From an optimization exercise on the open Yosys and OpenROAD flow, aimed at small area and a short achievable clock period; shortcuts taken in it are not production practice. At most, simulation tests tie the RTL to the original design; equivalence was not proved. The series may have gaps, and a smaller design here may also do less where the tests do not look. No functional check of the RTL was part of runs 6, 7, 14 and 15.

File: design/flow/run.sh
#!/bin/bash
# synth_recipe.tcl (not shown) runs the flow's synth.tcl, then flattens the netlist and writes it again
# the make line also repeats each setting of config.mk as NAME=value (left out here)
make -C /OpenROAD-flow-scripts/flow DESIGN_CONFIG=/design/flow/config.mk WORK_HOME=/design/flow/orfs CLKGATE_MAP_FILE= SYNTH_SCRIPT=/design/flow/synth_recipe.tcl finish
File: design/flow/config.mk
export PLATFORM = sky130hd
export DESIGN_NAME = fpu
export DESIGN_NICKNAME = fpu
export VERILOG_FILES = /design/flow/design.v
export SDC_FILE = /design/flow/constraint.sdc
export NUM_CORES = 4
export LEC_CHECK = 0
export CAP_MARGIN = 20
export CORE_MARGIN = 2
export CORE_UTILIZATION = 45
export PLACE_DENSITY = 0.6
export SLEW_MARGIN = 20
File: design/flow/constraint.sdc
create_clock -name core_clock -period 70.0 [get_ports {i_clk}]
set_input_delay 14.0000 -clock core_clock [delete_from_list [all_inputs] [get_ports {i_clk}]]
set_output_delay 14.0000 -clock core_clock [all_outputs]
set_load 0.01 [all_outputs]
File: design/flow/design.v
module fpu #(
    parameter DATA_WIDTH = 32,
    parameter INST_WIDTH = 1
)(
    input                   i_clk,
    input                   i_rst_n,
    input  [DATA_WIDTH-1:0] i_data_a,
    input  [DATA_WIDTH-1:0] i_data_b,
    input  [INST_WIDTH-1:0] i_inst,
    input                   i_valid,
    output [DATA_WIDTH-1:0] o_data,
    output                  o_valid
);
    reg [DATA_WIDTH-1:0]    o_data_r;
    reg                     o_valid_r;
    reg                     o_sign;
    reg [7:0]               o_exponent;
    reg [24:0]              o_fraction;
    wire                    a_sign;
    wire [7:0]              a_exponent;
    wire [23:0]             a_fraction;
    wire                    b_sign;
    wire [7:0]              b_exponent;
    wire [23:0]             b_fraction; 
    reg [7:0]               exponent_diff;
    reg [23:0]              remain_fraction;
    reg [23:0]              tmp_fraction;
    integer                 k;
    assign o_data = o_data_r;
    assign o_valid = o_valid_r;
    assign a_sign = i_data_a[31];
    assign a_exponent = i_data_a[30:23];
    assign a_fraction = {1'b1, i_data_a[22:0]};
    assign b_sign = i_data_b[31];
    assign b_exponent = i_data_b[30:23];
    assign b_fraction = {1'b1, i_data_b[22:0]};
    always @(*) begin
        o_sign = 0;
        o_exponent = 0;
        o_fraction = 0;
        exponent_diff = 0;
        remain_fraction = 0;
        tmp_fraction = 0;
        k = 0;
        case(i_inst)
        1'd0: begin  
            if (a_exponent == b_exponent) begin     
                o_exponent = a_exponent;
                remain_fraction = 0;
                if (a_sign == b_sign) begin         
                    o_fraction = a_fraction + b_fraction;
                    o_sign = a_sign;
                end else begin                      
                    if( a_fraction > b_fraction) begin
                        o_fraction = a_fraction - b_fraction;
                        o_sign = a_sign;
                    end else begin              
                        o_fraction = b_fraction - a_fraction;
                        o_sign = b_sign;
                    end
                end
            end else begin                           
                if (a_exponent > b_exponent) begin   
                    o_exponent = a_exponent;
                    exponent_diff = a_exponent - b_exponent;
                    o_sign = a_sign;
                    tmp_fraction = b_fraction >> exponent_diff;
                    if (a_sign == b_sign) begin
                        o_fraction = a_fraction + tmp_fraction;
                        remain_fraction = b_fraction << (24 - exponent_diff);
                    end else begin
                        o_fraction = a_fraction - tmp_fraction - 1;
                        remain_fraction = ~(b_fraction << (24 - exponent_diff)) + 1;
                    end
                end else begin                       
                    o_exponent = b_exponent;
                    exponent_diff = b_exponent - a_exponent;
                    o_sign = b_sign;
                    tmp_fraction = a_fraction >> exponent_diff;
                    if (a_sign == b_sign) begin
                        o_fraction = tmp_fraction + b_fraction;
                        remain_fraction = a_fraction << (24 - exponent_diff);
                    end else begin
                        o_fraction = b_fraction - tmp_fraction - 1;
                        remain_fraction = ~(a_fraction << (24 - exponent_diff)) + 1;
                    end
                end
            end
            if (o_fraction[24] == 1) begin   
                o_exponent = o_exponent + 1;
                remain_fraction = remain_fraction >> 1;
                remain_fraction[23] = o_fraction[0];
                o_fraction = o_fraction >> 1;
            end else if(o_fraction[23] == 0 && o_exponent != 0) begin
                for (k = 0; k < 48; k = k + 1) begin
                    if (o_fraction[23] == 0 && o_exponent != 0) begin
                        o_exponent = o_exponent - 1;
                        o_fraction = o_fraction << 1;
                        o_fraction[0] = remain_fraction[23];
                        remain_fraction = remain_fraction << 1;
                    end
                end
                if (o_fraction[23] == 0)
                    o_exponent = 0;
            end
            if(remain_fraction[23] == 1 && remain_fraction[22:0] == 0 && o_fraction[0] == 1) begin   
                o_fraction = o_fraction + 1;
            end else if(remain_fraction[23] == 1 && remain_fraction[22:0] != 0) begin
                o_fraction = o_fraction + 1;
            end 
        end
        1'd1: begin  
            o_sign = a_sign ^ b_sign;
            o_exponent = a_exponent + b_exponent - 127;
            {o_fraction, remain_fraction[23:1]} = a_fraction * b_fraction;
            if (o_fraction[24] == 1) begin   
                o_exponent = o_exponent + 1;
                remain_fraction = remain_fraction >> 1;
                remain_fraction[23] = o_fraction[0];
                o_fraction = o_fraction >> 1;
            end else if(o_fraction[23] == 0 && o_exponent != 0) begin
                o_exponent = o_exponent - 1;
                o_fraction = o_fraction << 1;
                o_fraction[0] = remain_fraction[23];
                remain_fraction = remain_fraction << 1;
            end
            if(remain_fraction[23] == 1 && remain_fraction[22:0] == 0 && o_fraction[0] == 1) begin   
                o_fraction = o_fraction + 1;
            end else if(remain_fraction[23] == 1 && remain_fraction[22:0] != 0) begin
                o_fraction = o_fraction + 1;
            end
        end
        endcase
    end
    always @(posedge i_clk or negedge i_rst_n) begin
        if (~i_rst_n) begin
            o_data_r <= 0;
            o_valid_r <= 0;
        end else begin
            if (i_valid)
                o_data_r <= {o_sign, o_exponent, o_fraction[22:0]};
            o_valid_r <= i_valid;
        end
    end
endmodule
==> results_dict.tcl, run 1 <==
set metrics [dict create \
    dr.first_iter.drc_count 7022 \
    synthFlopType "dfrtp_1" \
    dieArea_um2 184500 \
    clock_tree_area_fraction_pct 0.1535 \
    grt-ovfl-total 0 \
    stdcell_area_um2 92930 \
    synth.distinct_cells 150 \
    synth.ff_latch_count 33 \
    cp_top_family "compound AO/OA/AOI/OAI gates" \
    firstDrtPassIters 6 \
    crit_slowest_cell "or4b_2" \
    nClkBuffers 7 \
    area_delta_synth_final_pct 14.04 \
    dominant_cells "multi-input gates" \
    dpl_cell_area_um2 90180 \
    cts_tree "yes" \
    relSlewSlack_pct 18.27 \
    drv_slew 0 \
    worstMarginPinSlew_ns 1.218 \
    multiInputGateArea_um2 77650 \
    n_antenna_cell 11 \
    sh_seq_area_pct 0.8886 \
    fmax_mhz 14.68 \
    nMultiInputCombCells 10111 \
    final_cell_mix "1,514 x nand2_1, 1,374 x nor2_1, 1,128 x mux2i_1" \
    synth_area_um2 81490 \
    antenna_found_initial 12 \
    yosysWarnings 1 \
    worstSetupPathType "in -> reg" \
    fin_crit_sh_pct 97.29 \
    min_from "o_data_r[3]" \
    port_buffers 100 \
    post_drt_via_cell_ratio 6.167 \
    setup_ws_ns 1.898 \
    crit_start "i_data_a[26]" \
    arrival_ns 68.22 \
    core_region_area_um2 180400 \
    n_all_buffers 972 \
    inverters 942 \
    place_congestion 1.015 \
    cp.required_ns 70.12 \
    cts_root_buffer "clkbuf_16" \
    yosysSeqAreaShare_pct 1.013 \
    ant_nets 0 \
    hpwl_um 268600 \
    status "no timing/DRC/antenna violations" \
    endpoint_kind "flop" \
]
==> run 1: cells in the mapped netlist, drive strengths merged (190+ instances only) <==
cell,n,area share [%]
nand2,1557,7.2
nor2,1430,6.6
mux2i,1140,14
inv,930,4.3
a21oi,921,5.7
o21ai,775,4.8
fa,492,12
ha,480,7.4
clkbuf,472,2.2
xnor2,322,3.5
buf,273,1.6
mux2,252,3.5
nand3,197,1.2
nor3,190,1.2
==> run 1: flip-flops by register name, indices dropped and copies added, names as in the netlist <==
name / cells
o_data_r: 32
o_valid_r: 1
==> run 1: per-layer routing <==
layer | global-route usage (%) | share of wire (%) | wire length, um
met5 | 0 | 0.0079 | 26
met4 | 12.80 | 4.5 | 14670
met3 | 2.788 | 5.2 | 17030
met2 | 57.72 | 47 | 153700
met1 | 44.49 | 43 | 142400
==> run 1: worst paths after layout <==
| kind | end | slack, ns | depth (start not counted) |
|---|---|---|---|
| worst max-delay path | o_data_r[18] | 1.90 | 275 |
| worst min-delay path | o_data_r[3] | 0.51 | 1 |
| worst max register to register | o_data_r[11] | 69.16 | 3 |
| worst min register to register | o_data_r[3] | 0.51 | 1 |
| max in group asynchronous | o_data_r[29] | 55.54 | 2 |
| min in group asynchronous | o_data_r[1] | 14.15 | 2 |
==> run 1: cells by family (layout without fill, tap and decap cells) <==
kind of cell               count (synthesis)  count (layout)  synth area share [%]
AOI/OAI and AO/OA                       3092            3093                 25.10
xor gates and xnor gates                 417             417                 4.629
adders and majority gates                972             972                 19.46
buffers and inverters                   1687            1921                 8.083
DFF                                       33              33                 1.013
muxes                                   1423            1423                 18.37
other                                      0              11                     0
and+or+nand+nor                         4205            4206                 23.35
==> run 1: metrics by stage <==
stage	utilization, %	hold slack [ns]	cells
2_1_floorplan	-	0.5283	11829
3_3_place_gp	50.00	0.4944	14288
3_5_place_dp	50.00	0.4977	14289
4_1_cts	50.24	0.5158	14312
5_1_grt	51.52	0.5431	14440
6_report	51.53	0.5139	14446
==> run 1: what timing repair did <==
item / 4_1_cts / 5_1_grt
cloned: 1 / 2
gates resized for setup: 26 / 281
pin swaps: 14 / 148
endpoints found under the setup margin: 31 / 31
setup buffers: 15 / 121
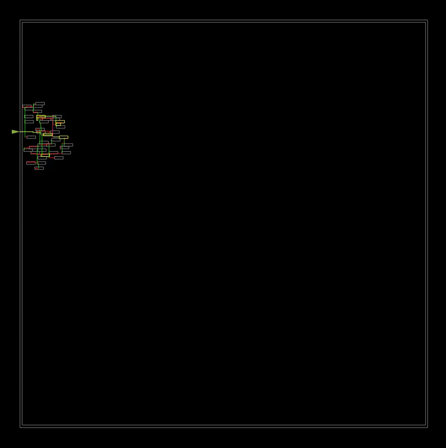
(run_1/clocks.png)
clk latency of the worst-skew pair: 0.27 ns
FFs & Latches: 33
Clock Sink Count: 33
total CTS buffers: 5

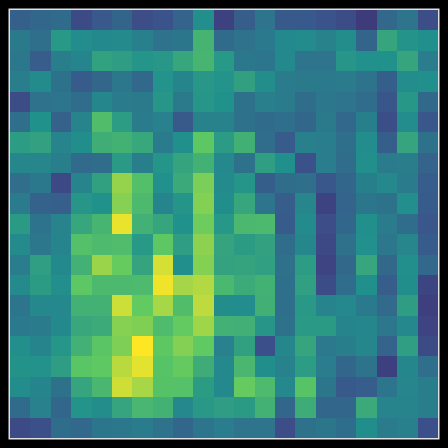
(run_1/metal_density.png)
The die is cut into 21 by 21 equal tiles; dark purple is low, yellow is high, scaled to the fullest tile. Values are wire area over tile area, all layers added.
mean over tiles: 0.29
tiles over half the peak: 36%
fullest tile: 0.60
GR Util All Layers: 33.91%
drt wl/cell: 22.69 um
Detailed Route WL: 327,800 um
total number of vias: 89,083

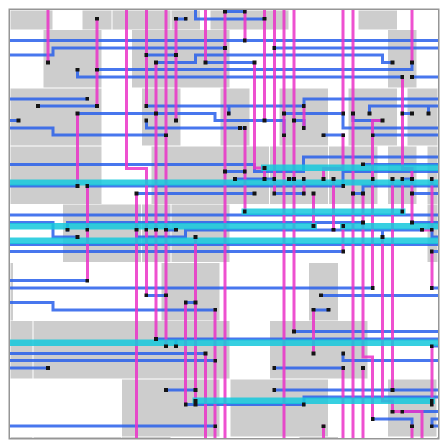
(run_1/detail.png)
Window x 205 to 225, y 291 to 311 um. Cells in grey, sequential cells in the stronger grey; small squares are vias.
[blue] metal 1
[cyan] metal 3
[magenta] metal 2
sequential cells in the window: 0
cells with their middle in the window: 23
most frequent: ha_1 (4), buf_4 (3)

==> run_1/worst_path.png <==
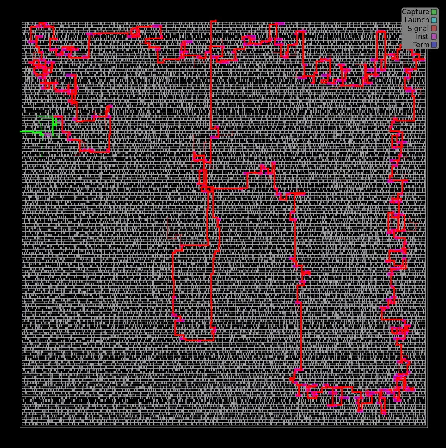

==> inputs of run 2 (changes only) <==
==> design/flow/design.v (replaced) <==
module fpu #(
    parameter DATA_WIDTH = 32,
    parameter INST_WIDTH = 1
)(
    input                   i_clk,
    input                   i_rst_n,
    input  [DATA_WIDTH-1:0] i_data_a,
    input  [DATA_WIDTH-1:0] i_data_b,
    input  [INST_WIDTH-1:0] i_inst,
    input                   i_valid,
    output [DATA_WIDTH-1:0] o_data,
    output                  o_valid
);
    reg [DATA_WIDTH-1:0]    o_data_r;
    reg                     o_valid_r;
    assign o_data  = o_data_r;
    assign o_valid = o_valid_r;
    wire        sa = i_data_a[31];
    wire        sb = i_data_b[31];
    wire [7:0]  ea = i_data_a[30:23];
    wire [7:0]  eb = i_data_b[30:23];
    wire [23:0] fa = {1'b1, i_data_a[22:0]};
    wire [23:0] fb = {1'b1, i_data_b[22:0]};
    wire        a_gt = i_data_a[30:0] > i_data_b[30:0];
    wire [8:0]  dab  = {1'b0, ea} - {1'b0, eb};
    wire [7:0]  dba  = eb - ea;
    wire [7:0]  d    = dab[8] ? dba : dab[7:0];
    wire [7:0]  ebig = a_gt ? ea : eb;
    wire [23:0] fbig = a_gt ? fa : fb;
    wire [23:0] fsml = a_gt ? fb : fa;
    wire        sbig = a_gt ? sa : sb;
    wire        sub  = sa ^ sb;
    wire        d0   = (d == 8'd0);
    wire        dv   = (d <= 8'd24);
    wire [25:0] al   = dv ? ({fsml, 2'b00} >> d[4:0]) : 26'd0;
    wire [23:0] t    = al[25:2];
    reg  [4:0]  tz;
    integer i;
    always @(*) begin
        tz = 5'd23;
        for (i = 22; i >= 0; i = i - 1)
            if (fsml[i]) tz = i;
    end
    wire        nzA  = dv & ({3'b0, tz} + 8'd1 < d);    
    wire        nzB  = dv & ({3'b0, tz} + 8'd2 < d);    
    wire        nzC  = dv & ({3'b0, tz} < d);           
    wire        rem23 = al[1] ^ (sub & nzA);
    wire        rem22 = al[0] ^ (sub & nzB);
    wire [24:0] fs   = {1'b0, fbig} + {1'b0, t ^ {24{sub}}} + {24'b0, sub & d0};
    wire [24:0] fsum = {fs[24] & ~sub, fs[23:0]};
    wire [24:0] v    = {fsum[23:0], rem23};
    reg  [4:0]  lz;
    always @(*) begin
        lz = 5'd25;
        for (i = 0; i < 25; i = i + 1)
            if (v[i]) lz = 24 - i;
    end
    wire        vz   = ~|fsum & ~rem23;
    wire [4:0]  kk   = (ebig < {3'b0, lz}) ? ebig[4:0] : lz;
    wire [4:0]  m    = fsum[24] ? 5'd0 : kk + 5'd1;
    wire [26:0] u    = {fsum, rem23, rem22};
    wire [26:0] us   = u << m;
    wire [23:0] af   = us[26:3];
    wire        ard  = us[2];
    wire        ast  = fsum[24] ? nzC : (kk == 5'd0) ? nzA : (kk == 5'd1) ? nzB : 1'b0;
    wire [7:0]  ae   = vz ? 8'd0 : ebig + 8'd1 - {3'b0, m};
    wire [47:0] p    = fa * fb;
    wire        ms   = sa ^ sb;
    wire [7:0]  me   = ea + eb - 8'd127 + {7'b0, p[47]};
    wire [23:0] mf   = p[47] ? p[47:24] : p[46:23];
    wire        mrd  = p[47] ? p[23] : p[22];
    wire        mst  = p[47] ? (|p[22:0]) : (|p[21:0]);
    wire        mul  = i_inst[0];
    wire [22:0] f    = mul ? mf[22:0] : af[22:0];
    wire        rd   = mul ? mrd : ard;
    wire        st   = mul ? mst : ast;
    wire        rnd  = rd & (st | f[0]);
    wire [22:0] fr   = f + {22'b0, rnd};
    wire [31:0] res  = {mul ? ms : sbig, mul ? me : ae, fr};
    always @(posedge i_clk or negedge i_rst_n) begin
        if (~i_rst_n) begin
            o_data_r  <= 0;
            o_valid_r <= 0;
        end else begin
            if (i_valid)
                o_data_r <= res;
            o_valid_r <= i_valid;
        end
    end
endmodule
--- a/design/flow/config.mk
+++ b/design/flow/config.mk
@@ -6,7 +6,8 @@
 export NUM_CORES = 4
 export LEC_CHECK = 0
+export ABC_AREA = 1
 export CAP_MARGIN = 20
 export CORE_MARGIN = 2
-export CORE_UTILIZATION = 45
-export PLACE_DENSITY = 0.6
+export CORE_UTILIZATION = 55
+export PLACE_DENSITY = 0.65
 export SLEW_MARGIN = 20
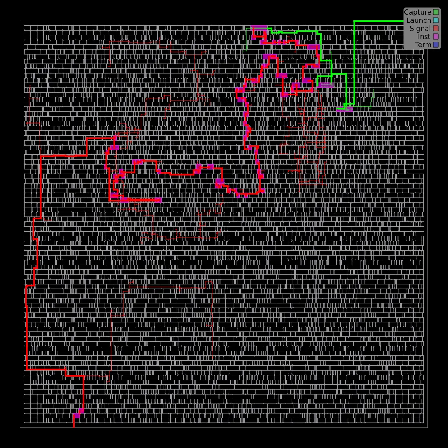
(run_2/worst_path.png)
final core occ: 58.94%
final cell count without fillers: 4,721
Setup Total Neg Slack: 0 ns

==> results_dict.tcl, run 2 <==
set metrics [dict create \
    status "no timing/DRC/antenna violations" \
    crit_slowest_cell "clkinv_1" \
    grt-ovfl-total 0 \
    grt-busiest-layer "met2" \
    regMostFlops "o_data_r" \
    core_region_area_um2 51300 \
    synth.distinct_cells 57 \
    yosysSeqAreaShare_pct 2.899 \
    dr.first_iter.drc_count 1955 \
    grt_use_met1_pct 47.68 \
    wl_per_cell_um 18.00 \
    cts_tree "yes" \
    final_cell_mix "1,089 x nand2_1, 982 x inv_1, 488 x fa_1" \
    stdcell_area_um2 30240 \
    synth_largest_area_cell "fa_1" \
    crit_start "i_data_b[18]" \
    grtUsageMet3_pct 4.712 \
    n_antenna_cell 0 \
    relSlewSlack_pct 30.18 \
    port_buffers 100 \
    antenna_found_initial 0 \
    ant_nets 0 \
    cts_buffers 5 \
    largest_reg_flops 32 \
    post_drt_via_cell_ratio 5.333 \
    min_from "o_data_r[1]" \
    worstMarginPinSlew_ns 1.046 \
    drv_slew 0 \
    place_congestion 0.9810 \
    ys_top_cells_by_count "1,089 x nand2_1, 982 x inv_1, 488 x fa_1" \
    endpoint_kind "flop" \
    dieArea_um2 53620 \
    cp.required_ns 70.13 \
    cts_resized 0 \
    top_regs "o_data_r: 32 flops, o_valid_r: 1 flops" \
    routed_wl_um 84960 \
    fin_crit_sh_pct 40.03 \
    met2_usage_pct 52.98 \
]
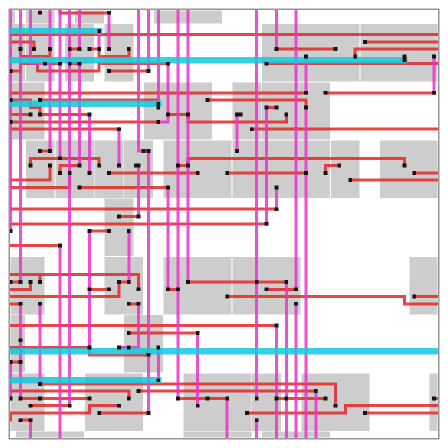
(run_2/detail.png)
Window x 106 to 126, y 152 to 172 um. Cells in grey, sequential cells in the stronger grey; small squares are vias.
[cyan] metal 3
[red] metal 1
[magenta] metal 2
sequential cells in the window: 0
most frequent: xor2_1 (8), nor2_1 (5), inv_1 (4)
cells with their middle in the window: 29

[run 2: kinds of logic (layout without fill, tap and decap cells)]
kind of cell	after synthesis	after routing	share of synthesized area [%]
other	1	2	0.01317
muxes	3	3	0.1054
and+or+nand+nor	1534	1534	22.32
DFF	33	33	2.899
buffers and inverters	1167	1166	15.70
adders and majority gates	794	794	47.74
AOI/OAI and AO/OA	398	398	7.802
xor gates and xnor gates	111	111	3.413
[run 2: path summary, 6_finish.rpt]
kind                                 to  slack (ns)  depth (start not counted)
min                         o_data_r[1]        0.47                          2
min reg2reg                 o_data_r[1]        0.47                          2
min in group asynchronous     o_valid_r       14.14                          2
max                        o_data_r[30]       41.98                         71
max reg2reg                o_data_r[26]       69.31                          2
max in group asynchronous   o_data_r[0]       55.57                          2
[run 2: stage by stage]
step	hold WS (ns)	setup slack, ns	util, %	cells
after detailed placement	0.4638	41.77	58.63	4713
final	0.4702	41.98	58.94	4721
after floorplan	0.5086	45.11	-	4042
after global routing	0.4874	40.18	58.94	4721
after global placement	0.4635	41.98	58.63	4713
after CTS	0.4776	42.05	58.96	4721
[run 2: cell type report]
type | count | area, um^2 | share of cell area, %
clock buffers | 7 | 142.6 | 0.4717
inverters | 1000 | 3754 | 12.41
well taps | 680 | 850.8 | 2.814
repair buffers | 158 | 1426 | 4.717
multi-input cells | 2842 | 23210 | 76.75
clock inverters | 1 | 30.03 | 0.09930
flip-flops and latches | 33 | 825.8 | 2.731
[run 2: metal layers]
metal  vias to the layer above  share of wire, %  wire length, um
met2                       969                45            38010
met1                     12056                44            37600
met4                         0               2.4             2068
li1                      12016                 -                -
met5                         -                 0                0
met3                       135               8.6             7278
[run 2: critical path: cells and delay by family]
family,cells,cell delay [ns]
AO/OA/AOI/OAI,22,3.85
buffers and inverters,11,2.41
adder cells (fa/ha/maj),7,2.21
XOR/XNOR,3,0.46
AND/OR/NAND/NOR,28,5.19
==> run_2/io_fan.png <==
Scale: 1.5 px per um.
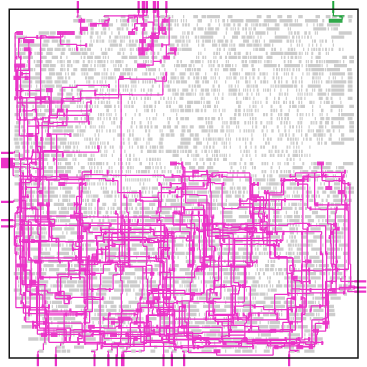

--- run 3: outline of the changes from run 2 ---
design/flow/design.v: 90 -> 1845 lines; modules unchanged: 0
  fpu: edited, 90 -> 96 lines
  fpu_mul: new, 1749 lines
==> module fpu as of run 3 <==
module fpu #(
    parameter DATA_WIDTH = 32,
    parameter INST_WIDTH = 1
)(
    input                   i_clk,
    input                   i_rst_n,
    input  [DATA_WIDTH-1:0] i_data_a,
    input  [DATA_WIDTH-1:0] i_data_b,
    input  [INST_WIDTH-1:0] i_inst,
    input                   i_valid,
    output [DATA_WIDTH-1:0] o_data,
    output                  o_valid
);
    reg [DATA_WIDTH-1:0]    o_data_r;
    reg                     o_valid_r;
    assign o_data  = o_data_r;
    assign o_valid = o_valid_r;
    wire        sa = i_data_a[31];
    wire        sb = i_data_b[31];
    wire [7:0]  ea = i_data_a[30:23];
    wire [7:0]  eb = i_data_b[30:23];
    wire [23:0] fa = {1'b1, i_data_a[22:0]};
    wire [23:0] fb = {1'b1, i_data_b[22:0]};
    wire        a_gt = i_data_a[30:0] > i_data_b[30:0];
    wire [8:0]  dab  = {1'b0, ea} - {1'b0, eb};
    wire [7:0]  dba  = eb - ea;
    wire [7:0]  d    = dab[8] ? dba : dab[7:0];
    wire [7:0]  ebig = a_gt ? ea : eb;
    wire [23:0] fbig = a_gt ? fa : fb;
    wire [23:0] fsml = a_gt ? fb : fa;
    wire        sbig = a_gt ? sa : sb;
    wire        sub  = sa ^ sb;
    wire        d0   = (d == 8'd0);
    wire        dv   = (d <= 8'd24);
    wire [25:0] al   = dv ? ({fsml, 2'b00} >> d[4:0]) : 26'd0;
    wire [23:0] t    = al[25:2];
    reg  [4:0]  tza, tzb;
    integer i;
    always @(*) begin
        tza = 5'd23;
        tzb = 5'd23;
        for (i = 22; i >= 0; i = i - 1) begin
            if (fa[i]) tza = i;
            if (fb[i]) tzb = i;
        end
    end
    wire [4:0]  tz   = a_gt ? tzb : tza;
    wire        nzA  = dv & ({3'b0, tz} + 8'd1 < d);    
    wire        nzB  = dv & ({3'b0, tz} + 8'd2 < d);    
    wire        nzC  = dv & ({3'b0, tz} < d);           
    wire        rem23 = al[1] ^ (sub & nzA);
    wire        rem22 = al[0] ^ (sub & nzB);
    wire [24:0] fs   = {1'b0, fbig} + {1'b0, t ^ {24{sub}}} + {24'b0, sub & d0};
    wire [24:0] fsum = {fs[24] & ~sub, fs[23:0]};
    wire [24:0] v    = {fsum[23:0], rem23};
    reg  [4:0]  lz;
    always @(*) begin
        lz = 5'd25;
        for (i = 0; i < 25; i = i + 1)
            if (v[i]) lz = 24 - i;
    end
    wire        vz   = ~|fsum & ~rem23;
    wire [4:0]  kk   = (ebig < {3'b0, lz}) ? ebig[4:0] : lz;
    wire [4:0]  m    = fsum[24] ? 5'd0 : kk + 5'd1;
    wire [26:0] u    = {fsum, rem23, rem22};
    wire [26:0] us   = u << m;
    wire [23:0] af   = us[26:3];
    wire        ard  = us[2];
    wire        ast  = fsum[24] ? nzC : (kk == 5'd0) ? nzA : (kk == 5'd1) ? nzB : 1'b0;
    wire [7:0]  ae   = vz ? 8'd0 : ebig + 8'd1 - {3'b0, m};
    wire [47:22] p;
    fpu_mul u_mul (.a(i_data_a[22:0]), .b(i_data_b[22:0]), .p(p));
    wire [5:0]  tzp  = {1'b0, tza} + {1'b0, tzb};
    wire        ms   = sa ^ sb;
    wire [7:0]  me   = ea + eb - 8'd127 + {7'b0, p[47]};
    wire [23:0] mf   = p[47] ? p[47:24] : p[46:23];
    wire        mrd  = p[47] ? p[23] : p[22];
    wire        mst  = p[47] ? (tzp < 6'd23) : (tzp < 6'd22);
    wire        mul  = i_inst[0];
    wire [22:0] f    = mul ? mf[22:0] : af[22:0];
    wire        rd   = mul ? mrd : ard;
    wire        st   = mul ? mst : ast;
    wire        rnd  = rd & (st | f[0]);
    wire [22:0] fr   = f + {22'b0, rnd};
    wire [31:0] res  = {mul ? ms : sbig, mul ? me : ae, fr};
    always @(posedge i_clk or negedge i_rst_n) begin
        if (~i_rst_n) begin
            o_data_r  <= 0;
            o_valid_r <= 0;
        end else begin
            if (i_valid)
                o_data_r <= res;
            o_valid_r <= i_valid;
        end
    end
endmodule
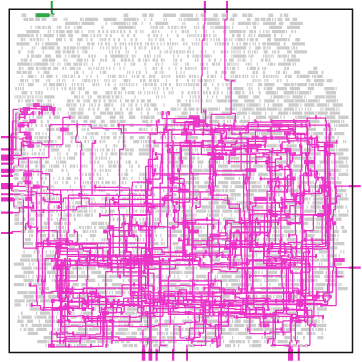
(run_3/io_fan.png)
Scale: 1.5 px per um.
[magenta] i_data_b | bits: 32 | direction: input | end cells: 639 | buffers: 57 | wire: 16,000 um
[green] o_valid | bits: 1 | direction: output | end cells: 1 | buffers: 1 | wire: 4.80 um

==> results_dict.tcl, run 3 <==
set metrics [dict create \
    cts_root_buffer "clkbuf_16" \
    post_drt_via_cell_ratio 5.331 \
    synth_top_area_share_pct 36.45 \
    antenna_found_initial 0 \
    whs_ns 0.4832 \
    drv_slew 0 \
    worstMarginPinSlew_ns 0.9805 \
    fin_cells 4642 \
    cts_buffers 5 \
    synthFlopType "dfrtp_1" \
    setup_tns_ns 0 \
    synth.distinct_cells 61 \
    routed_wl_um 86960 \
    endpoint_kind "flop" \
    synth-simple-area-share_pct 23.41 \
    final_util_pct 58.55 \
    firstDrtPassIters 6 \
    synth_xor_area_share_pct 2.569 \
    cts_resized 0 \
    crit_slowest_cell "ha_1" \
    hpwl_um 63870 \
    synth_adder_area_share_pct 45.75 \
    port_buffers 100 \
    dp_slack_ns 42.21 \
    vias 24748 \
    regMostFlops "o_data_r" \
    synth_largest_area_cell "fa_1" \
    yosysSeqAreaShare_pct 2.995 \
    largest_reg_flops 32 \
    hold_depth 2 \
    grt-ovfl-total 0 \
    yosysMostFrequentCell "nand2_1" \
    synth_mux_area_share_pct 0.1452 \
    relSlewSlack_pct 34.23 \
    cts_sinks 33 \
    cts_setup_buffers 0 \
    fmax_mhz 36.19 \
    setup_ws_ns 42.37 \
    cp.required_ns 70.16 \
    status "no timing/DRC/antenna violations" \
    r2r_cells 2 \
    area_delta_synth_final_pct 5.890 \
    timing.hold.worst_endpoint "o_data_r[17]" \
]
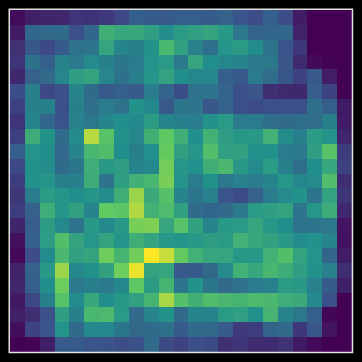
(run_3/metal_density.png)
Scale: 1.5 px per um. The die is cut into 23 by 23 equal tiles; dark purple is low, yellow is high, scaled to the fullest tile. Values are wire area over tile area, all layers added.
mean over tiles: 0.28
emptiest ninth of the die: top right
tiles over half the peak: 36%
fullest tile: 0.68
densest ninth of the die: middle
nearly empty tiles: 4.0%
drt wl/cell: 18.73 um
GR Util All Layers: 34.46%

run 3: cell type report:
cell class / count / area, um^2
sequential: 33 / 825.8
timing repair buffer: 159 / 1439
tap: 672 / 840.8
fill: 4996 / 20670
inverter: 1071 / 4020
clock buffer: 7 / 142.6
clock inverter: 1 / 30.03
multi-input combinational: 2699 / 21900
run 3: metal layers:
layer / part of all wire, % / track usage, % / up-vias / wire [um]
met5: 0 / 0 / - / 0
met3: 9.3 / 5.613 / 182 / 8062
li1: - / - / 11688 / -
met2: 45 / 55.32 / 1108 / 39080
met1: 42 / 48.13 / 11770 / 36480
met4: 3.8 / 10.50 / 0 / 3332
run 3: logic make-up after synthesis:
group	Yosys count
buffers and inverters	1274
other	1
AO/OA/AOI/OAI	366
XOR/XNOR	80
flip-flops	33
AND/OR/NAND/NOR	1540
multiplexers	4
adder cells (fa/ha/maj)	707
run 3: how the worst max path moves through the flow:
| stage | end | from | slack [ns] |
|---|---|---|---|
| after detailed placement | o_data_r[30] | i_data_a[23] | 42.21 |
| after global routing | o_data_r[30] | i_data_a[23] | 40.71 |
| after CTS | o_data_r[30] | i_data_a[23] | 42.53 |
| after floorplan | o_data_r[30] | i_data_a[23] | 45.84 |
| final | o_data_r[30] | i_data_a[23] | 42.37 |
| after global placement | o_data_r[30] | i_data_a[23] | 42.56 |
run 3: worst max-delay path: cells and delay by family:
kind                     cells  cell delay (ns)
buffers and inverters       12             3.26
adder cells (fa/ha/maj)      8             3.03
AO/OA/AOI/OAI               13             1.88
AND/OR/NAND/NOR             36             4.95
XOR/XNOR                     3             0.57
==> run_3/clocks.png <==
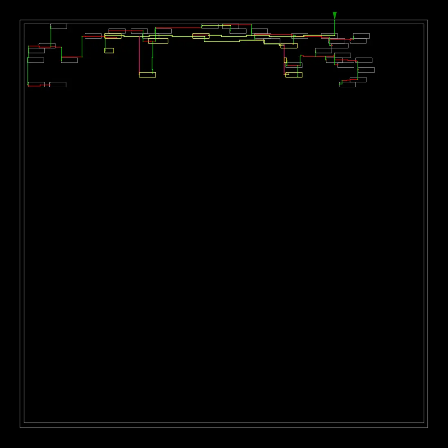

==> inputs of run 4 (changes only) <==
==> design/flow/flow/run.sh (new file) <==
#!/bin/bash
# Standard synthesis, then an inverter clean-up around the full adders
# (flow/netopt.py), then the rest of the standard layout.
set -euo pipefail
R=orfs/results/${FLOW_PLATFORM}/fpu/base
LIB=${FLOW_HOME}/platforms/${FLOW_PLATFORM}/lib/sky130_fd_sc_hd__tt_025C_1v80.lib
bash standard.sh synth > synth.log 2>&1
cp $R/1_2_yosys.v 1_2_yosys_std.v
python3 flow/netopt.py "$LIB" 1_2_yosys_std.v $R/1_2_yosys.v > netopt.log 2>&1
rm -f $R/1_synth.odb $R/1_synth.sdc
# over-fix setup: aim for slack well beyond what the clock period needs
SETUP_SLACK_MARGIN=${MARGIN:-46} bash standard.sh finish > layout.log 2>&1
==> design/flow/flow/netopt.py (new file) <==
#!/usr/bin/env python3
"""Remove inverters around full adders in a flat gate-level netlist.

A full adder is self-dual: fa(~a,~b,~c) = ~fa(a,b,c) for both outputs, so a
full-adder cell may be 'flipped' (fed its inputs' complements, it gives its
outputs' complements).  A gate with a complementary cell in the library
(nand2 / and2, xor2 / xnor2, a21oi / a21o, ...) may be swapped for it, which
complements its output.  The script collapses the inverters on internal
nets, chooses flips and swaps that minimise the cell area (one inverter per
net that still needs the complement), and writes the netlist back.
Usage: netopt.py LIBERTY IN.v OUT.v
"""
import re, sys, random
from collections import defaultdict

lib = open(sys.argv[1]).read()
AREA = {c: float(a) for c, a in re.findall(
    r'cell\s*\(\s*"?(sky130_fd_sc_hd__\w+)"?\s*\)\s*\{.*?\n\s*area\s*:\s*([\d.]+)', lib, re.S)}
P = 'sky130_fd_sc_hd__'
PAIRS = [('nand2', 'and2'), ('nor2', 'or2'), ('nand3', 'and3'), ('nor3', 'or3'),
         ('nand4', 'and4'), ('nor4', 'or4'), ('xor2', 'xnor2'), ('xor3', 'xnor3'),
         ('a21oi', 'a21o'), ('o21ai', 'o21a'), ('a22oi', 'a22o'), ('o22ai', 'o22a'),
         ('a211oi', 'a211o'), ('o211ai', 'o211a'), ('a31oi', 'a31o'), ('o31ai', 'o31a'),
         ('a221oi', 'a221o'), ('o221ai', 'o221a'), ('a32oi', 'a32o'), ('o32ai', 'o32a'),
         ('a311oi', 'a311o'), ('o311ai', 'o311a'), ('a2111oi', 'a2111o'), ('o2111ai', 'o2111a'),
         ('a41oi', 'a41o'), ('o41ai', 'o41a'), ('a21boi', 'a21bo'), ('o21bai', 'o21ba'),
         ('nand2b', 'and2b'), ('nor2b', 'or2b'), ('nand3b', 'and3b'), ('nor3b', 'or3b'),
         ('nand4b', 'and4b'), ('nor4b', 'or4b'), ('a2bb2oi', 'a2bb2o'), ('o2bb2ai', 'o2bb2a'),
         ('mux2i', 'mux2')]
COMP = {}
for x, y in PAIRS:
    for s in (0, 1, 2, 4):
        a, b = f'{P}{x}_{s}', f'{P}{y}_{s}'
        if a in AREA and b in AREA:
            COMP[a] = b; COMP[b] = a
# where the same size is missing, use size 1
for x, y in PAIRS:
    for s in (0, 1, 2, 4):
        a = f'{P}{x}_{s}'
        if a in AREA and a not in COMP and f'{P}{y}_1' in AREA: COMP[a] = f'{P}{y}_1'
        b = f'{P}{y}_{s}'
        if b in AREA and b not in COMP and f'{P}{x}_1' in AREA: COMP[b] = f'{P}{x}_1'
# output pin names differ: inverting cells use Y, the others X
def outpin(t):
    return 'Y' if re.search(r'(nand|nor|oi|ai|xnor|mux2i|inv)\w*_\d+$', t.replace(P, '')) and not t.replace(P,'').startswith('xnor') or t.replace(P,'').startswith('xnor') and False else 'X'
def outpin_of(t):
    n = t.replace(P, '').rsplit('_', 1)[0]
    if n.startswith('xnor') or n.startswith('xor'):
        return 'Y' if n.startswith('xnor') else 'X'
    if n in ('mux2i',) or n.startswith('nand') or n.startswith('nor') or n.endswith('oi') or n.endswith('ai') or n.startswith('inv') or n.startswith('clkinv'):
        return 'Y'
    return 'X'
INVA = AREA[P + 'inv_1']

src = re.sub(r"\(\*.*?\*\)", "", open(sys.argv[2]).read(), flags=re.S)
m = re.search(r'\bmodule\s+(\w+)\s*\((.*?)\);(.*)\bendmodule', src, re.S)
head_end = m.start(3)
stmts = [s.strip() for s in m.group(3).split(';')]
cell_re = re.compile(r'^(sky130_fd_sc_hd__\w+)\s+(\S+)\s*\((.*)\)$', re.S)
pin_re = re.compile(r'\.(\w+)\s*\(\s*(.*?)\s*\)\s*(?:,|$)', re.S)
OUTPINS = {'X', 'Y', 'SUM', 'COUT', 'Q', 'Q_N', 'HI', 'LO'}

decls, cells, others = [], [], []
for s in stmts:
    if not s: continue
    cm = cell_re.match(s)
    if cm:
        cells.append([cm.group(1), cm.group(2), [(p, n.strip()) for p, n in pin_re.findall(cm.group(3))]])
    elif re.match(r'^(wire|input|output|inout|reg)\b', s):
        decls.append(s)
    else:
        others.append(s)

portnames = set()
for s in decls:
    if re.match(r'^(input|output|inout)\b', s):
        portnames.add(s.split()[-1])
fixed = set()
for s in others:
    for tok in re.findall(r"\\\S+|[A-Za-z_][\w$]*(?:\s*\[\d+\])?", s):
        fixed.add(tok.replace(' ', ''))
def is_fixed(n):
    return n in fixed or n.split('[')[0].strip() in portnames or "'" in n

def isinv(t): return re.match(P + r'(inv|clkinv)_\d+$', t) is not None
def isfa(t): return re.match(P + r'fa_\d+$', t) is not None

inv_of, inv_cells = {}, set()
for i, (t, n, pins) in enumerate(cells):
    if isinv(t):
        d = dict(pins); a, y = d.get('A'), d.get('Y')
        if a and y and not is_fixed(a) and not is_fixed(y):
            inv_of[y] = a; inv_cells.add(i)
def root(net):
    pol = 0
    while net in inv_of:
        net = inv_of[net]; pol ^= 1
    return net, pol

driver = {}
for i, (t, n, pins) in enumerate(cells):
    if i in inv_cells: continue
    for p, net in pins:
        if p in OUTPINS: driver[net] = i
loads = defaultdict(list)
for i, (t, n, pins) in enumerate(cells):
    if i in inv_cells: continue
    for k, (p, net) in enumerate(pins):
        if p not in OUTPINS and net:
            b, pol = root(net)
            loads[b].append((i, k, pol))

# kind of each movable cell: 1 = full adder (inputs and output flip), 2 = gate swap (output flips)
kind = {}
for i, (t, n, pins) in enumerate(cells):
    if i in inv_cells: continue
    outs = [net for p, net in pins if p in OUTPINS]
    if any(is_fixed(o) for o in outs): continue
    if isfa(t): kind[i] = 1
    elif t in COMP and len(outs) == 1: kind[i] = 2
flip = defaultdict(int)

def ipar(l):  # input parity of load cell l
    return flip[l] if kind.get(l) == 1 else 0
def dpar(b):
    d = driver.get(b)
    return flip[d] if d is not None and d in kind else 0
def net_needs_inv(b):
    fd = dpar(b)
    for (l, k, pol) in loads[b]:
        if pol ^ fd ^ ipar(l): return True
    return False
def cell_area(i):
    t = cells[i][0]
    if kind.get(i) == 2 and flip[i]: t = COMP[t]
    return AREA[t]
def touched(i):
    s = set()
    for p, net in cells[i][2]:
        if p in OUTPINS: s.add(net)
        elif kind[i] == 1 and net: s.add(root(net)[0])
    return s
def local_cost(i, nets):
    return cell_area(i) + INVA * sum(1 for b in nets if net_needs_inv(b))
def total():
    return sum(cell_area(i) for i in kind) + INVA * sum(1 for b in loads if net_needs_inv(b))

movable = list(kind)
tnets = {i: touched(i) for i in movable}
c_start = total()
rng = random.Random(int(__import__("os").environ.get("NETOPT_SEED", "1")))
best = c_start; best_flip = dict(flip)
cur = c_start
T = float(__import__("os").environ.get("NETOPT_T", "2.0"))
for sweep in range(int(__import__("os").environ.get("NETOPT_SWEEPS", "60"))):
    rng.shuffle(movable)
    for i in movable:
        nets = tnets[i]
        c0 = local_cost(i, nets)
        flip[i] ^= 1
        c1 = local_cost(i, nets)
        dc = c1 - c0
        if dc < -1e-9 or (T > 0.05 and rng.random() < pow(2.718, -dc / T) and dc > 1e-9) or (abs(dc) < 1e-9 and rng.random() < 0.3):
            cur += dc
            if cur < best - 1e-9:
                best = cur; best_flip = dict(flip)
        else:
            flip[i] ^= 1
    T *= 0.85
flip = defaultdict(int, best_flip)
# final greedy polish
for _ in range(5):
    for i in movable:
        nets = tnets[i]; c0 = local_cost(i, nets); flip[i] ^= 1
        if local_cost(i, nets) >= c0 - 1e-9: flip[i] ^= 1
c_end = total()
sys.stderr.write(f"netopt: {len(inv_cells)} inverters collapsed; area of movable cells + inverters {c_start:.1f} -> {c_end:.1f} "
                 f"({sum(1 for i in movable if kind[i]==1 and flip[i])} adders flipped, {sum(1 for i in movable if kind[i]==2 and flip[i])} gates swapped)\n")

inv_type = {}
for i in inv_cells:
    t, n, pins = cells[i]
    b, _ = root(dict(pins)['A'])
    if b not in inv_type or AREA[t] > AREA[inv_type[b]]: inv_type[b] = t
new_cells, new_wires = [], []
ninv = 0
for b, lst in loads.items():
    fd = dpar(b)
    nn = None
    for (l, k, pol) in lst:
        x = pol ^ fd ^ ipar(l)
        p, _ = cells[l][2][k]
        if x:
            if nn is None:
                ninv += 1
                nn = f'_ninv{ninv}_'
                new_wires.append(nn)
                new_cells.append((inv_type.get(b, P + 'inv_1'), f'_ninvc{ninv}_', [('A', b), ('Y', nn)]))
            cells[l][2][k] = (p, nn)
        else:
            cells[l][2][k] = (p, b)
for i in movable:
    if kind[i] == 2 and flip[i]:
        t = cells[i][0]; nt = COMP[t]
        op_old, op_new = outpin_of(t), outpin_of(nt)
        cells[i][0] = nt
        cells[i][2] = [((op_new if p == op_old else p), net) for p, net in cells[i][2]]

def esc(n):
    return n + ' ' if n.startswith('\\') else n
out = [src[:head_end]]
out += ['  ' + s + ' ;' for s in decls]
out += [f'  wire {w};' for w in new_wires]
for i, (t, n, pins) in enumerate(cells):
    if i in inv_cells: continue
    out.append(f'  {t} {n} (' + ', '.join(f'.{p}({esc(net)})' for p, net in pins) + ');')
for t, n, pins in new_cells:
    out.append(f'  {t} {n} (' + ', '.join(f'.{p}({esc(net)})' for p, net in pins) + ');')
out += ['  ' + s + ' ;' for s in others]
out.append('endmodule\n')
open(sys.argv[3], 'w').write('\n'.join(out))
sys.stderr.write(f"netopt: {ninv} inverters written\n")
==> design/flow/standard.sh (new file) <==
#!/bin/bash
# synth_recipe.tcl (not shown) runs the flow's synth.tcl, then flattens the netlist and writes it again
# the make line also repeats each setting of config.mk as NAME=value (left out here)
make -C /OpenROAD-flow-scripts/flow DESIGN_CONFIG=/design/flow/config.mk WORK_HOME=/design/flow/orfs CLKGATE_MAP_FILE= SYNTH_SCRIPT=/design/flow/synth_recipe.tcl "${@:-finish}"
removed: design/flow/run.sh
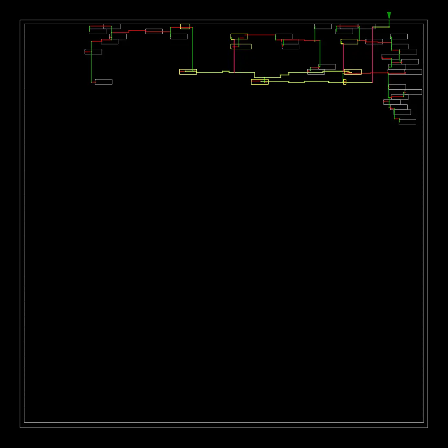
(run_4/clocks.png)
clk latency of the worst-skew pair: 0.29 ns
Clock Skew: 0 ns
clock buf count: 7

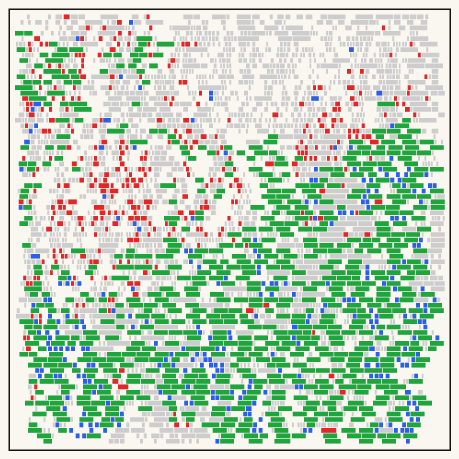
(run_4/logic_types.png)
Scale: 2 px per um.
[blue] and/or cells | cells: 280
[green] fa/ha/maj cells | cells: 707
[red] aoi and oai cells | cells: 342

==> results_dict.tcl, run 4 <==
set metrics [dict create \
    regMostFlops "o_data_r" \
    place_congestion 0.9649 \
    final_util_pct 69.57 \
    grt_usage_pct 41.18 \
    drv_slew 0 \
    core_region_area_um2 46260 \
    routed_wl_um 103600 \
    final_cell_mix "788 x nand2_1, 493 x fa_1, 322 x inv_1" \
    synth_area_um2 25590 \
    top_regs "o_data_r: 32 flops, o_valid_r: 1 flops" \
    setup_tns_ns 0 \
    vias 25583 \
    post_drt_via_cell_ratio 6.179 \
    dpl_cell_area_um2 26940 \
    status "no timing/DRC/antenna violations" \
    cp.required_ns 70.22 \
    grt-ovfl-total 0 \
    r2r_end "o_data_r[9]" \
    worst-path-buf-inv 9 \
    cts_root_buffer "clkbuf_16" \
    largest_reg_flops 32 \
    setup_ws_ns 46.25 \
    fin_crit_sh_pct 33.92 \
    arrival_ns 23.96 \
    stdcell_area_um2 32180 \
    wl_per_cell_um 25.02 \
    yosysWarnings 1 \
    hold_depth 2 \
    r2r_setup_slack_ns 69.28 \
    dr.first_iter.drc_count 3057 \
    cp_top_family "adder cells" \
]
[run 4: cell type report]
type | count | area, um^2
Inverter | 366 | 1475
Tap cell | 607 | 759.5
Timing Repair inverter | 4 | 30.03
Multi-Input combinational cell | 2708 | 23710
Sequential cell | 33 | 825.8
Fill cell | 3637 | 14080
Clock buffer | 7 | 142.6
Clock inverter | 1 | 30.03
Timing Repair Buffer | 414 | 5207
[run 4: metal layers]
metal | global-route usage, % | up-vias | share of wire (%)
li1 | - | 10859 | -
met1 | 54.40 | 12433 | 36
met2 | 63.44 | 1821 | 43
met3 | 11.72 | 466 | 14
met4 | 17.72 | 4 | 6.3
met5 | 0 | - | 0.029
[run 4: repair_timing]
action	4_1_cts	5_1_grt
resized for setup	333	359
endpoints found under the setup margin	31	30
buffers inserted	66	135
gates cloned	45	25
pin swaps	48	161
[run 4: worst max path at each step]
| stage | from | endpoint | depth (start not counted) |
|---|---|---|---|
| floorplan | i_data_a[28] | o_data_r[30] | 74 |
| global placement | i_data_a[23] | o_data_r[30] | 73 |
| detailed placement | i_data_a[23] | o_data_r[30] | 71 |
| CTS | i_data_b[21] | o_data_r[30] | 55 |
| global route | i_data_b[10] | o_data_r[30] | 56 |
| finish | i_data_a[12] | o_data_r[30] | 55 |
[run 4: worst min-delay path: stages, from the launching register on]
cell and delay (ns):
dfrtp_1 0.34, nand2_1 0.06, nand2_1 0.05
[run 4: metrics by stage]
step,instances,hold slack [ns]
2_1_floorplan,3301,0.5086
3_3_place_gp,3861,0.4648
3_5_place_dp,3861,0.4667
4_1_cts,3980,0.4813
5_1_grt,4140,0.5035
6_report,4140,0.4755
==> run_4/io_fan.png <==
Scale: 1.5 px per um.
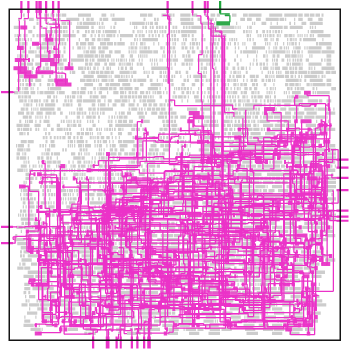

==> inputs of run 5 (changes only) <==
--- a/design/flow/flow/run.sh
+++ b/design/flow/flow/run.sh
@@ -9,4 +9,3 @@
 python3 flow/netopt.py "$LIB" 1_2_yosys_std.v $R/1_2_yosys.v > netopt.log 2>&1
 rm -f $R/1_synth.odb $R/1_synth.sdc
-# over-fix setup: aim for slack well beyond what the clock period needs
-SETUP_SLACK_MARGIN=${MARGIN:-46} bash standard.sh finish > layout.log 2>&1
+bash standard.sh finish > layout.log 2>&1
--- a/design/flow/flow/netopt.py
+++ b/design/flow/flow/netopt.py
@@ -149,9 +149,9 @@
 tnets = {i: touched(i) for i in movable}
 c_start = total()
-rng = random.Random(int(__import__("os").environ.get("NETOPT_SEED", "1")))
+rng = random.Random(1)
 best = c_start; best_flip = dict(flip)
 cur = c_start
-T = float(__import__("os").environ.get("NETOPT_T", "2.0"))
-for sweep in range(int(__import__("os").environ.get("NETOPT_SWEEPS", "60"))):
+T = 2.0
+for sweep in range(60):
     rng.shuffle(movable)
     for i in movable:
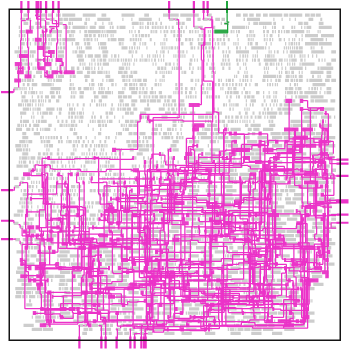
(run_5/io_fan.png)
Scale: 1.5 px per um.
[green] o_valid | bits: 1 | direction: output | end cells: 1 | buffers: 1 | wire: 17.4 um
[magenta] i_data_b | bits: 32 | direction: input | end cells: 643 | buffers: 55 | wire: 16,100 um
I/O Pins: 101
number of buffers added on ports: 100

==> results_dict.tcl, run 5 <==
set metrics [dict create \
    cts_sinks 33 \
    worst-path-buf-inv 12 \
    drv_slew 0 \
    post_drt_via_cell_ratio 5.940 \
    status "no timing/DRC/antenna violations" \
    final_util_pct 58.67 \
    r2r_cells 2 \
    synth_area_um2 25590 \
    area_delta_synth_final_pct 6.058 \
    wl_per_cell_um 21.85 \
    hpwl_um 60490 \
    insertion_delay_ns 0.29 \
    yosysWarnings 1 \
    grt_usage_pct 36.51 \
    dr.first_iter.drc_count 2083 \
    cts_buffers 5 \
    fin_crit_sh_pct 40.04 \
    place_inst 3862 \
    fin_cells 3873 \
    largest_reg_flops 32 \
    place_congestion 0.9556 \
    ant_nets 0 \
    cts_root_buffer "clkbuf_16" \
    antenna_found_initial 2 \
    top_regs "o_data_r: 32 flops, o_valid_r: 1 flops" \
    cts_tree "yes" \
    vias 23006 \
    regMostFlops "o_data_r" \
    worstMarginPinSlew_ns 1.013 \
    cp_top_family "simple AND/OR/NAND/NOR gates" \
    worstSetupPathType "in -> reg" \
    firstDrtPassIters 6 \
    multiInputGateArea_um2 22560 \
]
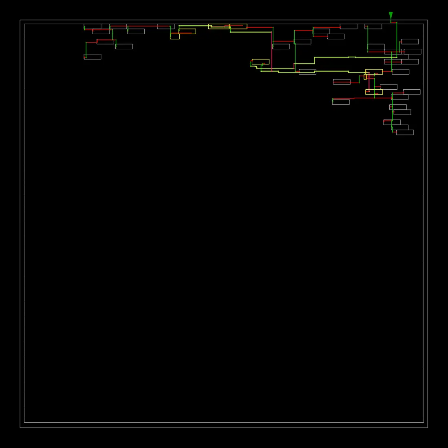
(run_5/clocks.png)

==> run 5: final timing paths <==
path / startpoint / to / slack, ns
worst max-delay path: i_data_a[23] / o_data_r[30] / 41.97
worst min-delay path: o_data_r[21] / o_data_r[21] / 0.48
worst max register to register: o_data_r[30] / o_data_r[30] / 69.31
worst min register to register: o_data_r[21] / o_data_r[21] / 0.48
max in group asynchronous: i_rst_n / o_data_r[29] / 55.67
min in group asynchronous: i_rst_n / o_data_r[14] / 13.81
==> run 5: worst register-to-register path, stage by stage (launching register included) <==
cell	delay (ns)
dfrtp_1	0.40
nor2_1	0.10
a31oi_1	0.06
==> run 5: through the flow <==
stage / area, um^2 / hold WS [ns]
2_1_floorplan: 25590 / 0.5086
3_3_place_gp: 26940 / 0.4640
3_5_place_dp: 26940 / 0.4659
4_1_cts: 27110 / 0.4812
5_1_grt: 27140 / 0.5004
6_report: 27140 / 0.4759
==> run 5: layout make-up <==
class | instances | area share, %
clock buffer | 7 | 0.5255
inverter | 366 | 5.062
tap | 607 | 2.798
timing repair buffer | 158 | 5.338
sequential | 33 | 3.043
clock inverter | 1 | 0.1106
antenna | 2 | 0.01844
multi-input combinational | 2699 | 83.10
==> run 5: routing by layer <==
metal / GRT usage (%) / share of wire, % / vias up
met3: 8.723 / 10 / 256
met1: 47.77 / 39 / 11295
met5: 0 / 0 / -
met4: 13.42 / 4.6 / 0
met2: 59.10 / 46 / 1175
li1: - / - / 10280
==> run_5/worst_path.png <==
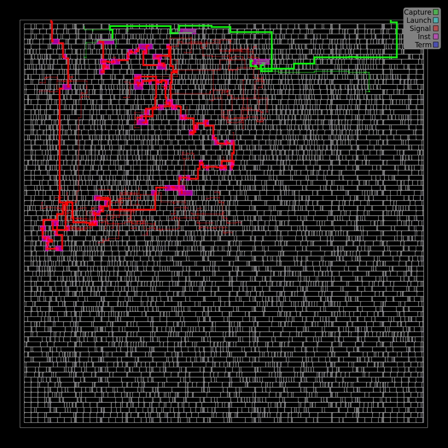

==> inputs of run 6 (changes only) <==
--- a/design/flow/design.v
+++ b/design/flow/design.v
@@ -54,19 +54,19 @@
     wire [24:0] fsum = {fs[24] & ~sub, fs[23:0]};
     wire [24:0] v    = {fsum[23:0], rem23};
-    reg  [4:0]  lz;
+    wire [24:0] mk   = (ebig <= 8'd24) ? (25'h1000000 >> ebig[4:0]) : 25'd0;
+    wire [24:0] vm   = v | mk;
+    reg  [4:0]  kk;
     always @(*) begin
-        lz = 5'd25;
+        kk = 5'd25;
         for (i = 0; i < 25; i = i + 1)
-            if (v[i]) lz = 24 - i;
+            if (vm[i]) kk = 24 - i;
     end
-    wire        vz   = ~|fsum & ~rem23;
-    wire [4:0]  kk   = (ebig < {3'b0, lz}) ? ebig[4:0] : lz;
-    wire [4:0]  m    = fsum[24] ? 5'd0 : kk + 5'd1;
-    wire [26:0] u    = {fsum, rem23, rem22};
-    wire [26:0] us   = u << m;
-    wire [23:0] af   = us[26:3];
-    wire        ard  = us[2];
+    wire        vz   = ~|v;
+    wire [25:0] w    = {v, rem22};
+    wire [25:0] ws   = w << kk;
+    wire [23:0] af   = fsum[24] ? fsum[24:1] : ws[25:2];
+    wire        ard  = fsum[24] ? fsum[0] : ws[1];
     wire        ast  = fsum[24] ? nzC : (kk == 5'd0) ? nzA : (kk == 5'd1) ? nzB : 1'b0;
-    wire [7:0]  ae   = vz ? 8'd0 : ebig + 8'd1 - {3'b0, m};
+    wire [7:0]  ae   = fsum[24] ? ebig + 8'd1 : vz ? 8'd0 : ebig - {3'b0, kk};
     wire [47:22] p;
     fpu_mul u_mul (.a(i_data_a[22:0]), .b(i_data_b[22:0]), .p(p));
--- a/design/flow/flow/run.sh
+++ b/design/flow/flow/run.sh
@@ -9,3 +9,4 @@
 python3 flow/netopt.py "$LIB" 1_2_yosys_std.v $R/1_2_yosys.v > netopt.log 2>&1
 rm -f $R/1_synth.odb $R/1_synth.sdc
-bash standard.sh finish > layout.log 2>&1
+# over-fix setup: aim for slack well beyond what the clock period needs
+SETUP_SLACK_MARGIN=${MARGIN:-43} bash standard.sh finish > layout.log 2>&1
--- a/design/flow/flow/netopt.py
+++ b/design/flow/flow/netopt.py
@@ -149,9 +149,9 @@
 tnets = {i: touched(i) for i in movable}
 c_start = total()
-rng = random.Random(1)
+rng = random.Random(int(__import__("os").environ.get("NETOPT_SEED", "1")))
 best = c_start; best_flip = dict(flip)
 cur = c_start
-T = 2.0
-for sweep in range(60):
+T = float(__import__("os").environ.get("NETOPT_T", "2.0"))
+for sweep in range(int(__import__("os").environ.get("NETOPT_SWEEPS", "60"))):
     rng.shuffle(movable)
     for i in movable:
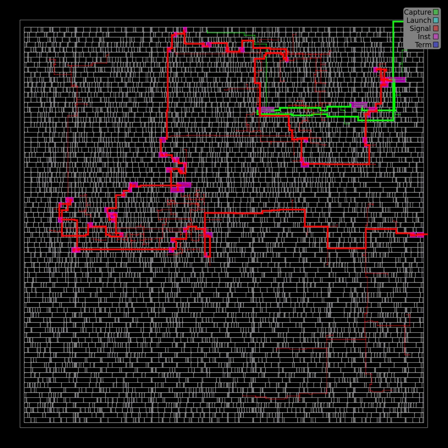
(run_6/worst_path.png)
final cell count without fillers: 3,996
final core occ: 59.28%
Final min period: 25.17 ns
Final WS setup: 44.83 ns

==> results_dict.tcl, run 6 <==
set metrics [dict create \
    port_buffers 100 \
    antenna_found_initial 2 \
    dr.first_iter.drc_count 2582 \
    status "no timing/DRC/antenna violations" \
    area_delta_synth_final_pct 6.270 \
    setup_tns_ns 0 \
    regMostFlops "o_data_r" \
    vias 24165 \
    cts_resized 0 \
    top_regs "o_data_r: 32 flops, o_valid_r: 1 flops" \
    endpoint_kind "flop" \
    cp.required_ns 70.18 \
    relSlewSlack_pct 22.99 \
    grt-ovfl-total 0 \
    place_congestion 1.017 \
    drv_slew 0 \
    cts_setup_buffers 0 \
    routed_wl_um 92030 \
    skew_ns 0 \
    yosysWarnings 1 \
    wl_per_cell_um 23.03 \
]
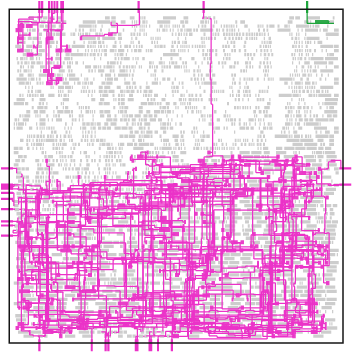
(run_6/io_fan.png)
Scale: 1.5 px per um.
[magenta] i_data_b | bits: 32 | direction: input | end cells: 636 | buffers: 55 | wire: 15,200 um
[green] o_valid | bits: 1 | direction: output | end cells: 1 | buffers: 1 | wire: 27.4 um

==> run 6: critical path, delay by kind of cell <==
| kind | cells | cell delay (ns) |
|---|---|---|
| fa+ha+maj | 3 | 1.28 |
| mux | 1 | 0.34 |
| xor+xnor | 2 | 0.93 |
| simple gates | 25 | 3.15 |
| buf+inv | 7 | 2.86 |
| compound gates | 14 | 2.73 |
==> run 6: cell type report <==
class	instances	area share [%]
antenna	1	0.009049
multi-input combinational	2781	82.82
tap	607	2.746
clock buffer	5	0.4524
sequential	33	2.986
clock inverter	3	0.1674
inverter	400	5.429
timing repair buffer	166	5.393
==> run 6: path summary, 6_finish.rpt <==
kind                              start  slack [ns]  cells after the start            to
max                         i_data_b[2]       44.83                     52  o_data_r[13]
min                         o_data_r[1]        0.48                      2   o_data_r[1]
max reg2reg                o_data_r[28]       69.27                      2  o_data_r[28]
min reg2reg                 o_data_r[1]        0.48                      2   o_data_r[1]
max in group asynchronous       i_rst_n       55.70                      1  o_data_r[11]
min in group asynchronous       i_rst_n       13.79                      1     o_valid_r
==> run 6: per-stage QoR <==
stage / setup slack [ns] / cell area (um^2) / hold slack [ns] / instances / utilization, %
2_1_floorplan: 46.73 / 26030 / 0.5086 / 3412 / -
3_3_place_gp: 44.96 / 27480 / 0.4617 / 3987 / 58.90
3_5_place_dp: 44.68 / 27480 / 0.4648 / 3987 / 58.90
4_1_cts: 45.02 / 27650 / 0.4811 / 3995 / 59.27
5_1_grt: 43.84 / 27660 / 0.5035 / 3996 / 59.28
6_report: 44.83 / 27660 / 0.4754 / 3996 / 59.28
==> run 6: routing by layer <==
metal,wire [um],global-route usage (%),vias to the layer above
met5,0,0,-
met3,10520,8.813,262
met4,3577,14.39,0
met2,41230,59.84,1443
li1,-,-,10665
met1,36700,51.62,11795
==> run_6/detail.png <==
Window x 101 to 121, y 145 to 165 um. Cells in grey, sequential cells in the stronger grey; small squares are vias.
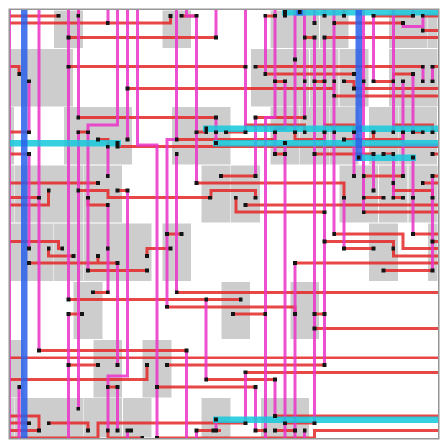

==> inputs of run 7 (changes only) <==
==> design/flow/flow/run.sh (replaced) <==
#!/bin/bash
# Standard synthesis, then an inverter clean-up around the full adders
# (flow/netopt.py), then the rest of the standard layout with plain
# buffers on the ports and setup repair aimed beyond the clock period.
set -euo pipefail
R=orfs/results/${FLOW_PLATFORM}/fpu/base
LIB=${FLOW_HOME}/platforms/${FLOW_PLATFORM}/lib/sky130_fd_sc_hd__tt_025C_1v80.lib
bash standard.sh synth > synth.log 2>&1
cp $R/1_2_yosys.v 1_2_yosys_std.v
python3 flow/netopt.py "$LIB" 1_2_yosys_std.v $R/1_2_yosys.v > netopt.log 2>&1
rm -f $R/1_synth.odb $R/1_synth.sdc
export BUFFER_PORTS_ARGS="-buffer_cell sky130_fd_sc_hd__buf_2"
export SETUP_SLACK_MARGIN=${MARGIN:-43}
bash standard.sh finish > layout.log 2>&1
--- a/design/flow/config.mk
+++ b/design/flow/config.mk
@@ -9,5 +9,6 @@
 export CAP_MARGIN = 20
 export CORE_MARGIN = 2
-export CORE_UTILIZATION = 55
-export PLACE_DENSITY = 0.65
+export CORE_UTILIZATION = 45
+export PLACE_DENSITY = 0.6
 export SLEW_MARGIN = 20
+export SYNTH_HIERARCHICAL = 1
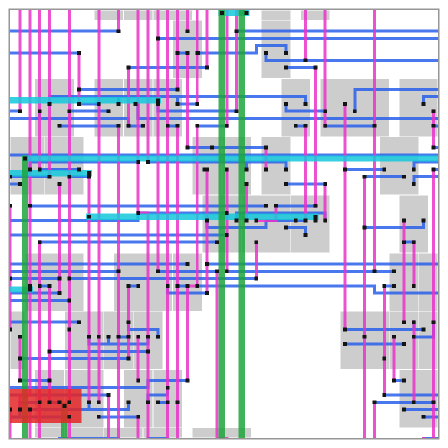
(run_7/detail.png)
Window x 112 to 132, y 160 to 180 um. Cells in grey, sequential cells in the stronger grey; small squares are vias.
[red] metal 5
[cyan] metal 3
[blue] metal 1
[green] metal 4
[magenta] metal 2
cells with their middle in the window: 33
most frequent: nand2_1 (14), nand3_1 (7)
sequential cells in the window: 0

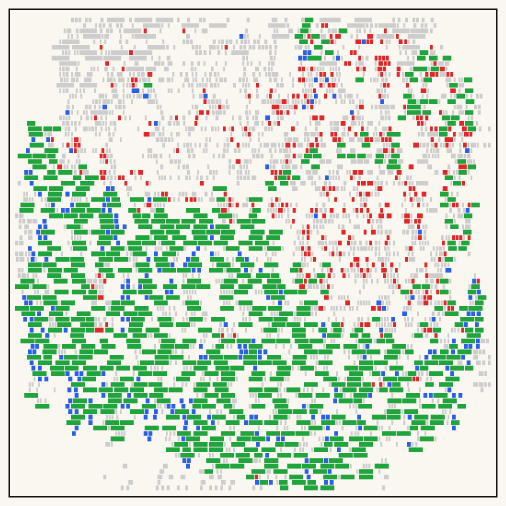
(run_7/logic_types.png)
Scale: 2 px per um.
[blue] and/or cells | cells: 261
[red] aoi and oai cells | cells: 366
[green] fa/ha/maj cells | cells: 686
fraction of area in multi-input gates: 84.16%
final cell count without fillers: 4,123

==> results_dict.tcl, run 7 <==
set metrics [dict create \
    fmax_mhz 39.16 \
    arrival_ns 25.77 \
    largest_reg_flops 32 \
    endpoint_kind "flop" \
    worstMarginPinSlew_ns 1.013 \
    status "no timing/DRC/antenna violations" \
    dieArea_um2 59050 \
    final_cell_mix "915 x nand2_1, 502 x fa_1, 368 x inv_1" \
    post-route-min-period_ns 25.54 \
    grt_usage_pct 30.32 \
    cts_sinks 33 \
    hpwl_um 64000 \
    setup_ws_ns 44.46 \
    ant_nets 0 \
    dp_slack_ns 44.12 \
    skew_ns 0 \
    cts_root_buffer "clkbuf_16" \
    port_buffers 100 \
    cts_tree "yes" \
    crit_slowest_cell "ha_1" \
    fin_crit_sh_pct 36.48 \
    regMostFlops "o_data_r" \
    place_inst 4113 \
    insertion_delay_ns 0.29 \
    antenna_found_initial 2 \
    yosysWarnings 7 \
    post_drt_via_cell_ratio 5.739 \
    routed_wl_um 87970 \
    vias 23662 \
    cp.required_ns 70.23 \
    relSlewSlack_pct 32.00 \
    cts_buffers 5 \
    place_congestion 1.031 \
    firstDrtPassIters 6 \
]
-- run 7: path summary, 6_finish.rpt --
check	start	slack (ns)	end	cells past startpoint
max	i_data_a[23]	44.46	o_data_r[22]	64
min	o_data_r[31]	0.48	o_data_r[31]	2
max reg2reg	o_data_r[0]	69.29	o_data_r[0]	1
min reg2reg	o_data_r[31]	0.48	o_data_r[31]	2
max in group asynchronous	i_rst_n	55.71	o_data_r[11]	1
min in group asynchronous	i_rst_n	13.78	o_valid_r	1
-- run 7: stage by stage --
stage	instance area, um^2	hold WS (ns)	utilization, %
4_1_cts	27050	0.4785	47.97
2_1_floorplan	25710	0.5086	-
3_3_place_gp	26850	0.4556	47.61
5_1_grt	27060	0.5106	47.99
3_5_place_dp	26850	0.4622	47.63
6_report	27060	0.4757	47.99
-- run 7: cell type report --
class	instances	area, um^2
fill	5697	29320
multi-input combinational	2791	22770
inverter	382	1434
tap	756	945.9
timing repair buffer	151	883.3
sequential	33	825.8
clock buffer	5	125.1
clock inverter	3	68.82
antenna	2	5.005
-- run 7: worst max-delay path: cells and delay by family --
family,cells,cell delay (ns)
simple gates,35,5.93
fa+ha+maj,3,1.37
buf+inv,8,1.42
xor+xnor,2,0.53
compound gates,16,2.48
-- run 7: what timing repair did --
action | 4_1_cts | 5_1_grt
endpoints found under the hold margin | 0 | 0
gates resized for setup | 0 | 1
setup endpoints to repair | 0 | 5
-- run 7: layer usage --
metal / share of wire [%] / GRT usage (%) / up-vias
li1: - / - / 10573
met1: 41 / 39.71 / 11707
met2: 47 / 50.48 / 1108
met3: 7.9 / 4.511 / 270
met4: 4.6 / 12.07 / 4
met5: 0.035 / 0.2451 / -
==> run_7/worst_path.png <==
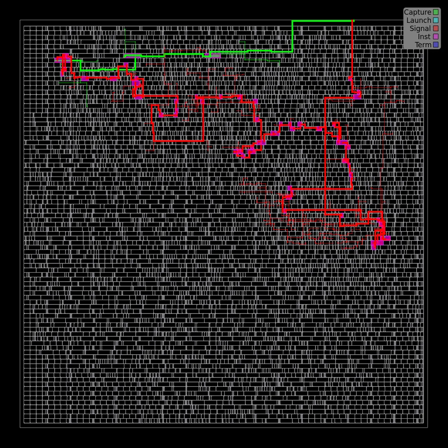

## Run 8: large edit since run 7, in outline
design/flow/design.v: 1845 -> 1245 lines; modules unchanged: 0
  fpu: edited, 96 -> 105 lines
  fpu_mul: edited, 1749 -> 1140 lines
==> module fpu as of run 8 <==
module fpu #(
    parameter DATA_WIDTH = 32,
    parameter INST_WIDTH = 1
)(
    input                   i_clk,
    input                   i_rst_n,
    input  [DATA_WIDTH-1:0] i_data_a,
    input  [DATA_WIDTH-1:0] i_data_b,
    input  [INST_WIDTH-1:0] i_inst,
    input                   i_valid,
    output [DATA_WIDTH-1:0] o_data,
    output                  o_valid
);
    reg [DATA_WIDTH-1:0]    o_data_r;
    reg                     o_valid_r;
    assign o_data  = o_data_r;
    assign o_valid = o_valid_r;
    wire        sa = i_data_a[31];
    wire        sb = i_data_b[31];
    wire [7:0]  ea = i_data_a[30:23];
    wire [7:0]  eb = i_data_b[30:23];
    wire [23:0] fa = {1'b1, i_data_a[22:0]};
    wire [23:0] fb = {1'b1, i_data_b[22:0]};
    wire        a_gt = i_data_a[30:0] > i_data_b[30:0];
    wire [8:0]  dab  = {1'b0, ea} - {1'b0, eb};
    wire [7:0]  dba  = eb - ea;
    wire [7:0]  d    = dab[8] ? dba : dab[7:0];
    wire [7:0]  ebig = a_gt ? ea : eb;
    wire [23:0] fbig = a_gt ? fa : fb;
    wire [23:0] fsml = a_gt ? fb : fa;
    wire        sbig = a_gt ? sa : sb;
    wire        sub  = sa ^ sb;
    wire        d0   = (d == 8'd0);
    wire        dv   = (d <= 8'd24);
    wire [25:0] al   = dv ? ({fsml, 2'b00} >> d[4:0]) : 26'd0;
    wire [23:0] t    = al[25:2];
    reg  [4:0]  tza, tzb;
    integer i;
    always @(*) begin
        tza = 5'd23;
        tzb = 5'd23;
        for (i = 22; i >= 0; i = i - 1) begin
            if (fa[i]) tza = i;
            if (fb[i]) tzb = i;
        end
    end
    wire [4:0]  tz   = a_gt ? tzb : tza;
    wire        nzA  = dv & ({3'b0, tz} + 8'd1 < d);    
    wire        nzB  = dv & ({3'b0, tz} + 8'd2 < d);    
    wire        nzC  = dv & ({3'b0, tz} < d);           
    wire        rem23 = al[1] ^ (sub & nzA);
    wire        rem22 = al[0] ^ (sub & nzB);
    wire [23:0] ta   = t ^ {24{sub}};
    wire        ci   = sub & d0;
    wire [8:0]  fs0  = {1'b0, fbig[7:0]} + {1'b0, ta[7:0]} + {8'd0, ci};
    wire [8:0]  fs10 = {1'b0, fbig[15:8]} + {1'b0, ta[15:8]};
    wire [8:0]  fs11 = {1'b0, fbig[15:8]} + {1'b0, ta[15:8]} + 9'd1;
    wire [8:0]  fs20 = {1'b0, fbig[23:16]} + {1'b0, ta[23:16]};
    wire [8:0]  fs21 = {1'b0, fbig[23:16]} + {1'b0, ta[23:16]} + 9'd1;
    wire [8:0]  fs1  = fs0[8] ? fs11 : fs10;
    wire [8:0]  fs2  = fs1[8] ? fs21 : fs20;
    wire [24:0] fs   = {fs2, fs1[7:0], fs0[7:0]};
    wire [24:0] fsum = {fs[24] & ~sub, fs[23:0]};
    wire [24:0] v    = {fsum[23:0], rem23};
    wire [24:0] mk   = (ebig <= 8'd24) ? (25'h1000000 >> ebig[4:0]) : 25'd0;
    wire [24:0] vm   = v | mk;
    reg  [4:0]  kk;
    always @(*) begin
        kk = 5'd25;
        for (i = 0; i < 25; i = i + 1)
            if (vm[i]) kk = 24 - i;
    end
    wire        vz   = ~|v;
    wire [25:0] w    = {v, rem22};
    wire [25:0] ws   = w << kk;
    wire [23:0] af   = fsum[24] ? fsum[24:1] : ws[25:2];
    wire        ard  = fsum[24] ? fsum[0] : ws[1];
    wire        ast  = fsum[24] ? nzC : (kk == 5'd0) ? nzA : (kk == 5'd1) ? nzB : 1'b0;
    wire [7:0]  ae   = fsum[24] ? ebig + 8'd1 : vz ? 8'd0 : ebig - {3'b0, kk};
    wire [47:22] p;
    fpu_mul u_mul (.a(i_data_a[22:0]), .b(i_data_b[22:0]), .p(p));
    wire [5:0]  tzp  = {1'b0, tza} + {1'b0, tzb};
    wire        ms   = sa ^ sb;
    wire [7:0]  me   = ea + eb - 8'd127 + {7'b0, p[47]};
    wire [23:0] mf   = p[47] ? p[47:24] : p[46:23];
    wire        mrd  = p[47] ? p[23] : p[22];
    wire        mst  = p[47] ? (tzp < 6'd23) : (tzp < 6'd22);
    wire        mul  = i_inst[0];
    wire [22:0] f    = mul ? mf[22:0] : af[22:0];
    wire        rd   = mul ? mrd : ard;
    wire        st   = mul ? mst : ast;
    wire        rnd  = rd & (st | f[0]);
    wire [22:0] fr   = f + {22'b0, rnd};
    wire [31:0] res  = {mul ? ms : sbig, mul ? me : ae, fr};
    always @(posedge i_clk or negedge i_rst_n) begin
        if (~i_rst_n) begin
            o_data_r  <= 0;
            o_valid_r <= 0;
        end else begin
            if (i_valid)
                o_data_r <= res;
            o_valid_r <= i_valid;
        end
    end
endmodule
--- a/design/flow/flow/run.sh
+++ b/design/flow/flow/run.sh
@@ -11,4 +11,4 @@
 rm -f $R/1_synth.odb $R/1_synth.sdc
 export BUFFER_PORTS_ARGS="-buffer_cell sky130_fd_sc_hd__buf_2"
-export SETUP_SLACK_MARGIN=${MARGIN:-43}
+export SETUP_SLACK_MARGIN=${MARGIN:-50}
 bash standard.sh finish > layout.log 2>&1
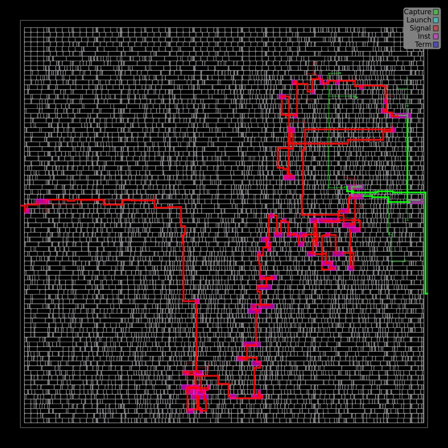
(run_8/worst_path.png)
final cell count without fillers: 4,190
final core occ: 56.33%
Final WS setup: 47.67 ns
Final min period: 22.33 ns

==> results_dict.tcl, run 8 <==
set metrics [dict create \
    worstSetupPathType "in -> reg" \
    cts_root_buffer "clkbuf_16" \
    worstMarginPinSlew_ns 1.190 \
    antenna_found_initial 1 \
    initial_core_util_pct 45.65 \
    hpwl_um 69150 \
    fmax_mhz 44.79 \
    setup_tns_ns 0 \
    dr.first_iter.drc_count 2820 \
    top_regs "o_data_r: 32 flops, o_valid_r: 1 flops" \
    cts_buffers 5 \
    synth_area_um2 23520 \
    drv_slew 0 \
    dieArea_um2 54100 \
    place_inst 3926 \
    wl_per_cell_um 23.81 \
    final_cell_mix "573 x nand2_1, 271 x inv_1, 263 x fa_1" \
    fin_crit_sh_pct 31.90 \
    rows 83 \
    grt-ovfl-total 0 \
    arrival_ns 22.52 \
    r2r_cells 2 \
    yosysWarnings 7 \
    endpoint_kind "flop" \
    regMostFlops "o_data_r" \
    die_x_um 232.6 \
    n_antenna_cell 0 \
    grt_usage_pct 36.42 \
    firstDrtPassIters 7 \
    relSlewSlack_pct 20.58 \
    post_drt_via_cell_ratio 6.123 \
    io_pins 101 \
    cts_sinks 33 \
    cp.required_ns 70.19 \
    hold_depth 2 \
    place_congestion 1.000 \
    routed_wl_um 99760 \
    cts_tree "yes" \
    port_buffers 100 \
    status "no timing/DRC/antenna violations" \
    ant_nets 0 \
    vias 25657 \
    largest_reg_flops 32 \
    crit_slowest_cell "fa_2" \
    core_region_area_um2 51510 \
    skew_ns 0 \
    area_delta_synth_final_pct 23.39 \
]
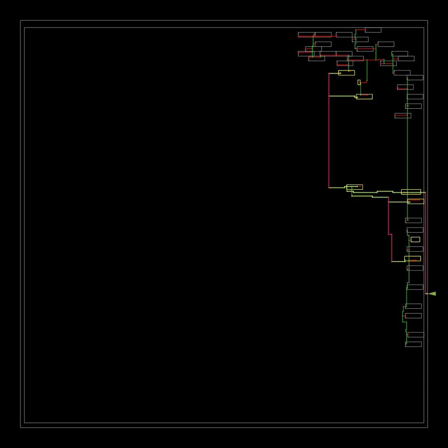
(run_8/clocks.png)
clk latency of the worst-skew pair: 0.30 ns

## run 8: metrics by stage
step | hold slack (ns) | worst slack [ns] | cell area [um^2]
2_1_floorplan | 0.5086 | 48.12 | 23900
3_3_place_gp | 0.4616 | 45.30 | 24600
3_5_place_dp | 0.4623 | 45.18 | 24600
4_1_cts | 0.4775 | 47.73 | 27820
5_1_grt | 0.5066 | 47.23 | 29020
6_report | 0.4722 | 47.67 | 29020
## run 8: path summary, 6_finish.rpt
path / start / to / slack (ns)
min: o_data_r[20] / o_data_r[20] / 0.47
min in group asynchronous: i_rst_n / o_data_r[28] / 13.76
max reg2reg: o_data_r[2] / o_data_r[2] / 69.29
max in group asynchronous: i_rst_n / o_data_r[7] / 55.76
max: i_data_b[21] / o_data_r[22] / 47.67
min reg2reg: o_data_r[20] / o_data_r[20] / 0.47
## run 8: area by class of cell
cell class              instances  area (um^2)
flip-flops and latches         33        825.8
repair buffers                368         3257
clock buffers                   7        142.6
clock inverters                 1        30.03
multi-input cells            2735        22340
repair inverters               12        72.57
fillers                      4952        22490
well taps                     680        850.8
inverters                     354         1494
## run 8: critical path: cells and delay by family
kind / cells / cell delay (ns)
buf+inv: 13 / 1.61
compound gates: 13 / 1.84
xor+xnor: 2 / 0.35
fa+ha+maj: 3 / 1.01
mux: 1 / 0.28
simple gates: 35 / 3.40
## run 8: metal layers
layer  wire (um)  track usage (%)  vias up
met3        9302            6.373      431
met5           9                0        -
met2       45720            59.64     1440
li1            -                -    11477
met4        6942            20.64        2
met1       37780            45.19    12307
## run 8: timing repair
action / CTS / global route
setup endpoints to repair: 31 / 31
pin swaps: 105 / 90
setup buffers: 168 / 51
resized for setup: 315 / 173
gates cloned: 31 / 6
==> run_8/detail.png <==
Window x 106 to 126, y 153 to 173 um. Cells in grey, sequential cells in the stronger grey; small squares are vias.
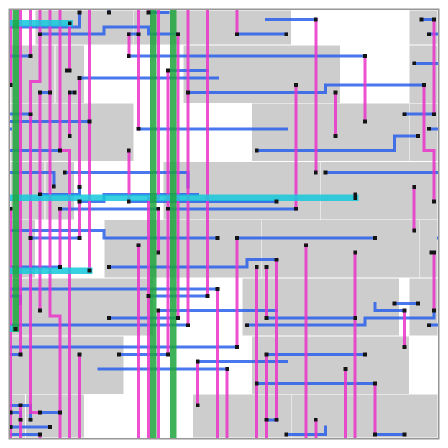

==> inputs of run 9 (changes only) <==
--- a/design/flow/flow/run.sh
+++ b/design/flow/flow/run.sh
@@ -11,4 +11,4 @@
 rm -f $R/1_synth.odb $R/1_synth.sdc
 export BUFFER_PORTS_ARGS="-buffer_cell sky130_fd_sc_hd__buf_2"
-export SETUP_SLACK_MARGIN=${MARGIN:-50}
+export SETUP_SLACK_MARGIN=${MARGIN:-47}
 bash standard.sh finish > layout.log 2>&1
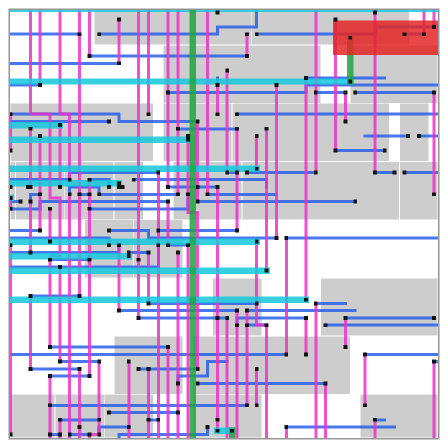
(run_9/detail.png)
Window x 106 to 126, y 153 to 173 um. Cells in grey, sequential cells in the stronger grey; small squares are vias.
[blue] metal 1
[cyan] metal 3
[magenta] metal 2
[green] metal 4
[red] metal 5
cells with their middle in the window: 22
most frequent: fa_1 (9), o22ai_1 (7), xnor2_1 (4)
sequential cells in the window: 0

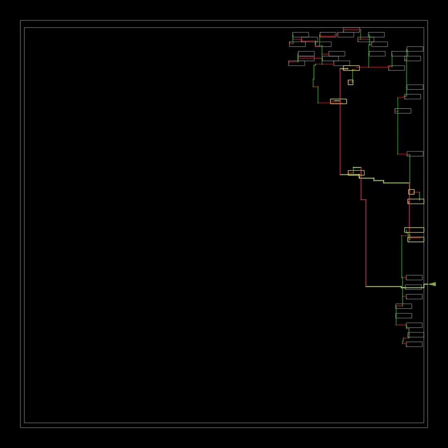
(run_9/clocks.png)
clock buf count: 5

==> results_dict.tcl, run 9 <==
set metrics [dict create \
    setup_tns_ns 0 \
    vias 24841 \
    cp.required_ns 70.18 \
    initial_core_util_pct 45.65 \
    place_congestion 0.9823 \
    dr.first_iter.drc_count 2403 \
    area_delta_synth_final_pct 14.58 \
    final_cell_mix "603 x nand2_1, 290 x inv_1, 265 x fa_1" \
    endpoint_kind "flop" \
    final_util_pct 52.31 \
    rows 83 \
    cts_sinks 33 \
    core_region_area_um2 51510 \
    post_drt_via_cell_ratio 6.128 \
    yosysWarnings 7 \
    wl_per_cell_um 23.11 \
    skew_ns 0 \
    place_inst 3921 \
    antenna_found_initial 2 \
    ant_nets 0 \
    cts_buffers 5 \
    firstDrtPassIters 6 \
    top_regs "o_data_r: 32 flops, o_valid_r: 1 flops" \
    cts_tree "yes" \
    grt_usage_pct 33.81 \
    dieArea_um2 54100 \
    drv_slew 0 \
    relSlewSlack_pct 24.12 \
    cts_root_buffer "clkbuf_16" \
    synth_area_um2 23520 \
    io_pins 101 \
    maxCapViolations 0 \
    fin_crit_sh_pct 32.48 \
    fmax_mhz 43.98 \
    status "no timing/DRC/antenna violations" \
    post-route-min-period_ns 22.74 \
    insertion_delay_ns 0.30 \
    hpwl_um 68670 \
    largest_reg_flops 32 \
    routed_wl_um 93690 \
    worstMarginPinSlew_ns 1.137 \
    crit_slowest_cell "or3_4" \
    port_buffers 100 \
    n_antenna_cell 0 \
    grt-ovfl-total 0 \
    arrival_ns 22.92 \
]
## run 9: through the flow
step	instance area [um^2]	setup slack (ns)	hold WS [ns]
floorplan	23520	47.22	0.5086
global placement	24270	44.46	0.4611
detailed placement	24270	44.06	0.4625
CTS	25310	46.98	0.4785
global route	26940	46.79	0.5172
finish	26940	47.26	0.4761
## run 9: critical path: cells and delay by family
family,cells,cell delay (ns)
XOR/XNOR,3,0.67
AO/OA/AOI/OAI,11,1.88
buffers and inverters,10,1.10
AND/OR/NAND/NOR,30,4.35
multiplexers,1,0.30
adder cells (fa/ha/maj),2,0.58
## run 9: final timing paths
kind	startpoint	end	slack [ns]	cells after the start
max	i_data_a[28]	o_data_r[22]	47.26	57
min	o_data_r[27]	o_data_r[27]	0.48	2
max reg2reg	o_data_r[26]	o_data_r[26]	69.30	2
max in group asynchronous	i_rst_n	o_data_r[12]	55.73	1
min in group asynchronous	i_rst_n	o_data_r[23]	13.77	1
min reg2reg	o_data_r[27]	o_data_r[27]	0.48	2
## run 9: timing repair
action,in CTS,in global routing
gates cloned,12,12
gates resized for setup,117,223
pin swaps,14,56
buffers inserted,32,69
endpoints found under the setup margin,31,30
## run 9: area by class of cell
type / instances / area, um^2
multi-input cells: 2730 / 21610
fillers: 5179 / 24560
inverters: 354 / 1428
clock buffers: 5 / 125.1
repair inverters: 6 / 36.28
repair buffers: 243 / 2024
well taps: 680 / 850.8
flip-flops and latches: 33 / 825.8
clock inverters: 3 / 46.29
## run 9: metal layers
| layer | GRT usage, % | share of wire, % | vias up |
|---|---|---|---|
| met1 | 43.09 | 39 | 11909 |
| met5 | 0 | 0.014 | - |
| li1 | - | - | 11212 |
| met2 | 55.93 | 46 | 1364 |
| met3 | 5.637 | 8.9 | 354 |
| met4 | 15.51 | 6.0 | 2 |
==> run_9/io_fan.png <==
Scale: 1.5 px per um.
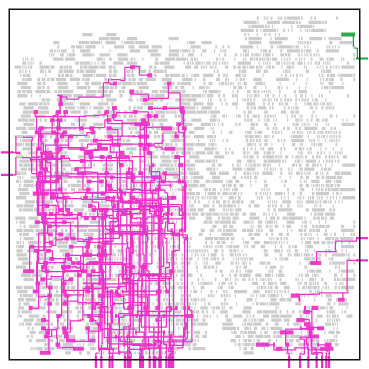

==> inputs of run 10 (changes only) <==
--- a/design/flow/flow/run.sh
+++ b/design/flow/flow/run.sh
@@ -11,4 +11,4 @@
 rm -f $R/1_synth.odb $R/1_synth.sdc
 export BUFFER_PORTS_ARGS="-buffer_cell sky130_fd_sc_hd__buf_2"
-export SETUP_SLACK_MARGIN=${MARGIN:-47}
+export SETUP_SLACK_MARGIN=${MARGIN:-45}
 bash standard.sh finish > layout.log 2>&1
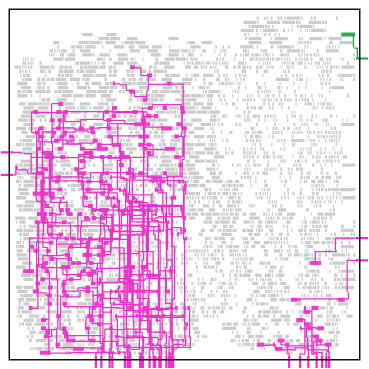
(run_10/io_fan.png)
Scale: 1.5 px per um.
[magenta] i_data_b | bits: 32 | direction: input | end cells: 334 | buffers: 38 | wire: 7,720 um
[green] o_valid | bits: 1 | direction: output | end cells: 1 | buffers: 1 | wire: 17.6 um

==> results_dict.tcl, run 10 <==
set metrics [dict create \
    relSlewSlack_pct 23.49 \
    fmax_mhz 41.24 \
    cts_buffers 5 \
    status "no timing/DRC/antenna violations" \
    grt-ovfl-total 0 \
    cts_sinks 33 \
    grt_usage_pct 32.91 \
    rows 83 \
    n_antenna_cell 0 \
    vias 23917 \
    die_x_um 232.6 \
    ant_nets 0 \
    largest_reg_flops 32 \
    port_buffers 100 \
    cts_root_buffer "clkbuf_16" \
    arrival_ns 24.48 \
    place_congestion 0.9823 \
    dp_slack_ns 44.06 \
    top_regs "o_data_r: 32 flops, o_valid_r: 1 flops" \
    endpoint_kind "flop" \
    worstMarginPinSlew_ns 1.145 \
    grt_use_met1_pct 41.87 \
]
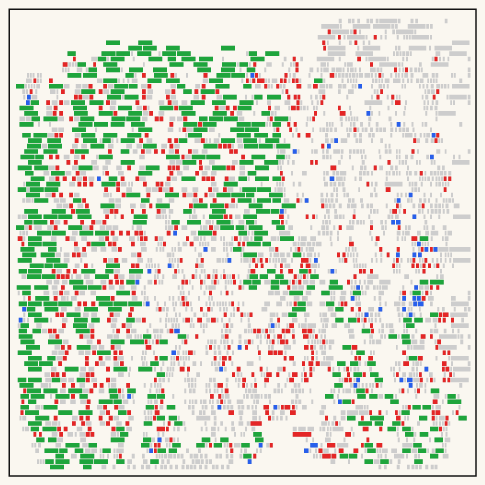
(run_10/logic_types.png)
Scale: 2 px per um.
[green] fa/ha/maj cells | cells: 466 | where: all over the die
[blue] and/or cells | cells: 70
[red] aoi and oai cells | cells: 639 | where: all over the die
final cell count without fillers: 3,951
commonest non-fill, non-tap cell in the layout: nand2_1
fraction of area in multi-input gates: 83.50%

[run 10: cell count changes in the layout (fill, tap and decap cells not counted), sizes merged]
cell	change
inv	+9
a21o	-1
bufbuf	-1
clkinvlp	-12
buf	-84
nand2	-3
clkbuf	-11
[run 10: per-stage QoR]
stage	instances	hold slack [ns]
floorplan	3309	0.5086
global placement	3921	0.4611
detailed placement	3921	0.4625
CTS	3931	0.4785
global route	3951	0.5172
finish	3951	0.4736
[run 10: worst max-delay path, delay by kind of cell]
family / cells / cell delay (ns)
compound gates: 11 / 1.85
xor+xnor: 3 / 1.57
fa+ha+maj: 3 / 1.01
buf+inv: 8 / 1.32
simple gates: 32 / 4.71
[run 10: path summary, 6_finish.rpt]
check / cells after the start / from / end / slack [ns]
max: 57 / i_data_a[28] / o_data_r[20] / 45.75
min: 2 / o_data_r[18] / o_data_r[18] / 0.47
max reg2reg: 2 / o_data_r[26] / o_data_r[26] / 69.30
min reg2reg: 2 / o_data_r[18] / o_data_r[18] / 0.47
max in group asynchronous: 1 / i_rst_n / o_data_r[12] / 55.73
min in group asynchronous: 1 / i_rst_n / o_data_r[23] / 13.77
[run 10: layer usage]
metal | vias to the layer above | part of all wire (%)
li1 | 10950 | -
met1 | 11435 | 40
met2 | 1232 | 46
met3 | 298 | 8.1
met4 | 2 | 5.4
met5 | - | 0.015
[run 10: timing repair]
action	in CTS	in global routing
pin swaps	2	5
cloned	2	5
buffers inserted	0	15
setup endpoints to repair	23	28
hold endpoints to repair	0	0
resized for setup	3	22
[run 10: cell type report]
cell class / count / area, um^2
well taps: 680 / 850.8
repair inverters: 3 / 17.52
fillers: 5348 / 26800
inverters: 354 / 1344
repair buffers: 147 / 868.3
multi-input cells: 2726 / 20630
clock inverters: 3 / 46.29
flip-flops and latches: 33 / 825.8
clock buffers: 5 / 125.1
==> run_10/clocks.png <==
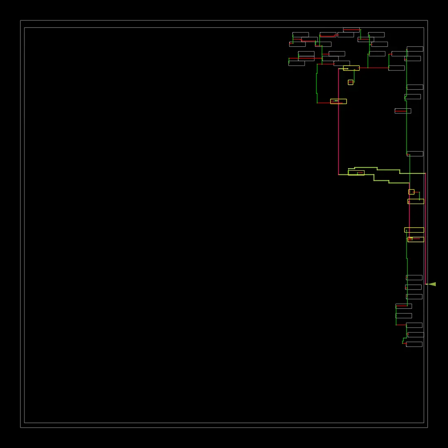

==> inputs of run 11 (changes only) <==
--- a/design/flow/flow/run.sh
+++ b/design/flow/flow/run.sh
@@ -11,4 +11,4 @@
 rm -f $R/1_synth.odb $R/1_synth.sdc
 export BUFFER_PORTS_ARGS="-buffer_cell sky130_fd_sc_hd__buf_2"
-export SETUP_SLACK_MARGIN=${MARGIN:-45}
+export SETUP_SLACK_MARGIN=${MARGIN:-43}
 bash standard.sh finish > layout.log 2>&1
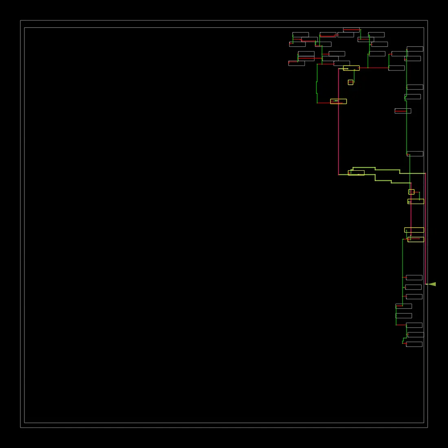
(run_11/clocks.png)

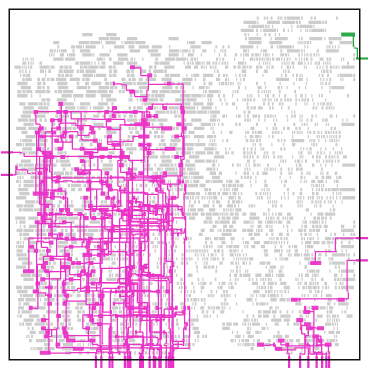
(run_11/io_fan.png)
Scale: 1.5 px per um.
[green] o_valid | bits: 1 | direction: output | end cells: 1 | buffers: 1 | wire: 17.6 um
[magenta] i_data_b | bits: 32 | direction: input | end cells: 334 | buffers: 38 | wire: 7,700 um

==> results_dict.tcl, run 11 <==
set metrics [dict create \
    status "no timing/DRC/antenna violations" \
    relSlewSlack_pct 21.63 \
    top_regs "o_data_r: 32 flops, o_valid_r: 1 flops" \
    grt-ovfl-total 0 \
    stdcell_area_um2 24450 \
    io_pins 101 \
    final_cell_mix "637 x nand2_1, 306 x inv_1, 278 x nand3_1" \
    cts_setup_buffers 0 \
    n_antenna_cell 0 \
    wl_per_cell_um 22.58 \
    arrival_ns 25.98 \
    place_inst 3921 \
    dpl_cell_area_um2 24270 \
    yosysWarnings 7 \
    grt_usage_pct 32.81 \
    initial_core_util_pct 45.65 \
    met2_usage_pct 54.81 \
    core_region_area_um2 51510 \
    fillCellCount 5355 \
    worstMarginPinSlew_ns 1.173 \
    cts_buffers 5 \
    grt_use_met1_pct 41.97 \
    largest_reg_flops 32 \
    port_buffers 100 \
]
run 11: metal layers:
metal	up-vias	share of wire (%)
met5	-	0.015
met4	2	5.4
met3	305	7.6
met2	1137	46
met1	11395	41
li1	10901	-
run 11: final cells by class:
type	instances	share of cell area (%)
clock buffer	5	0.5117
multi-input combinational	2722	83.97
clock inverter	3	0.1893
inverter	354	5.444
tap	680	3.480
timing repair buffer	132	3.029
sequential	33	3.377
run 11: what timing repair did:
item / CTS / global route
resized for setup: 0 / 1
hold buffers: 0 / 0
endpoints found under the setup margin: 0 / 3
run 11: path summary, 6_finish.rpt:
kind	from	slack (ns)	depth (start not counted)	end
hold / removal	o_data_r[18]	0.47	2	o_data_r[18]
setup / recovery	i_data_b[5]	44.26	61	o_data_r[20]
max in group asynchronous	i_rst_n	55.72	1	o_data_r[12]
hold reg to reg	o_data_r[18]	0.47	2	o_data_r[18]
setup reg to reg	o_data_r[26]	69.30	2	o_data_r[26]
min in group asynchronous	i_rst_n	13.78	1	o_data_r[23]
run 11: critical path: cells and delay by family:
family | cells | cell delay, ns
simple gates | 36 | 6.11
compound gates | 13 | 2.59
buf+inv | 6 | 1.67
fa+ha+maj | 4 | 0.96
xor+xnor | 2 | 0.57
run 11: per-stage QoR:
| stage | utilization, % | hold slack, ns |
|---|---|---|
| after detailed placement | 47.11 | 0.4625 |
| after CTS | 47.44 | 0.4785 |
| after global placement | 47.11 | 0.4611 |
| after global routing | 47.47 | 0.5172 |
| final | 47.47 | 0.4739 |
| after floorplan | - | 0.5086 |
==> run_11/detail.png <==
Window x 106 to 126, y 153 to 173 um. Cells in grey, sequential cells in the stronger grey; small squares are vias.
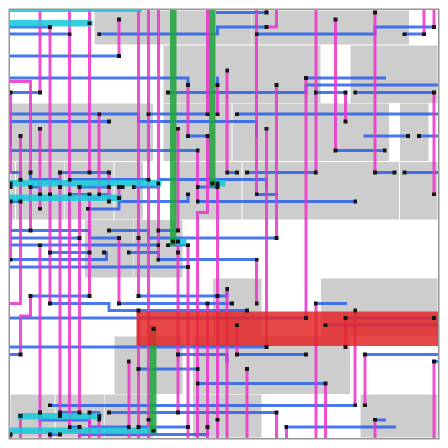

==> inputs of run 12 (changes only) <==
--- a/design/flow/flow/run.sh
+++ b/design/flow/flow/run.sh
@@ -11,4 +11,4 @@
 rm -f $R/1_synth.odb $R/1_synth.sdc
 export BUFFER_PORTS_ARGS="-buffer_cell sky130_fd_sc_hd__buf_2"
-export SETUP_SLACK_MARGIN=${MARGIN:-43}
+export SETUP_SLACK_MARGIN=${MARGIN:-46}
 bash standard.sh finish > layout.log 2>&1
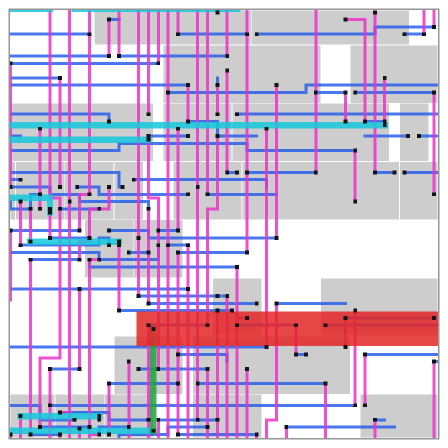
(run_12/detail.png)
Window x 106 to 126, y 153 to 173 um. Cells in grey, sequential cells in the stronger grey; small squares are vias.
[magenta] metal 2
[cyan] metal 3
[red] metal 5
[green] metal 4
[blue] metal 1
cells with their middle in the window: 22
sequential cells in the window: 0
most frequent: fa_1 (9), o22ai_1 (7), xnor2_1 (4)

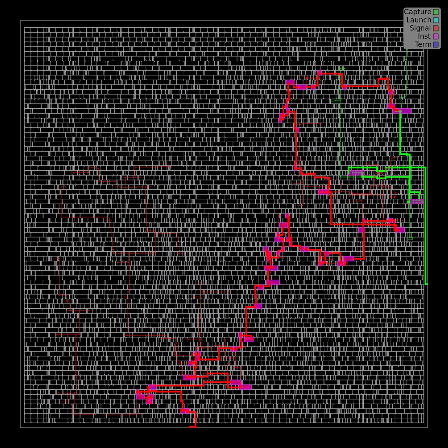
(run_12/worst_path.png)
Final WS setup: 46.60 ns
final core occ: 48.84%
Final min period: 23.40 ns

==> results_dict.tcl, run 12 <==
set metrics [dict create \
    crit_slowest_cell "buf_4" \
    post_drt_via_cell_ratio 6.088 \
    hpwl_um 68670 \
    core_region_area_um2 51510 \
    rows 83 \
    largest_reg_flops 32 \
    crit_start "i_data_b[7]" \
    grt-ovfl-total 0 \
    arrival_ns 23.58 \
    maxCapViolations 0 \
    yosysWarnings 7 \
    io_pins 101 \
    ctsHoldBuffers 0 \
    wl_per_cell_um 22.76 \
    cp.required_ns 70.19 \
    final_cell_mix "633 x nand2_1, 300 x inv_1, 278 x nand3_1" \
    drv_slew 0 \
    final-seq-area_um2 825.8 \
    die_x_um 232.6 \
    firstDrtPassIters 5 \
    stdcell_area_um2 25160 \
    cp_top_family "simple AND/OR/NAND/NOR gates" \
    setup_tns_ns 0 \
    status "no timing/DRC/antenna violations" \
    skew_ns 0 \
    dr.first_iter.drc_count 2572 \
    worstSetupPathType "in -> reg" \
    synth_area_um2 23520 \
    dpl_cell_area_um2 24270 \
    initial_core_util_pct 45.65 \
    vias 24198 \
    endpoint_kind "flop" \
]
run 12: stage by stage:
step	cells	worst slack [ns]	util [%]	hold slack, ns
2_1_floorplan	3309	47.22	-	0.5086
6_report	3975	46.60	48.84	0.4732
5_1_grt	3975	45.92	48.84	0.5172
3_5_place_dp	3921	44.06	47.11	0.4625
3_3_place_gp	3921	44.46	47.11	0.4611
4_1_cts	3948	46.07	47.97	0.4785
run 12: path summary, 6_finish.rpt:
path,cells past startpoint,endpoint
min in group asynchronous,1,o_data_r[26]
worst max-delay path,66,o_data_r[22]
max in group asynchronous,1,o_data_r[12]
worst min register to register,2,o_data_r[18]
worst max register to register,2,o_data_r[26]
worst min-delay path,2,o_data_r[18]
run 12: worst reg2reg max path, delay by kind of cell (launching register included):
kind | cells | cell delay [ns]
flops | 1 | 0.38
compound gates | 1 | 0.11
simple gates | 1 | 0.07
run 12: metal layers:
metal | part of all wire, % | vias to the layer above | track usage, %
met5 | 0.014 | - | 0
met4 | 5.5 | 2 | 15.29
met1 | 40 | 11557 | 42.42
met2 | 46 | 1290 | 55.17
li1 | - | 11012 | -
met3 | 8.3 | 337 | 5.331
run 12: area by class of cell:
type,instances,share of cell area (%)
repair inverters,3,0.05969
well taps,680,3.382
multi-input cells,2729,82.73
clock inverters,3,0.1840
inverters,354,5.476
flip-flops and latches,33,3.283
clock buffers,5,0.4974
repair buffers,168,4.392
run 12: timing repair:
| action | 4_1_cts | 5_1_grt |
|---|---|---|
| gates resized for setup | 26 | 53 |
| setup buffers | 11 | 23 |
| pin swaps | 5 | 5 |
| endpoints found under the setup margin | 30 | 27 |
| cloned | 8 | 3 |
==> run_12/clocks.png <==
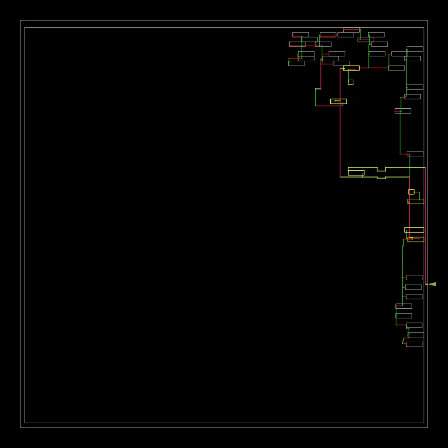

==> inputs of run 13 (changes only) <==
--- a/design/flow/config.mk
+++ b/design/flow/config.mk
@@ -9,6 +9,6 @@
 export CAP_MARGIN = 20
 export CORE_MARGIN = 2
-export CORE_UTILIZATION = 45
-export PLACE_DENSITY = 0.6
+export CORE_UTILIZATION = 55
+export PLACE_DENSITY = 0.72
 export SLEW_MARGIN = 20
 export SYNTH_HIERARCHICAL = 1
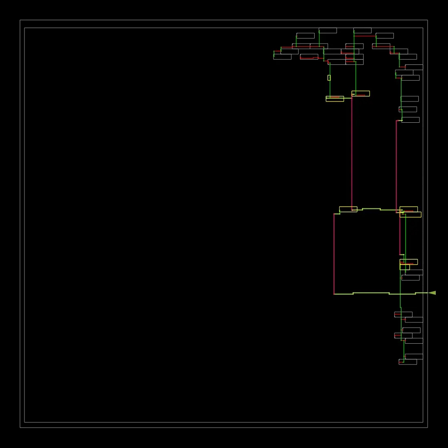
(run_13/clocks.png)
clock buf count: 7
clk latency of the worst-skew pair: 0.29 ns

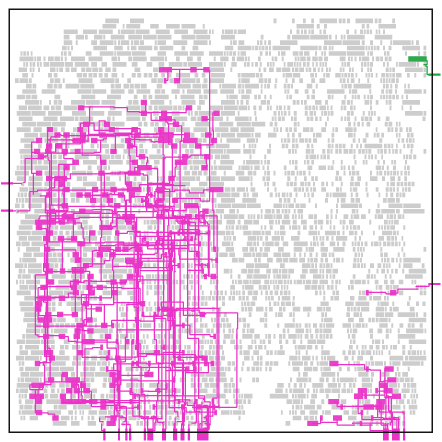
(run_13/io_fan.png)
Scale: 2 px per um.
[green] o_valid | bits: 1 | direction: output | end cells: 1 | buffers: 1 | wire: 11.1 um
[magenta] i_data_b | bits: 32 | direction: input | end cells: 334 | buffers: 39 | wire: 7,590 um

==> results_dict.tcl, run 13 <==
set metrics [dict create \
    cts_tree "yes" \
    top_regs "o_data_r: 32 flops, o_valid_r: 1 flops" \
    r2r_cells 2 \
    cts_root_buffer "clkbuf_16" \
    fin_crit_sh_pct 33.61 \
    post_drt_via_cell_ratio 6.458 \
    place_congestion 1.049 \
    final_cell_mix "636 x nand2_1, 302 x inv_1, 277 x nand3_1" \
    rows 75 \
    dr.first_iter.drc_count 3164 \
    antenna_found_initial 0 \
    hpwl_um 65900 \
    endpoint_kind "flop" \
    firstDrtPassIters 9 \
    crit_start "i_data_b[3]" \
    drv_slew 0 \
    wl_per_cell_um 22.88 \
    crit_path_end "o_data_r[29]" \
    relSlewSlack_pct 18.78 \
    vias 24733 \
    ctsHoldBuffers 0 \
    cp_top_family "adder cells" \
    io_pins 101 \
    grt-ovfl-total 0 \
    reg2reg_from "o_data_r[28]" \
    yosysWarnings 7 \
    layout_commonest_cell "nand2_1" \
    status "no timing/DRC/antenna violations" \
    path_depth 41 \
    ant_nets 0 \
    cts_sinks 33 \
    port_buffers 100 \
    die_x_um 210.8 \
    skew_ns 0 \
]
-- run 13: final cells by class --
type | instances | area (um^2) | share of cell area (%)
multi-input combinational | 2730 | 20810 | 83.50
inverter | 354 | 1363 | 5.467
timing repair buffer | 163 | 1065 | 4.272
sequential | 33 | 825.8 | 3.313
tap | 539 | 674.4 | 2.706
clock buffer | 7 | 142.6 | 0.5723
clock inverter | 1 | 30.03 | 0.1205
timing repair inverter | 2 | 10.01 | 0.04016
antenna | 1 | 2.502 | 0.01004
-- run 13: how the worst min path moves through the flow --
stage / cells after the start / to / slack, ns / from
after floorplan: 2 / o_data_r[1] / 0.51 / o_data_r[1]
after global placement: 2 / o_data_r[1] / 0.46 / o_data_r[1]
after detailed placement: 2 / o_data_r[1] / 0.46 / o_data_r[1]
after CTS: 2 / o_data_r[1] / 0.48 / o_data_r[1]
after global routing: 2 / o_data_r[15] / 0.49 / o_data_r[15]
final: 2 / o_data_r[15] / 0.47 / o_data_r[15]
-- run 13: tightest hold or removal path, cell delays in order (launching register included) --
cell	delay [ns]
dfrtp_1	0.33
nand2_1	0.05
nand2_1	0.05
-- run 13: metrics by stage --
stage	cell area (um^2)	utilization (%)	hold WS, ns	cells
after floorplan	23520	-	0.5086	3309
after global placement	24080	57.27	0.4604	3779
after detailed placement	24080	57.27	0.4629	3779
after CTS	24400	58.04	0.4767	3796
after global routing	24920	59.28	0.4924	3829
final	24930	59.29	0.4723	3830
-- run 13: per-layer routing --
| metal | part of all wire, % | track usage [%] | vias to the layer above | routed length (um) |
|---|---|---|---|---|
| met1 | 38 | 48.92 | 11634 | 32900 |
| li1 | - | - | 11035 | - |
| met4 | 7.5 | 23.60 | 0 | 6592 |
| met5 | 0 | 0 | - | 0 |
| met3 | 10 | 7.047 | 480 | 9157 |
| met2 | 44 | 63.42 | 1584 | 38990 |
==> run_13/detail.png <==
Window x 95 to 115, y 138 to 158 um. Cells in grey, sequential cells in the stronger grey; small squares are vias.
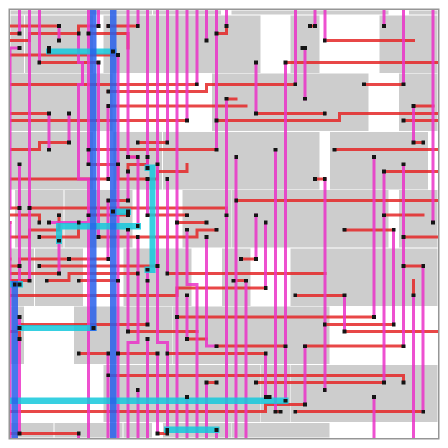

==> inputs of run 14 (changes only) <==
--- a/design/flow/design.v
+++ b/design/flow/design.v
@@ -51,14 +51,5 @@
     wire        rem23 = al[1] ^ (sub & nzA);
     wire        rem22 = al[0] ^ (sub & nzB);
-    wire [23:0] ta   = t ^ {24{sub}};
-    wire        ci   = sub & d0;
-    wire [8:0]  fs0  = {1'b0, fbig[7:0]} + {1'b0, ta[7:0]} + {8'd0, ci};
-    wire [8:0]  fs10 = {1'b0, fbig[15:8]} + {1'b0, ta[15:8]};
-    wire [8:0]  fs11 = {1'b0, fbig[15:8]} + {1'b0, ta[15:8]} + 9'd1;
-    wire [8:0]  fs20 = {1'b0, fbig[23:16]} + {1'b0, ta[23:16]};
-    wire [8:0]  fs21 = {1'b0, fbig[23:16]} + {1'b0, ta[23:16]} + 9'd1;
-    wire [8:0]  fs1  = fs0[8] ? fs11 : fs10;
-    wire [8:0]  fs2  = fs1[8] ? fs21 : fs20;
-    wire [24:0] fs   = {fs2, fs1[7:0], fs0[7:0]};
+    wire [24:0] fs   = {1'b0, fbig} + {1'b0, t ^ {24{sub}}} + {24'b0, sub & d0};
     wire [24:0] fsum = {fs[24] & ~sub, fs[23:0]};
     wire [24:0] v    = {fsum[23:0], rem23};
--- a/design/flow/config.mk
+++ b/design/flow/config.mk
@@ -9,6 +9,6 @@
 export CAP_MARGIN = 20
 export CORE_MARGIN = 2
-export CORE_UTILIZATION = 55
-export PLACE_DENSITY = 0.72
+export CORE_UTILIZATION = 45
+export PLACE_DENSITY = 0.6
 export SLEW_MARGIN = 20
 export SYNTH_HIERARCHICAL = 1
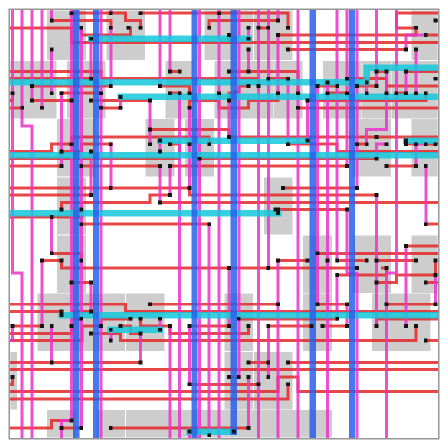
(run_14/detail.png)
Window x 105 to 125, y 151 to 171 um. Cells in grey, sequential cells in the stronger grey; small squares are vias.
[blue] metal 4
[magenta] metal 2
[red] metal 1
[cyan] metal 3
most frequent: nand2_1 (12), o21ai_0 (5), nand3_1 (4)
cells with their middle in the window: 32
sequential cells in the window: 0

==> results_dict.tcl, run 14 <==
set metrics [dict create \
    status "no timing/DRC/antenna violations" \
    cts_root_buffer "clkbuf_16" \
    worstMarginPinSlew_ns 1.187 \
    insertion_delay_ns 0.30 \
    setup_tns_ns 0 \
    hold_depth 2 \
    crit_slowest_cell "or3b_2" \
    grt-ovfl-total 0 \
    regMostFlops "o_data_r" \
    place_inst 3867 \
    port_buffers 100 \
    dieArea_um2 53190 \
    r2r_end "o_data_r[15]" \
    final_cell_mix "656 x nand2_1, 282 x inv_1, 272 x xor2_1" \
    arrival_ns 23.56 \
    grt_usage_pct 32.48 \
    final-seq-area_um2 825.8 \
    drv_slew 0 \
    post_drt_via_cell_ratio 6.031 \
    min_from "o_data_r[31]" \
    reg2reg_from "o_data_r[15]" \
    dr.first_iter.drc_count 2274 \
    ant_nets 0 \
    place_congestion 0.9948 \
    die_x_um 230.6 \
    rows 83 \
    layout_commonest_cell "nand2_1" \
    cp.required_ns 70.19 \
    routed_wl_um 89150 \
    r2r_cells 2 \
    core_region_area_um2 51090 \
    area_delta_synth_final_pct 6.994 \
    antenna_found_initial 0 \
    skew_ns 0 \
    largest_reg_flops 32 \
    n_antenna_cell 0 \
    top_regs "o_data_r: 32 flops, o_valid_r: 1 flops" \
    fmax_mhz 42.79 \
    maxCapViolations 0 \
    endpoint_kind "flop" \
    hpwl_um 68360 \
    worstSetupPathType "in -> reg" \
    yosysWarnings 7 \
    r2r_setup_slack_ns 69.30 \
    cts_sinks 33 \
    post-route-min-period_ns 23.37 \
    synth_area_um2 23110 \
    fillCellCount 5247 \
    relSlewSlack_pct 20.69 \
    cts_tree "yes" \
    firstDrtPassIters 5 \
    fin_crit_sh_pct 33.39 \
    cts_buffers 5 \
    io_pins 101 \
]
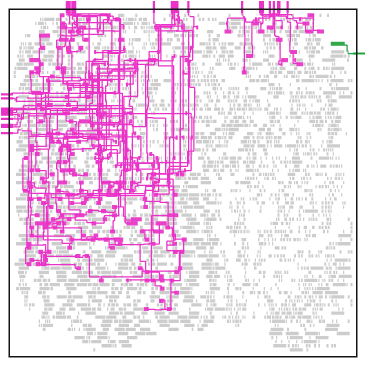
(run_14/io_fan.png)
Scale: 1.5 px per um.
[green] o_valid | bits: 1 | direction: output | end cells: 1 | buffers: 1 | wire: 11.3 um
[magenta] i_data_b | bits: 32 | direction: input | end cells: 332 | buffers: 41 | wire: 7,500 um

## run 14: how the worst max path moves through the flow
stage | endpoint | startpoint
finish | o_data_r[18] | i_data_a[30]
global route | o_data_r[20] | i_data_b[21]
CTS | o_data_r[18] | i_data_b[3]
detailed placement | o_data_r[18] | i_data_b[1]
global placement | o_data_r[18] | i_data_b[1]
floorplan | o_data_r[28] | i_data_a[28]
## run 14: stage by stage
step	cell area [um^2]	hold slack, ns	setup WS [ns]	utilization (%)
6_report	24730	0.4734	46.63	48.40
5_1_grt	24730	0.5124	45.95	48.40
4_1_cts	24180	0.4798	46.03	47.33
3_5_place_dp	23960	0.4635	45.01	46.90
3_3_place_gp	23960	0.4591	45.36	46.90
2_1_floorplan	23120	0.5086	47.41	-
## run 14: layout make-up
cell class                      count  share of cell area [%]
Multi-Input combinational cell   2689                   82.96
Clock inverter                      2                 0.05566
Sequential cell                    33                   3.339
Timing Repair inverter              1                 0.02024
Clock buffer                        6                  0.5616
Inverter                          327                   5.045
Tap cell                          680                   3.441
Timing Repair Buffer              166                   4.574
## run 14: per-layer routing
| layer | vias up | wire (um) | GRT usage [%] |
|---|---|---|---|
| li1 | 10791 | - | - |
| met1 | 11400 | 36750 | 42.91 |
| met2 | 1116 | 41490 | 53.64 |
| met3 | 239 | 6457 | 3.496 |
| met4 | 0 | 4450 | 14.54 |
| met5 | - | 0 | 0 |
## run 14: critical path: cells and delay by family
family / cells / cell delay [ns]
compound gates: 18 / 2.56
simple gates: 29 / 3.86
fa+ha+maj: 3 / 0.99
buf+inv: 13 / 1.56
xor+xnor: 3 / 0.50
## run 14: what timing repair did
item                       in CTS  in global routing
gates cloned                    1                 10
setup buffers                   2                 16
gates resized for setup        10                 80
hold buffers                    0                  0
setup endpoints to repair      25                 30
pin swaps                       2                 14
==> run_14/metal_density.png <==
Scale: 1.5 px per um. The die is cut into 23 by 23 equal tiles; dark purple is low, yellow is high, scaled to the fullest tile. Values are wire area over tile area, all layers added.
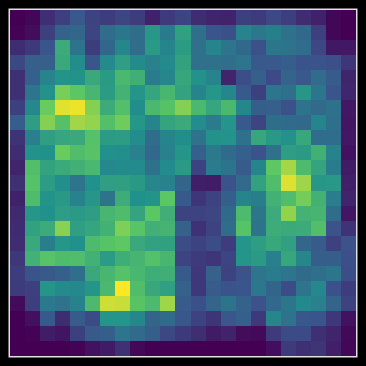

==> inputs of run 15 (changes only) <==
--- a/design/flow/design.v
+++ b/design/flow/design.v
@@ -51,5 +51,6 @@
     wire        rem23 = al[1] ^ (sub & nzA);
     wire        rem22 = al[0] ^ (sub & nzB);
-    wire [24:0] fs   = {1'b0, fbig} + {1'b0, t ^ {24{sub}}} + {24'b0, sub & d0};
+    wire [24:0] fs;
+    fpu_add #(24) u_fadd (.a(fbig), .b(t ^ {24{sub}}), .cin(sub & d0), .s(fs[23:0]), .co(fs[24]));
     wire [24:0] fsum = {fs[24] & ~sub, fs[23:0]};
     wire [24:0] v    = {fsum[23:0], rem23};
@@ -95,4 +96,33 @@
     end
 endmodule
+module fpu_add #(parameter N = 8) (
+    input  [N-1:0] a,
+    input  [N-1:0] b,
+    input          cin,
+    output [N-1:0] s,
+    output         co
+);
+    localparam L = $clog2(N + 1);
+    wire [N:0] g [0:L];
+    wire [N:0] p [0:L];
+    assign g[0] = {a & b, cin};
+    assign p[0] = {a ^ b, 1'b0};
+    genvar lv, j;
+    generate
+        for (lv = 0; lv < L; lv = lv + 1) begin : lvl
+            for (j = 0; j <= N; j = j + 1) begin : bt
+                if ((j >> lv) & 1) begin : mrg
+                    assign g[lv+1][j] = g[lv][j] | (p[lv][j] & g[lv][((j >> lv) << lv) - 1]);
+                    assign p[lv+1][j] = p[lv][j] & p[lv][((j >> lv) << lv) - 1];
+                end else begin : pas
+                    assign g[lv+1][j] = g[lv][j];
+                    assign p[lv+1][j] = p[lv][j];
+                end
+            end
+        end
+    endgenerate
+    assign s  = (a ^ b) ^ g[L][N-1:0];
+    assign co = g[L][N];
+endmodule
 module fpu_mul(input [22:0] a, input [22:0] b, output [47:22] p);
     wire neg_0 = b[1];
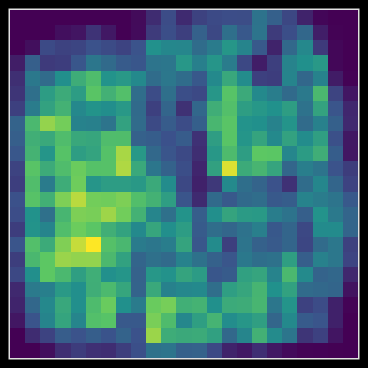
(run_15/metal_density.png)
Scale: 1.5 px per um. The die is cut into 23 by 23 equal tiles; dark purple is low, yellow is high, scaled to the fullest tile. Values are wire area over tile area, all layers added.
tiles over half the peak: 34%
densest ninth of the die: left middle
nearly empty tiles: 6.2%
total number of vias: 24,037
drt wl/cell: 23.84 um
Detailed Route WL: 94,080 um
GR Util All Layers: 34.91%

==> results_dict.tcl, run 15 <==
set metrics [dict create \
    final_util_pct 48.04 \
    yosysWarnings 8 \
    endpoint_kind "flop" \
    cp.required_ns 70.19 \
    port_buffers 100 \
    cts_buffers 5 \
    whs_ns 0.4744 \
    place_inst 3925 \
    regMostFlops "o_data_r" \
    reg2reg_from "o_data_r[0]" \
    top_regs "o_data_r: 32 flops, o_valid_r: 1 flops" \
    hold_depth 2 \
    status "no timing/DRC/antenna violations" \
    ant_nets 0 \
    worstSetupPathType "in -> reg" \
    skew_ns 0 \
    cp_top_family "adder cells" \
    antenna_found_initial 2 \
    grt-ovfl-total 0 \
    r2r_end "o_data_r[0]" \
    maxCapViolations 0 \
    place_congestion 0.9534 \
    dpl_cell_area_um2 24250 \
    insertion_delay_ns 0.27 \
    dr.first_iter.drc_count 2392 \
    setup_tns_ns 0 \
    cts_root_buffer "clkbuf_16" \
    stdcell_area_um2 24690 \
    area_delta_synth_final_pct 5.535 \
    largest_reg_flops 32 \
]
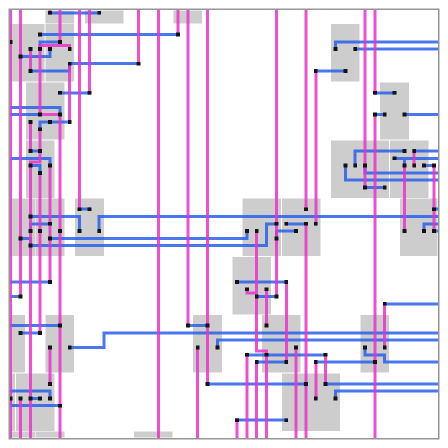
(run_15/detail.png)
Window x 106 to 126, y 152 to 172 um. Cells in grey, sequential cells in the stronger grey; small squares are vias.
[blue] metal 1
[magenta] metal 2
cells with their middle in the window: 21
sequential cells in the window: 0
most frequent: nand2_1 (8), nand3_1 (6), o21ai_0 (3)

## run 15: worst max path at each step
stage	start	end	slack, ns	cells after the start
6_report	i_data_b[3]	o_data_r[30]	46.53	45
5_1_grt	i_data_b[30]	o_data_r[18]	45.97	57
4_1_cts	i_data_b[3]	o_data_r[29]	46.02	42
3_5_place_dp	i_data_a[23]	o_data_r[29]	45.02	49
3_3_place_gp	i_data_a[23]	o_data_r[22]	45.24	53
2_1_floorplan	i_data_b[3]	o_data_r[29]	47.99	42
## run 15: final cells by class
| type | count | area [um^2] |
|---|---|---|
| fill | 5273 | 26710 |
| multi-input combinational | 2704 | 20460 |
| inverter | 359 | 1366 |
| timing repair buffer | 161 | 1011 |
| tap | 680 | 850.8 |
| sequential | 33 | 825.8 |
| clock buffer | 7 | 142.6 |
| clock inverter | 1 | 30.03 |
| timing repair inverter | 1 | 7.507 |
## run 15: worst min-delay path, cell delays in order (launching register included)
cell     delay [ns]
dfrtp_1        0.33
nand2_1        0.05
nand2_1        0.06
## run 15: per-layer routing
layer / GRT usage, % / wire length, um / vias up
met1: 43.92 / 37110 / 11623
met4: 19.07 / 6084 / 4
met5: 0 / 32 / -
met3: 4.936 / 7381 / 357
li1: - / - / 10864
met2: 57.68 / 43470 / 1189
## run 15: timing repair
| action | in CTS | in global routing |
|---|---|---|
| pin swaps | 0 | 1 |
| endpoints found under the setup margin | 24 | 29 |
| endpoints found under the hold margin | 0 | 0 |
| resized for setup | 5 | 31 |
| buffers inserted | 0 | 10 |
| hold buffers | 0 | 0 |
| cloned | 0 | 3 |
## run 15: metrics by stage
step	setup slack (ns)
4_1_cts	46.02
6_report	46.53
3_5_place_dp	45.02
2_1_floorplan	47.99
3_3_place_gp	45.24
5_1_grt	45.97

==> gallery <==
Close-up of the layout.
Plate I
Window x 100 to 120, y 144 to 164 um. Cells in grey, sequential cells in the stronger grey; small squares are vias.
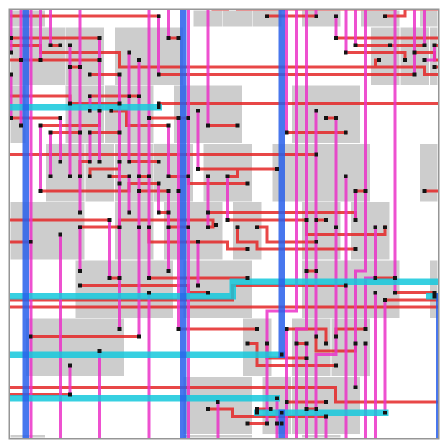
Plate II
Window x 104 to 124, y 150 to 170 um. Cells in grey, sequential cells in the stronger grey; small squares are vias.
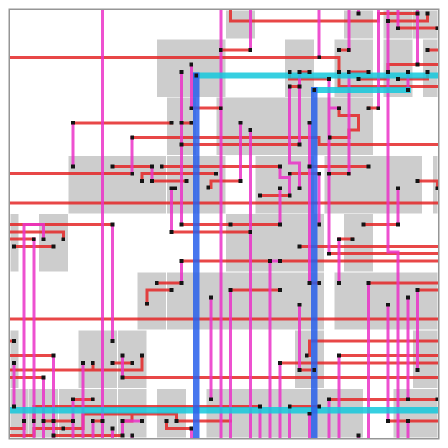
Plate III
Window x 100 to 120, y 144 to 164 um. Cells in grey, sequential cells in the stronger grey; small squares are vias.
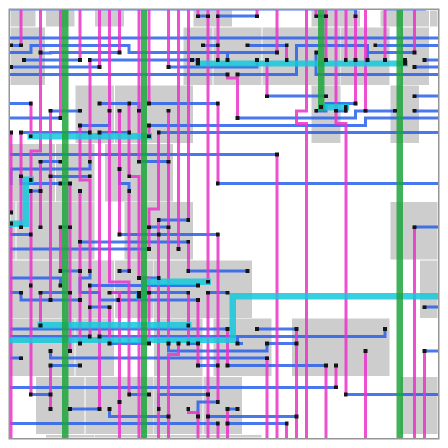
Plate IV
Window x 106 to 126, y 153 to 173 um. Cells in grey, sequential cells in the stronger grey; small squares are vias.
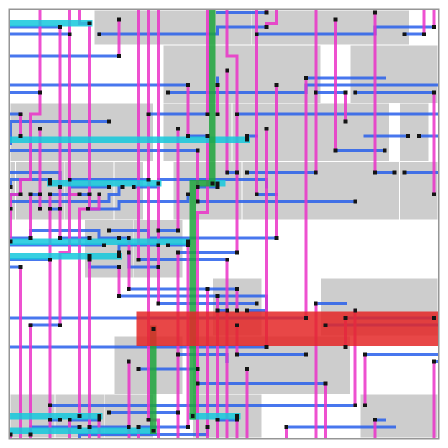
Plate II -> run 3
Plate IV -> run 10
Plate I -> run 5
Plate III -> run 4

Key to Plate I:
[red] metal 1
[blue] metal 4
[cyan] metal 3
[magenta] metal 2
most frequent: nand3_1 (5), a21oi_1 (5), ha_1 (5)
cells with their middle in the window: 31
sequential cells in the window: 0


==> screenshots <==
Wiring heat map.
(a)
Scale: 1.5 px per um. The die is cut into 22 by 22 equal tiles; dark purple is low, yellow is high, scaled to the fullest tile. Values are wire area over tile area, all layers added.
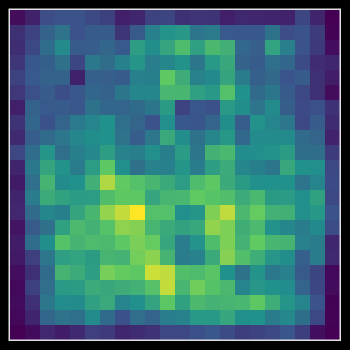
(b)
Scale: 1.5 px per um. The die is cut into 24 by 24 equal tiles; dark purple is low, yellow is high, scaled to the fullest tile. Values are wire area over tile area, all layers added.
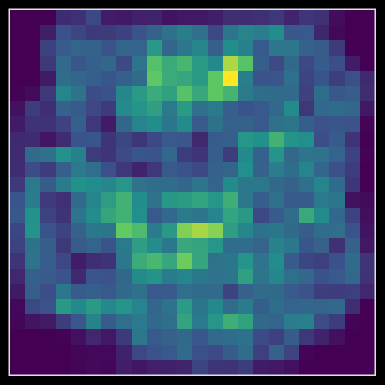
(c)
Scale: 1.5 px per um. The die is cut into 23 by 23 equal tiles; dark purple is low, yellow is high, scaled to the fullest tile. Values are wire area over tile area, all layers added.
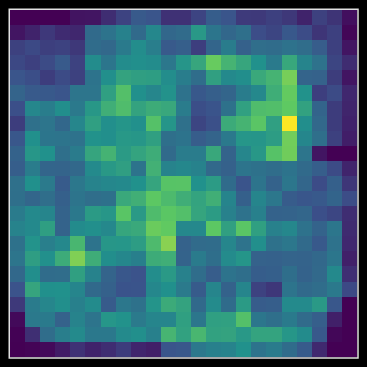
(d)
Scale: 1.5 px per um. The die is cut into 23 by 23 equal tiles; dark purple is low, yellow is high, scaled to the fullest tile. Values are wire area over tile area, all layers added.
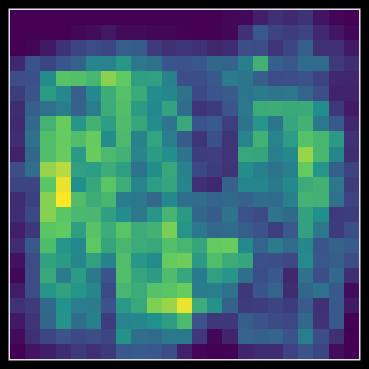
(e)
Scale: 1.5 px per um. The die is cut into 22 by 22 equal tiles; dark purple is low, yellow is high, scaled to the fullest tile. Values are wire area over tile area, all layers added.
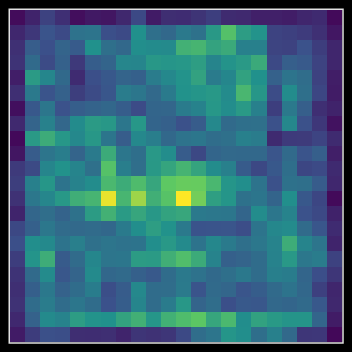
- (e) = run 6
- (d) = run 12
- (c) = run 2
- (b) = run 7
- (a) = run 4

==> static timing again, ports no longer ideal <==
In the flow no input, the clock included, has a driving cell. The finished layouts below were timed again as built, in two steps.
Step 1 sets driving cells, clkbuf_16 on the clock port and buf_2 on the other inputs (assumed; they add their load-dependent delay and slew).
Step 2 times the ports against the registers' clock, not the clock port: input delays grow and output delays shrink by t, the midpoint of the rising clock arrivals with the driver on.
Three values: ideal, step 1, step 2; two values: the first two.
run	shift t [ns]	setup slack, ns	hold slack, ns
run 1	0.298	1.898 / 1.795 / 1.497	0.514 / 0.514 / 0.514
run 2	0.310	41.978 / 41.992 / 41.681	0.470 / 0.470 / 0.470
run 3	0.329	42.370 / 42.374 / 42.045	0.483 / 0.483 / 0.483
run 4	0.335	46.253 / 46.276 / 45.941	0.475 / 0.475 / 0.475
run 5	0.335	41.972 / 41.988 / 41.654	0.476 / 0.476 / 0.476
run 6	0.341	44.831 / 44.855 / 44.514	0.475 / 0.475 / 0.475
run 7	0.328	44.463 / 44.457 / 44.129	0.476 / 0.476 / 0.476
run 8	0.341	47.673 / 47.666 / 47.325	0.472 / 0.472 / 0.472
run 9	0.343	47.261 / 47.279 / 46.937	0.476 / 0.476 / 0.476
run 10	0.338	45.751 / 45.765 / 45.427	0.474 / 0.474 / 0.474
run 11	0.338	44.257 / 44.271 / 43.934	0.474 / 0.474 / 0.474
run 12	0.339	46.603 / 46.612 / 46.273	0.473 / 0.473 / 0.473
run 13	0.330	46.473 / 46.492 / 46.162	0.472 / 0.472 / 0.472
run 14	0.333	46.629 / 46.640 / 46.307	0.473 / 0.473 / 0.473
run 15	0.302	46.529 / 46.535 / 46.233	0.474 / 0.474 / 0.474
After both steps setup and hold are still met in every run listed. For run 1, which loses most, drivers alone change the setup slack by -0.103 ns; drivers and shift together by -0.401 ns.
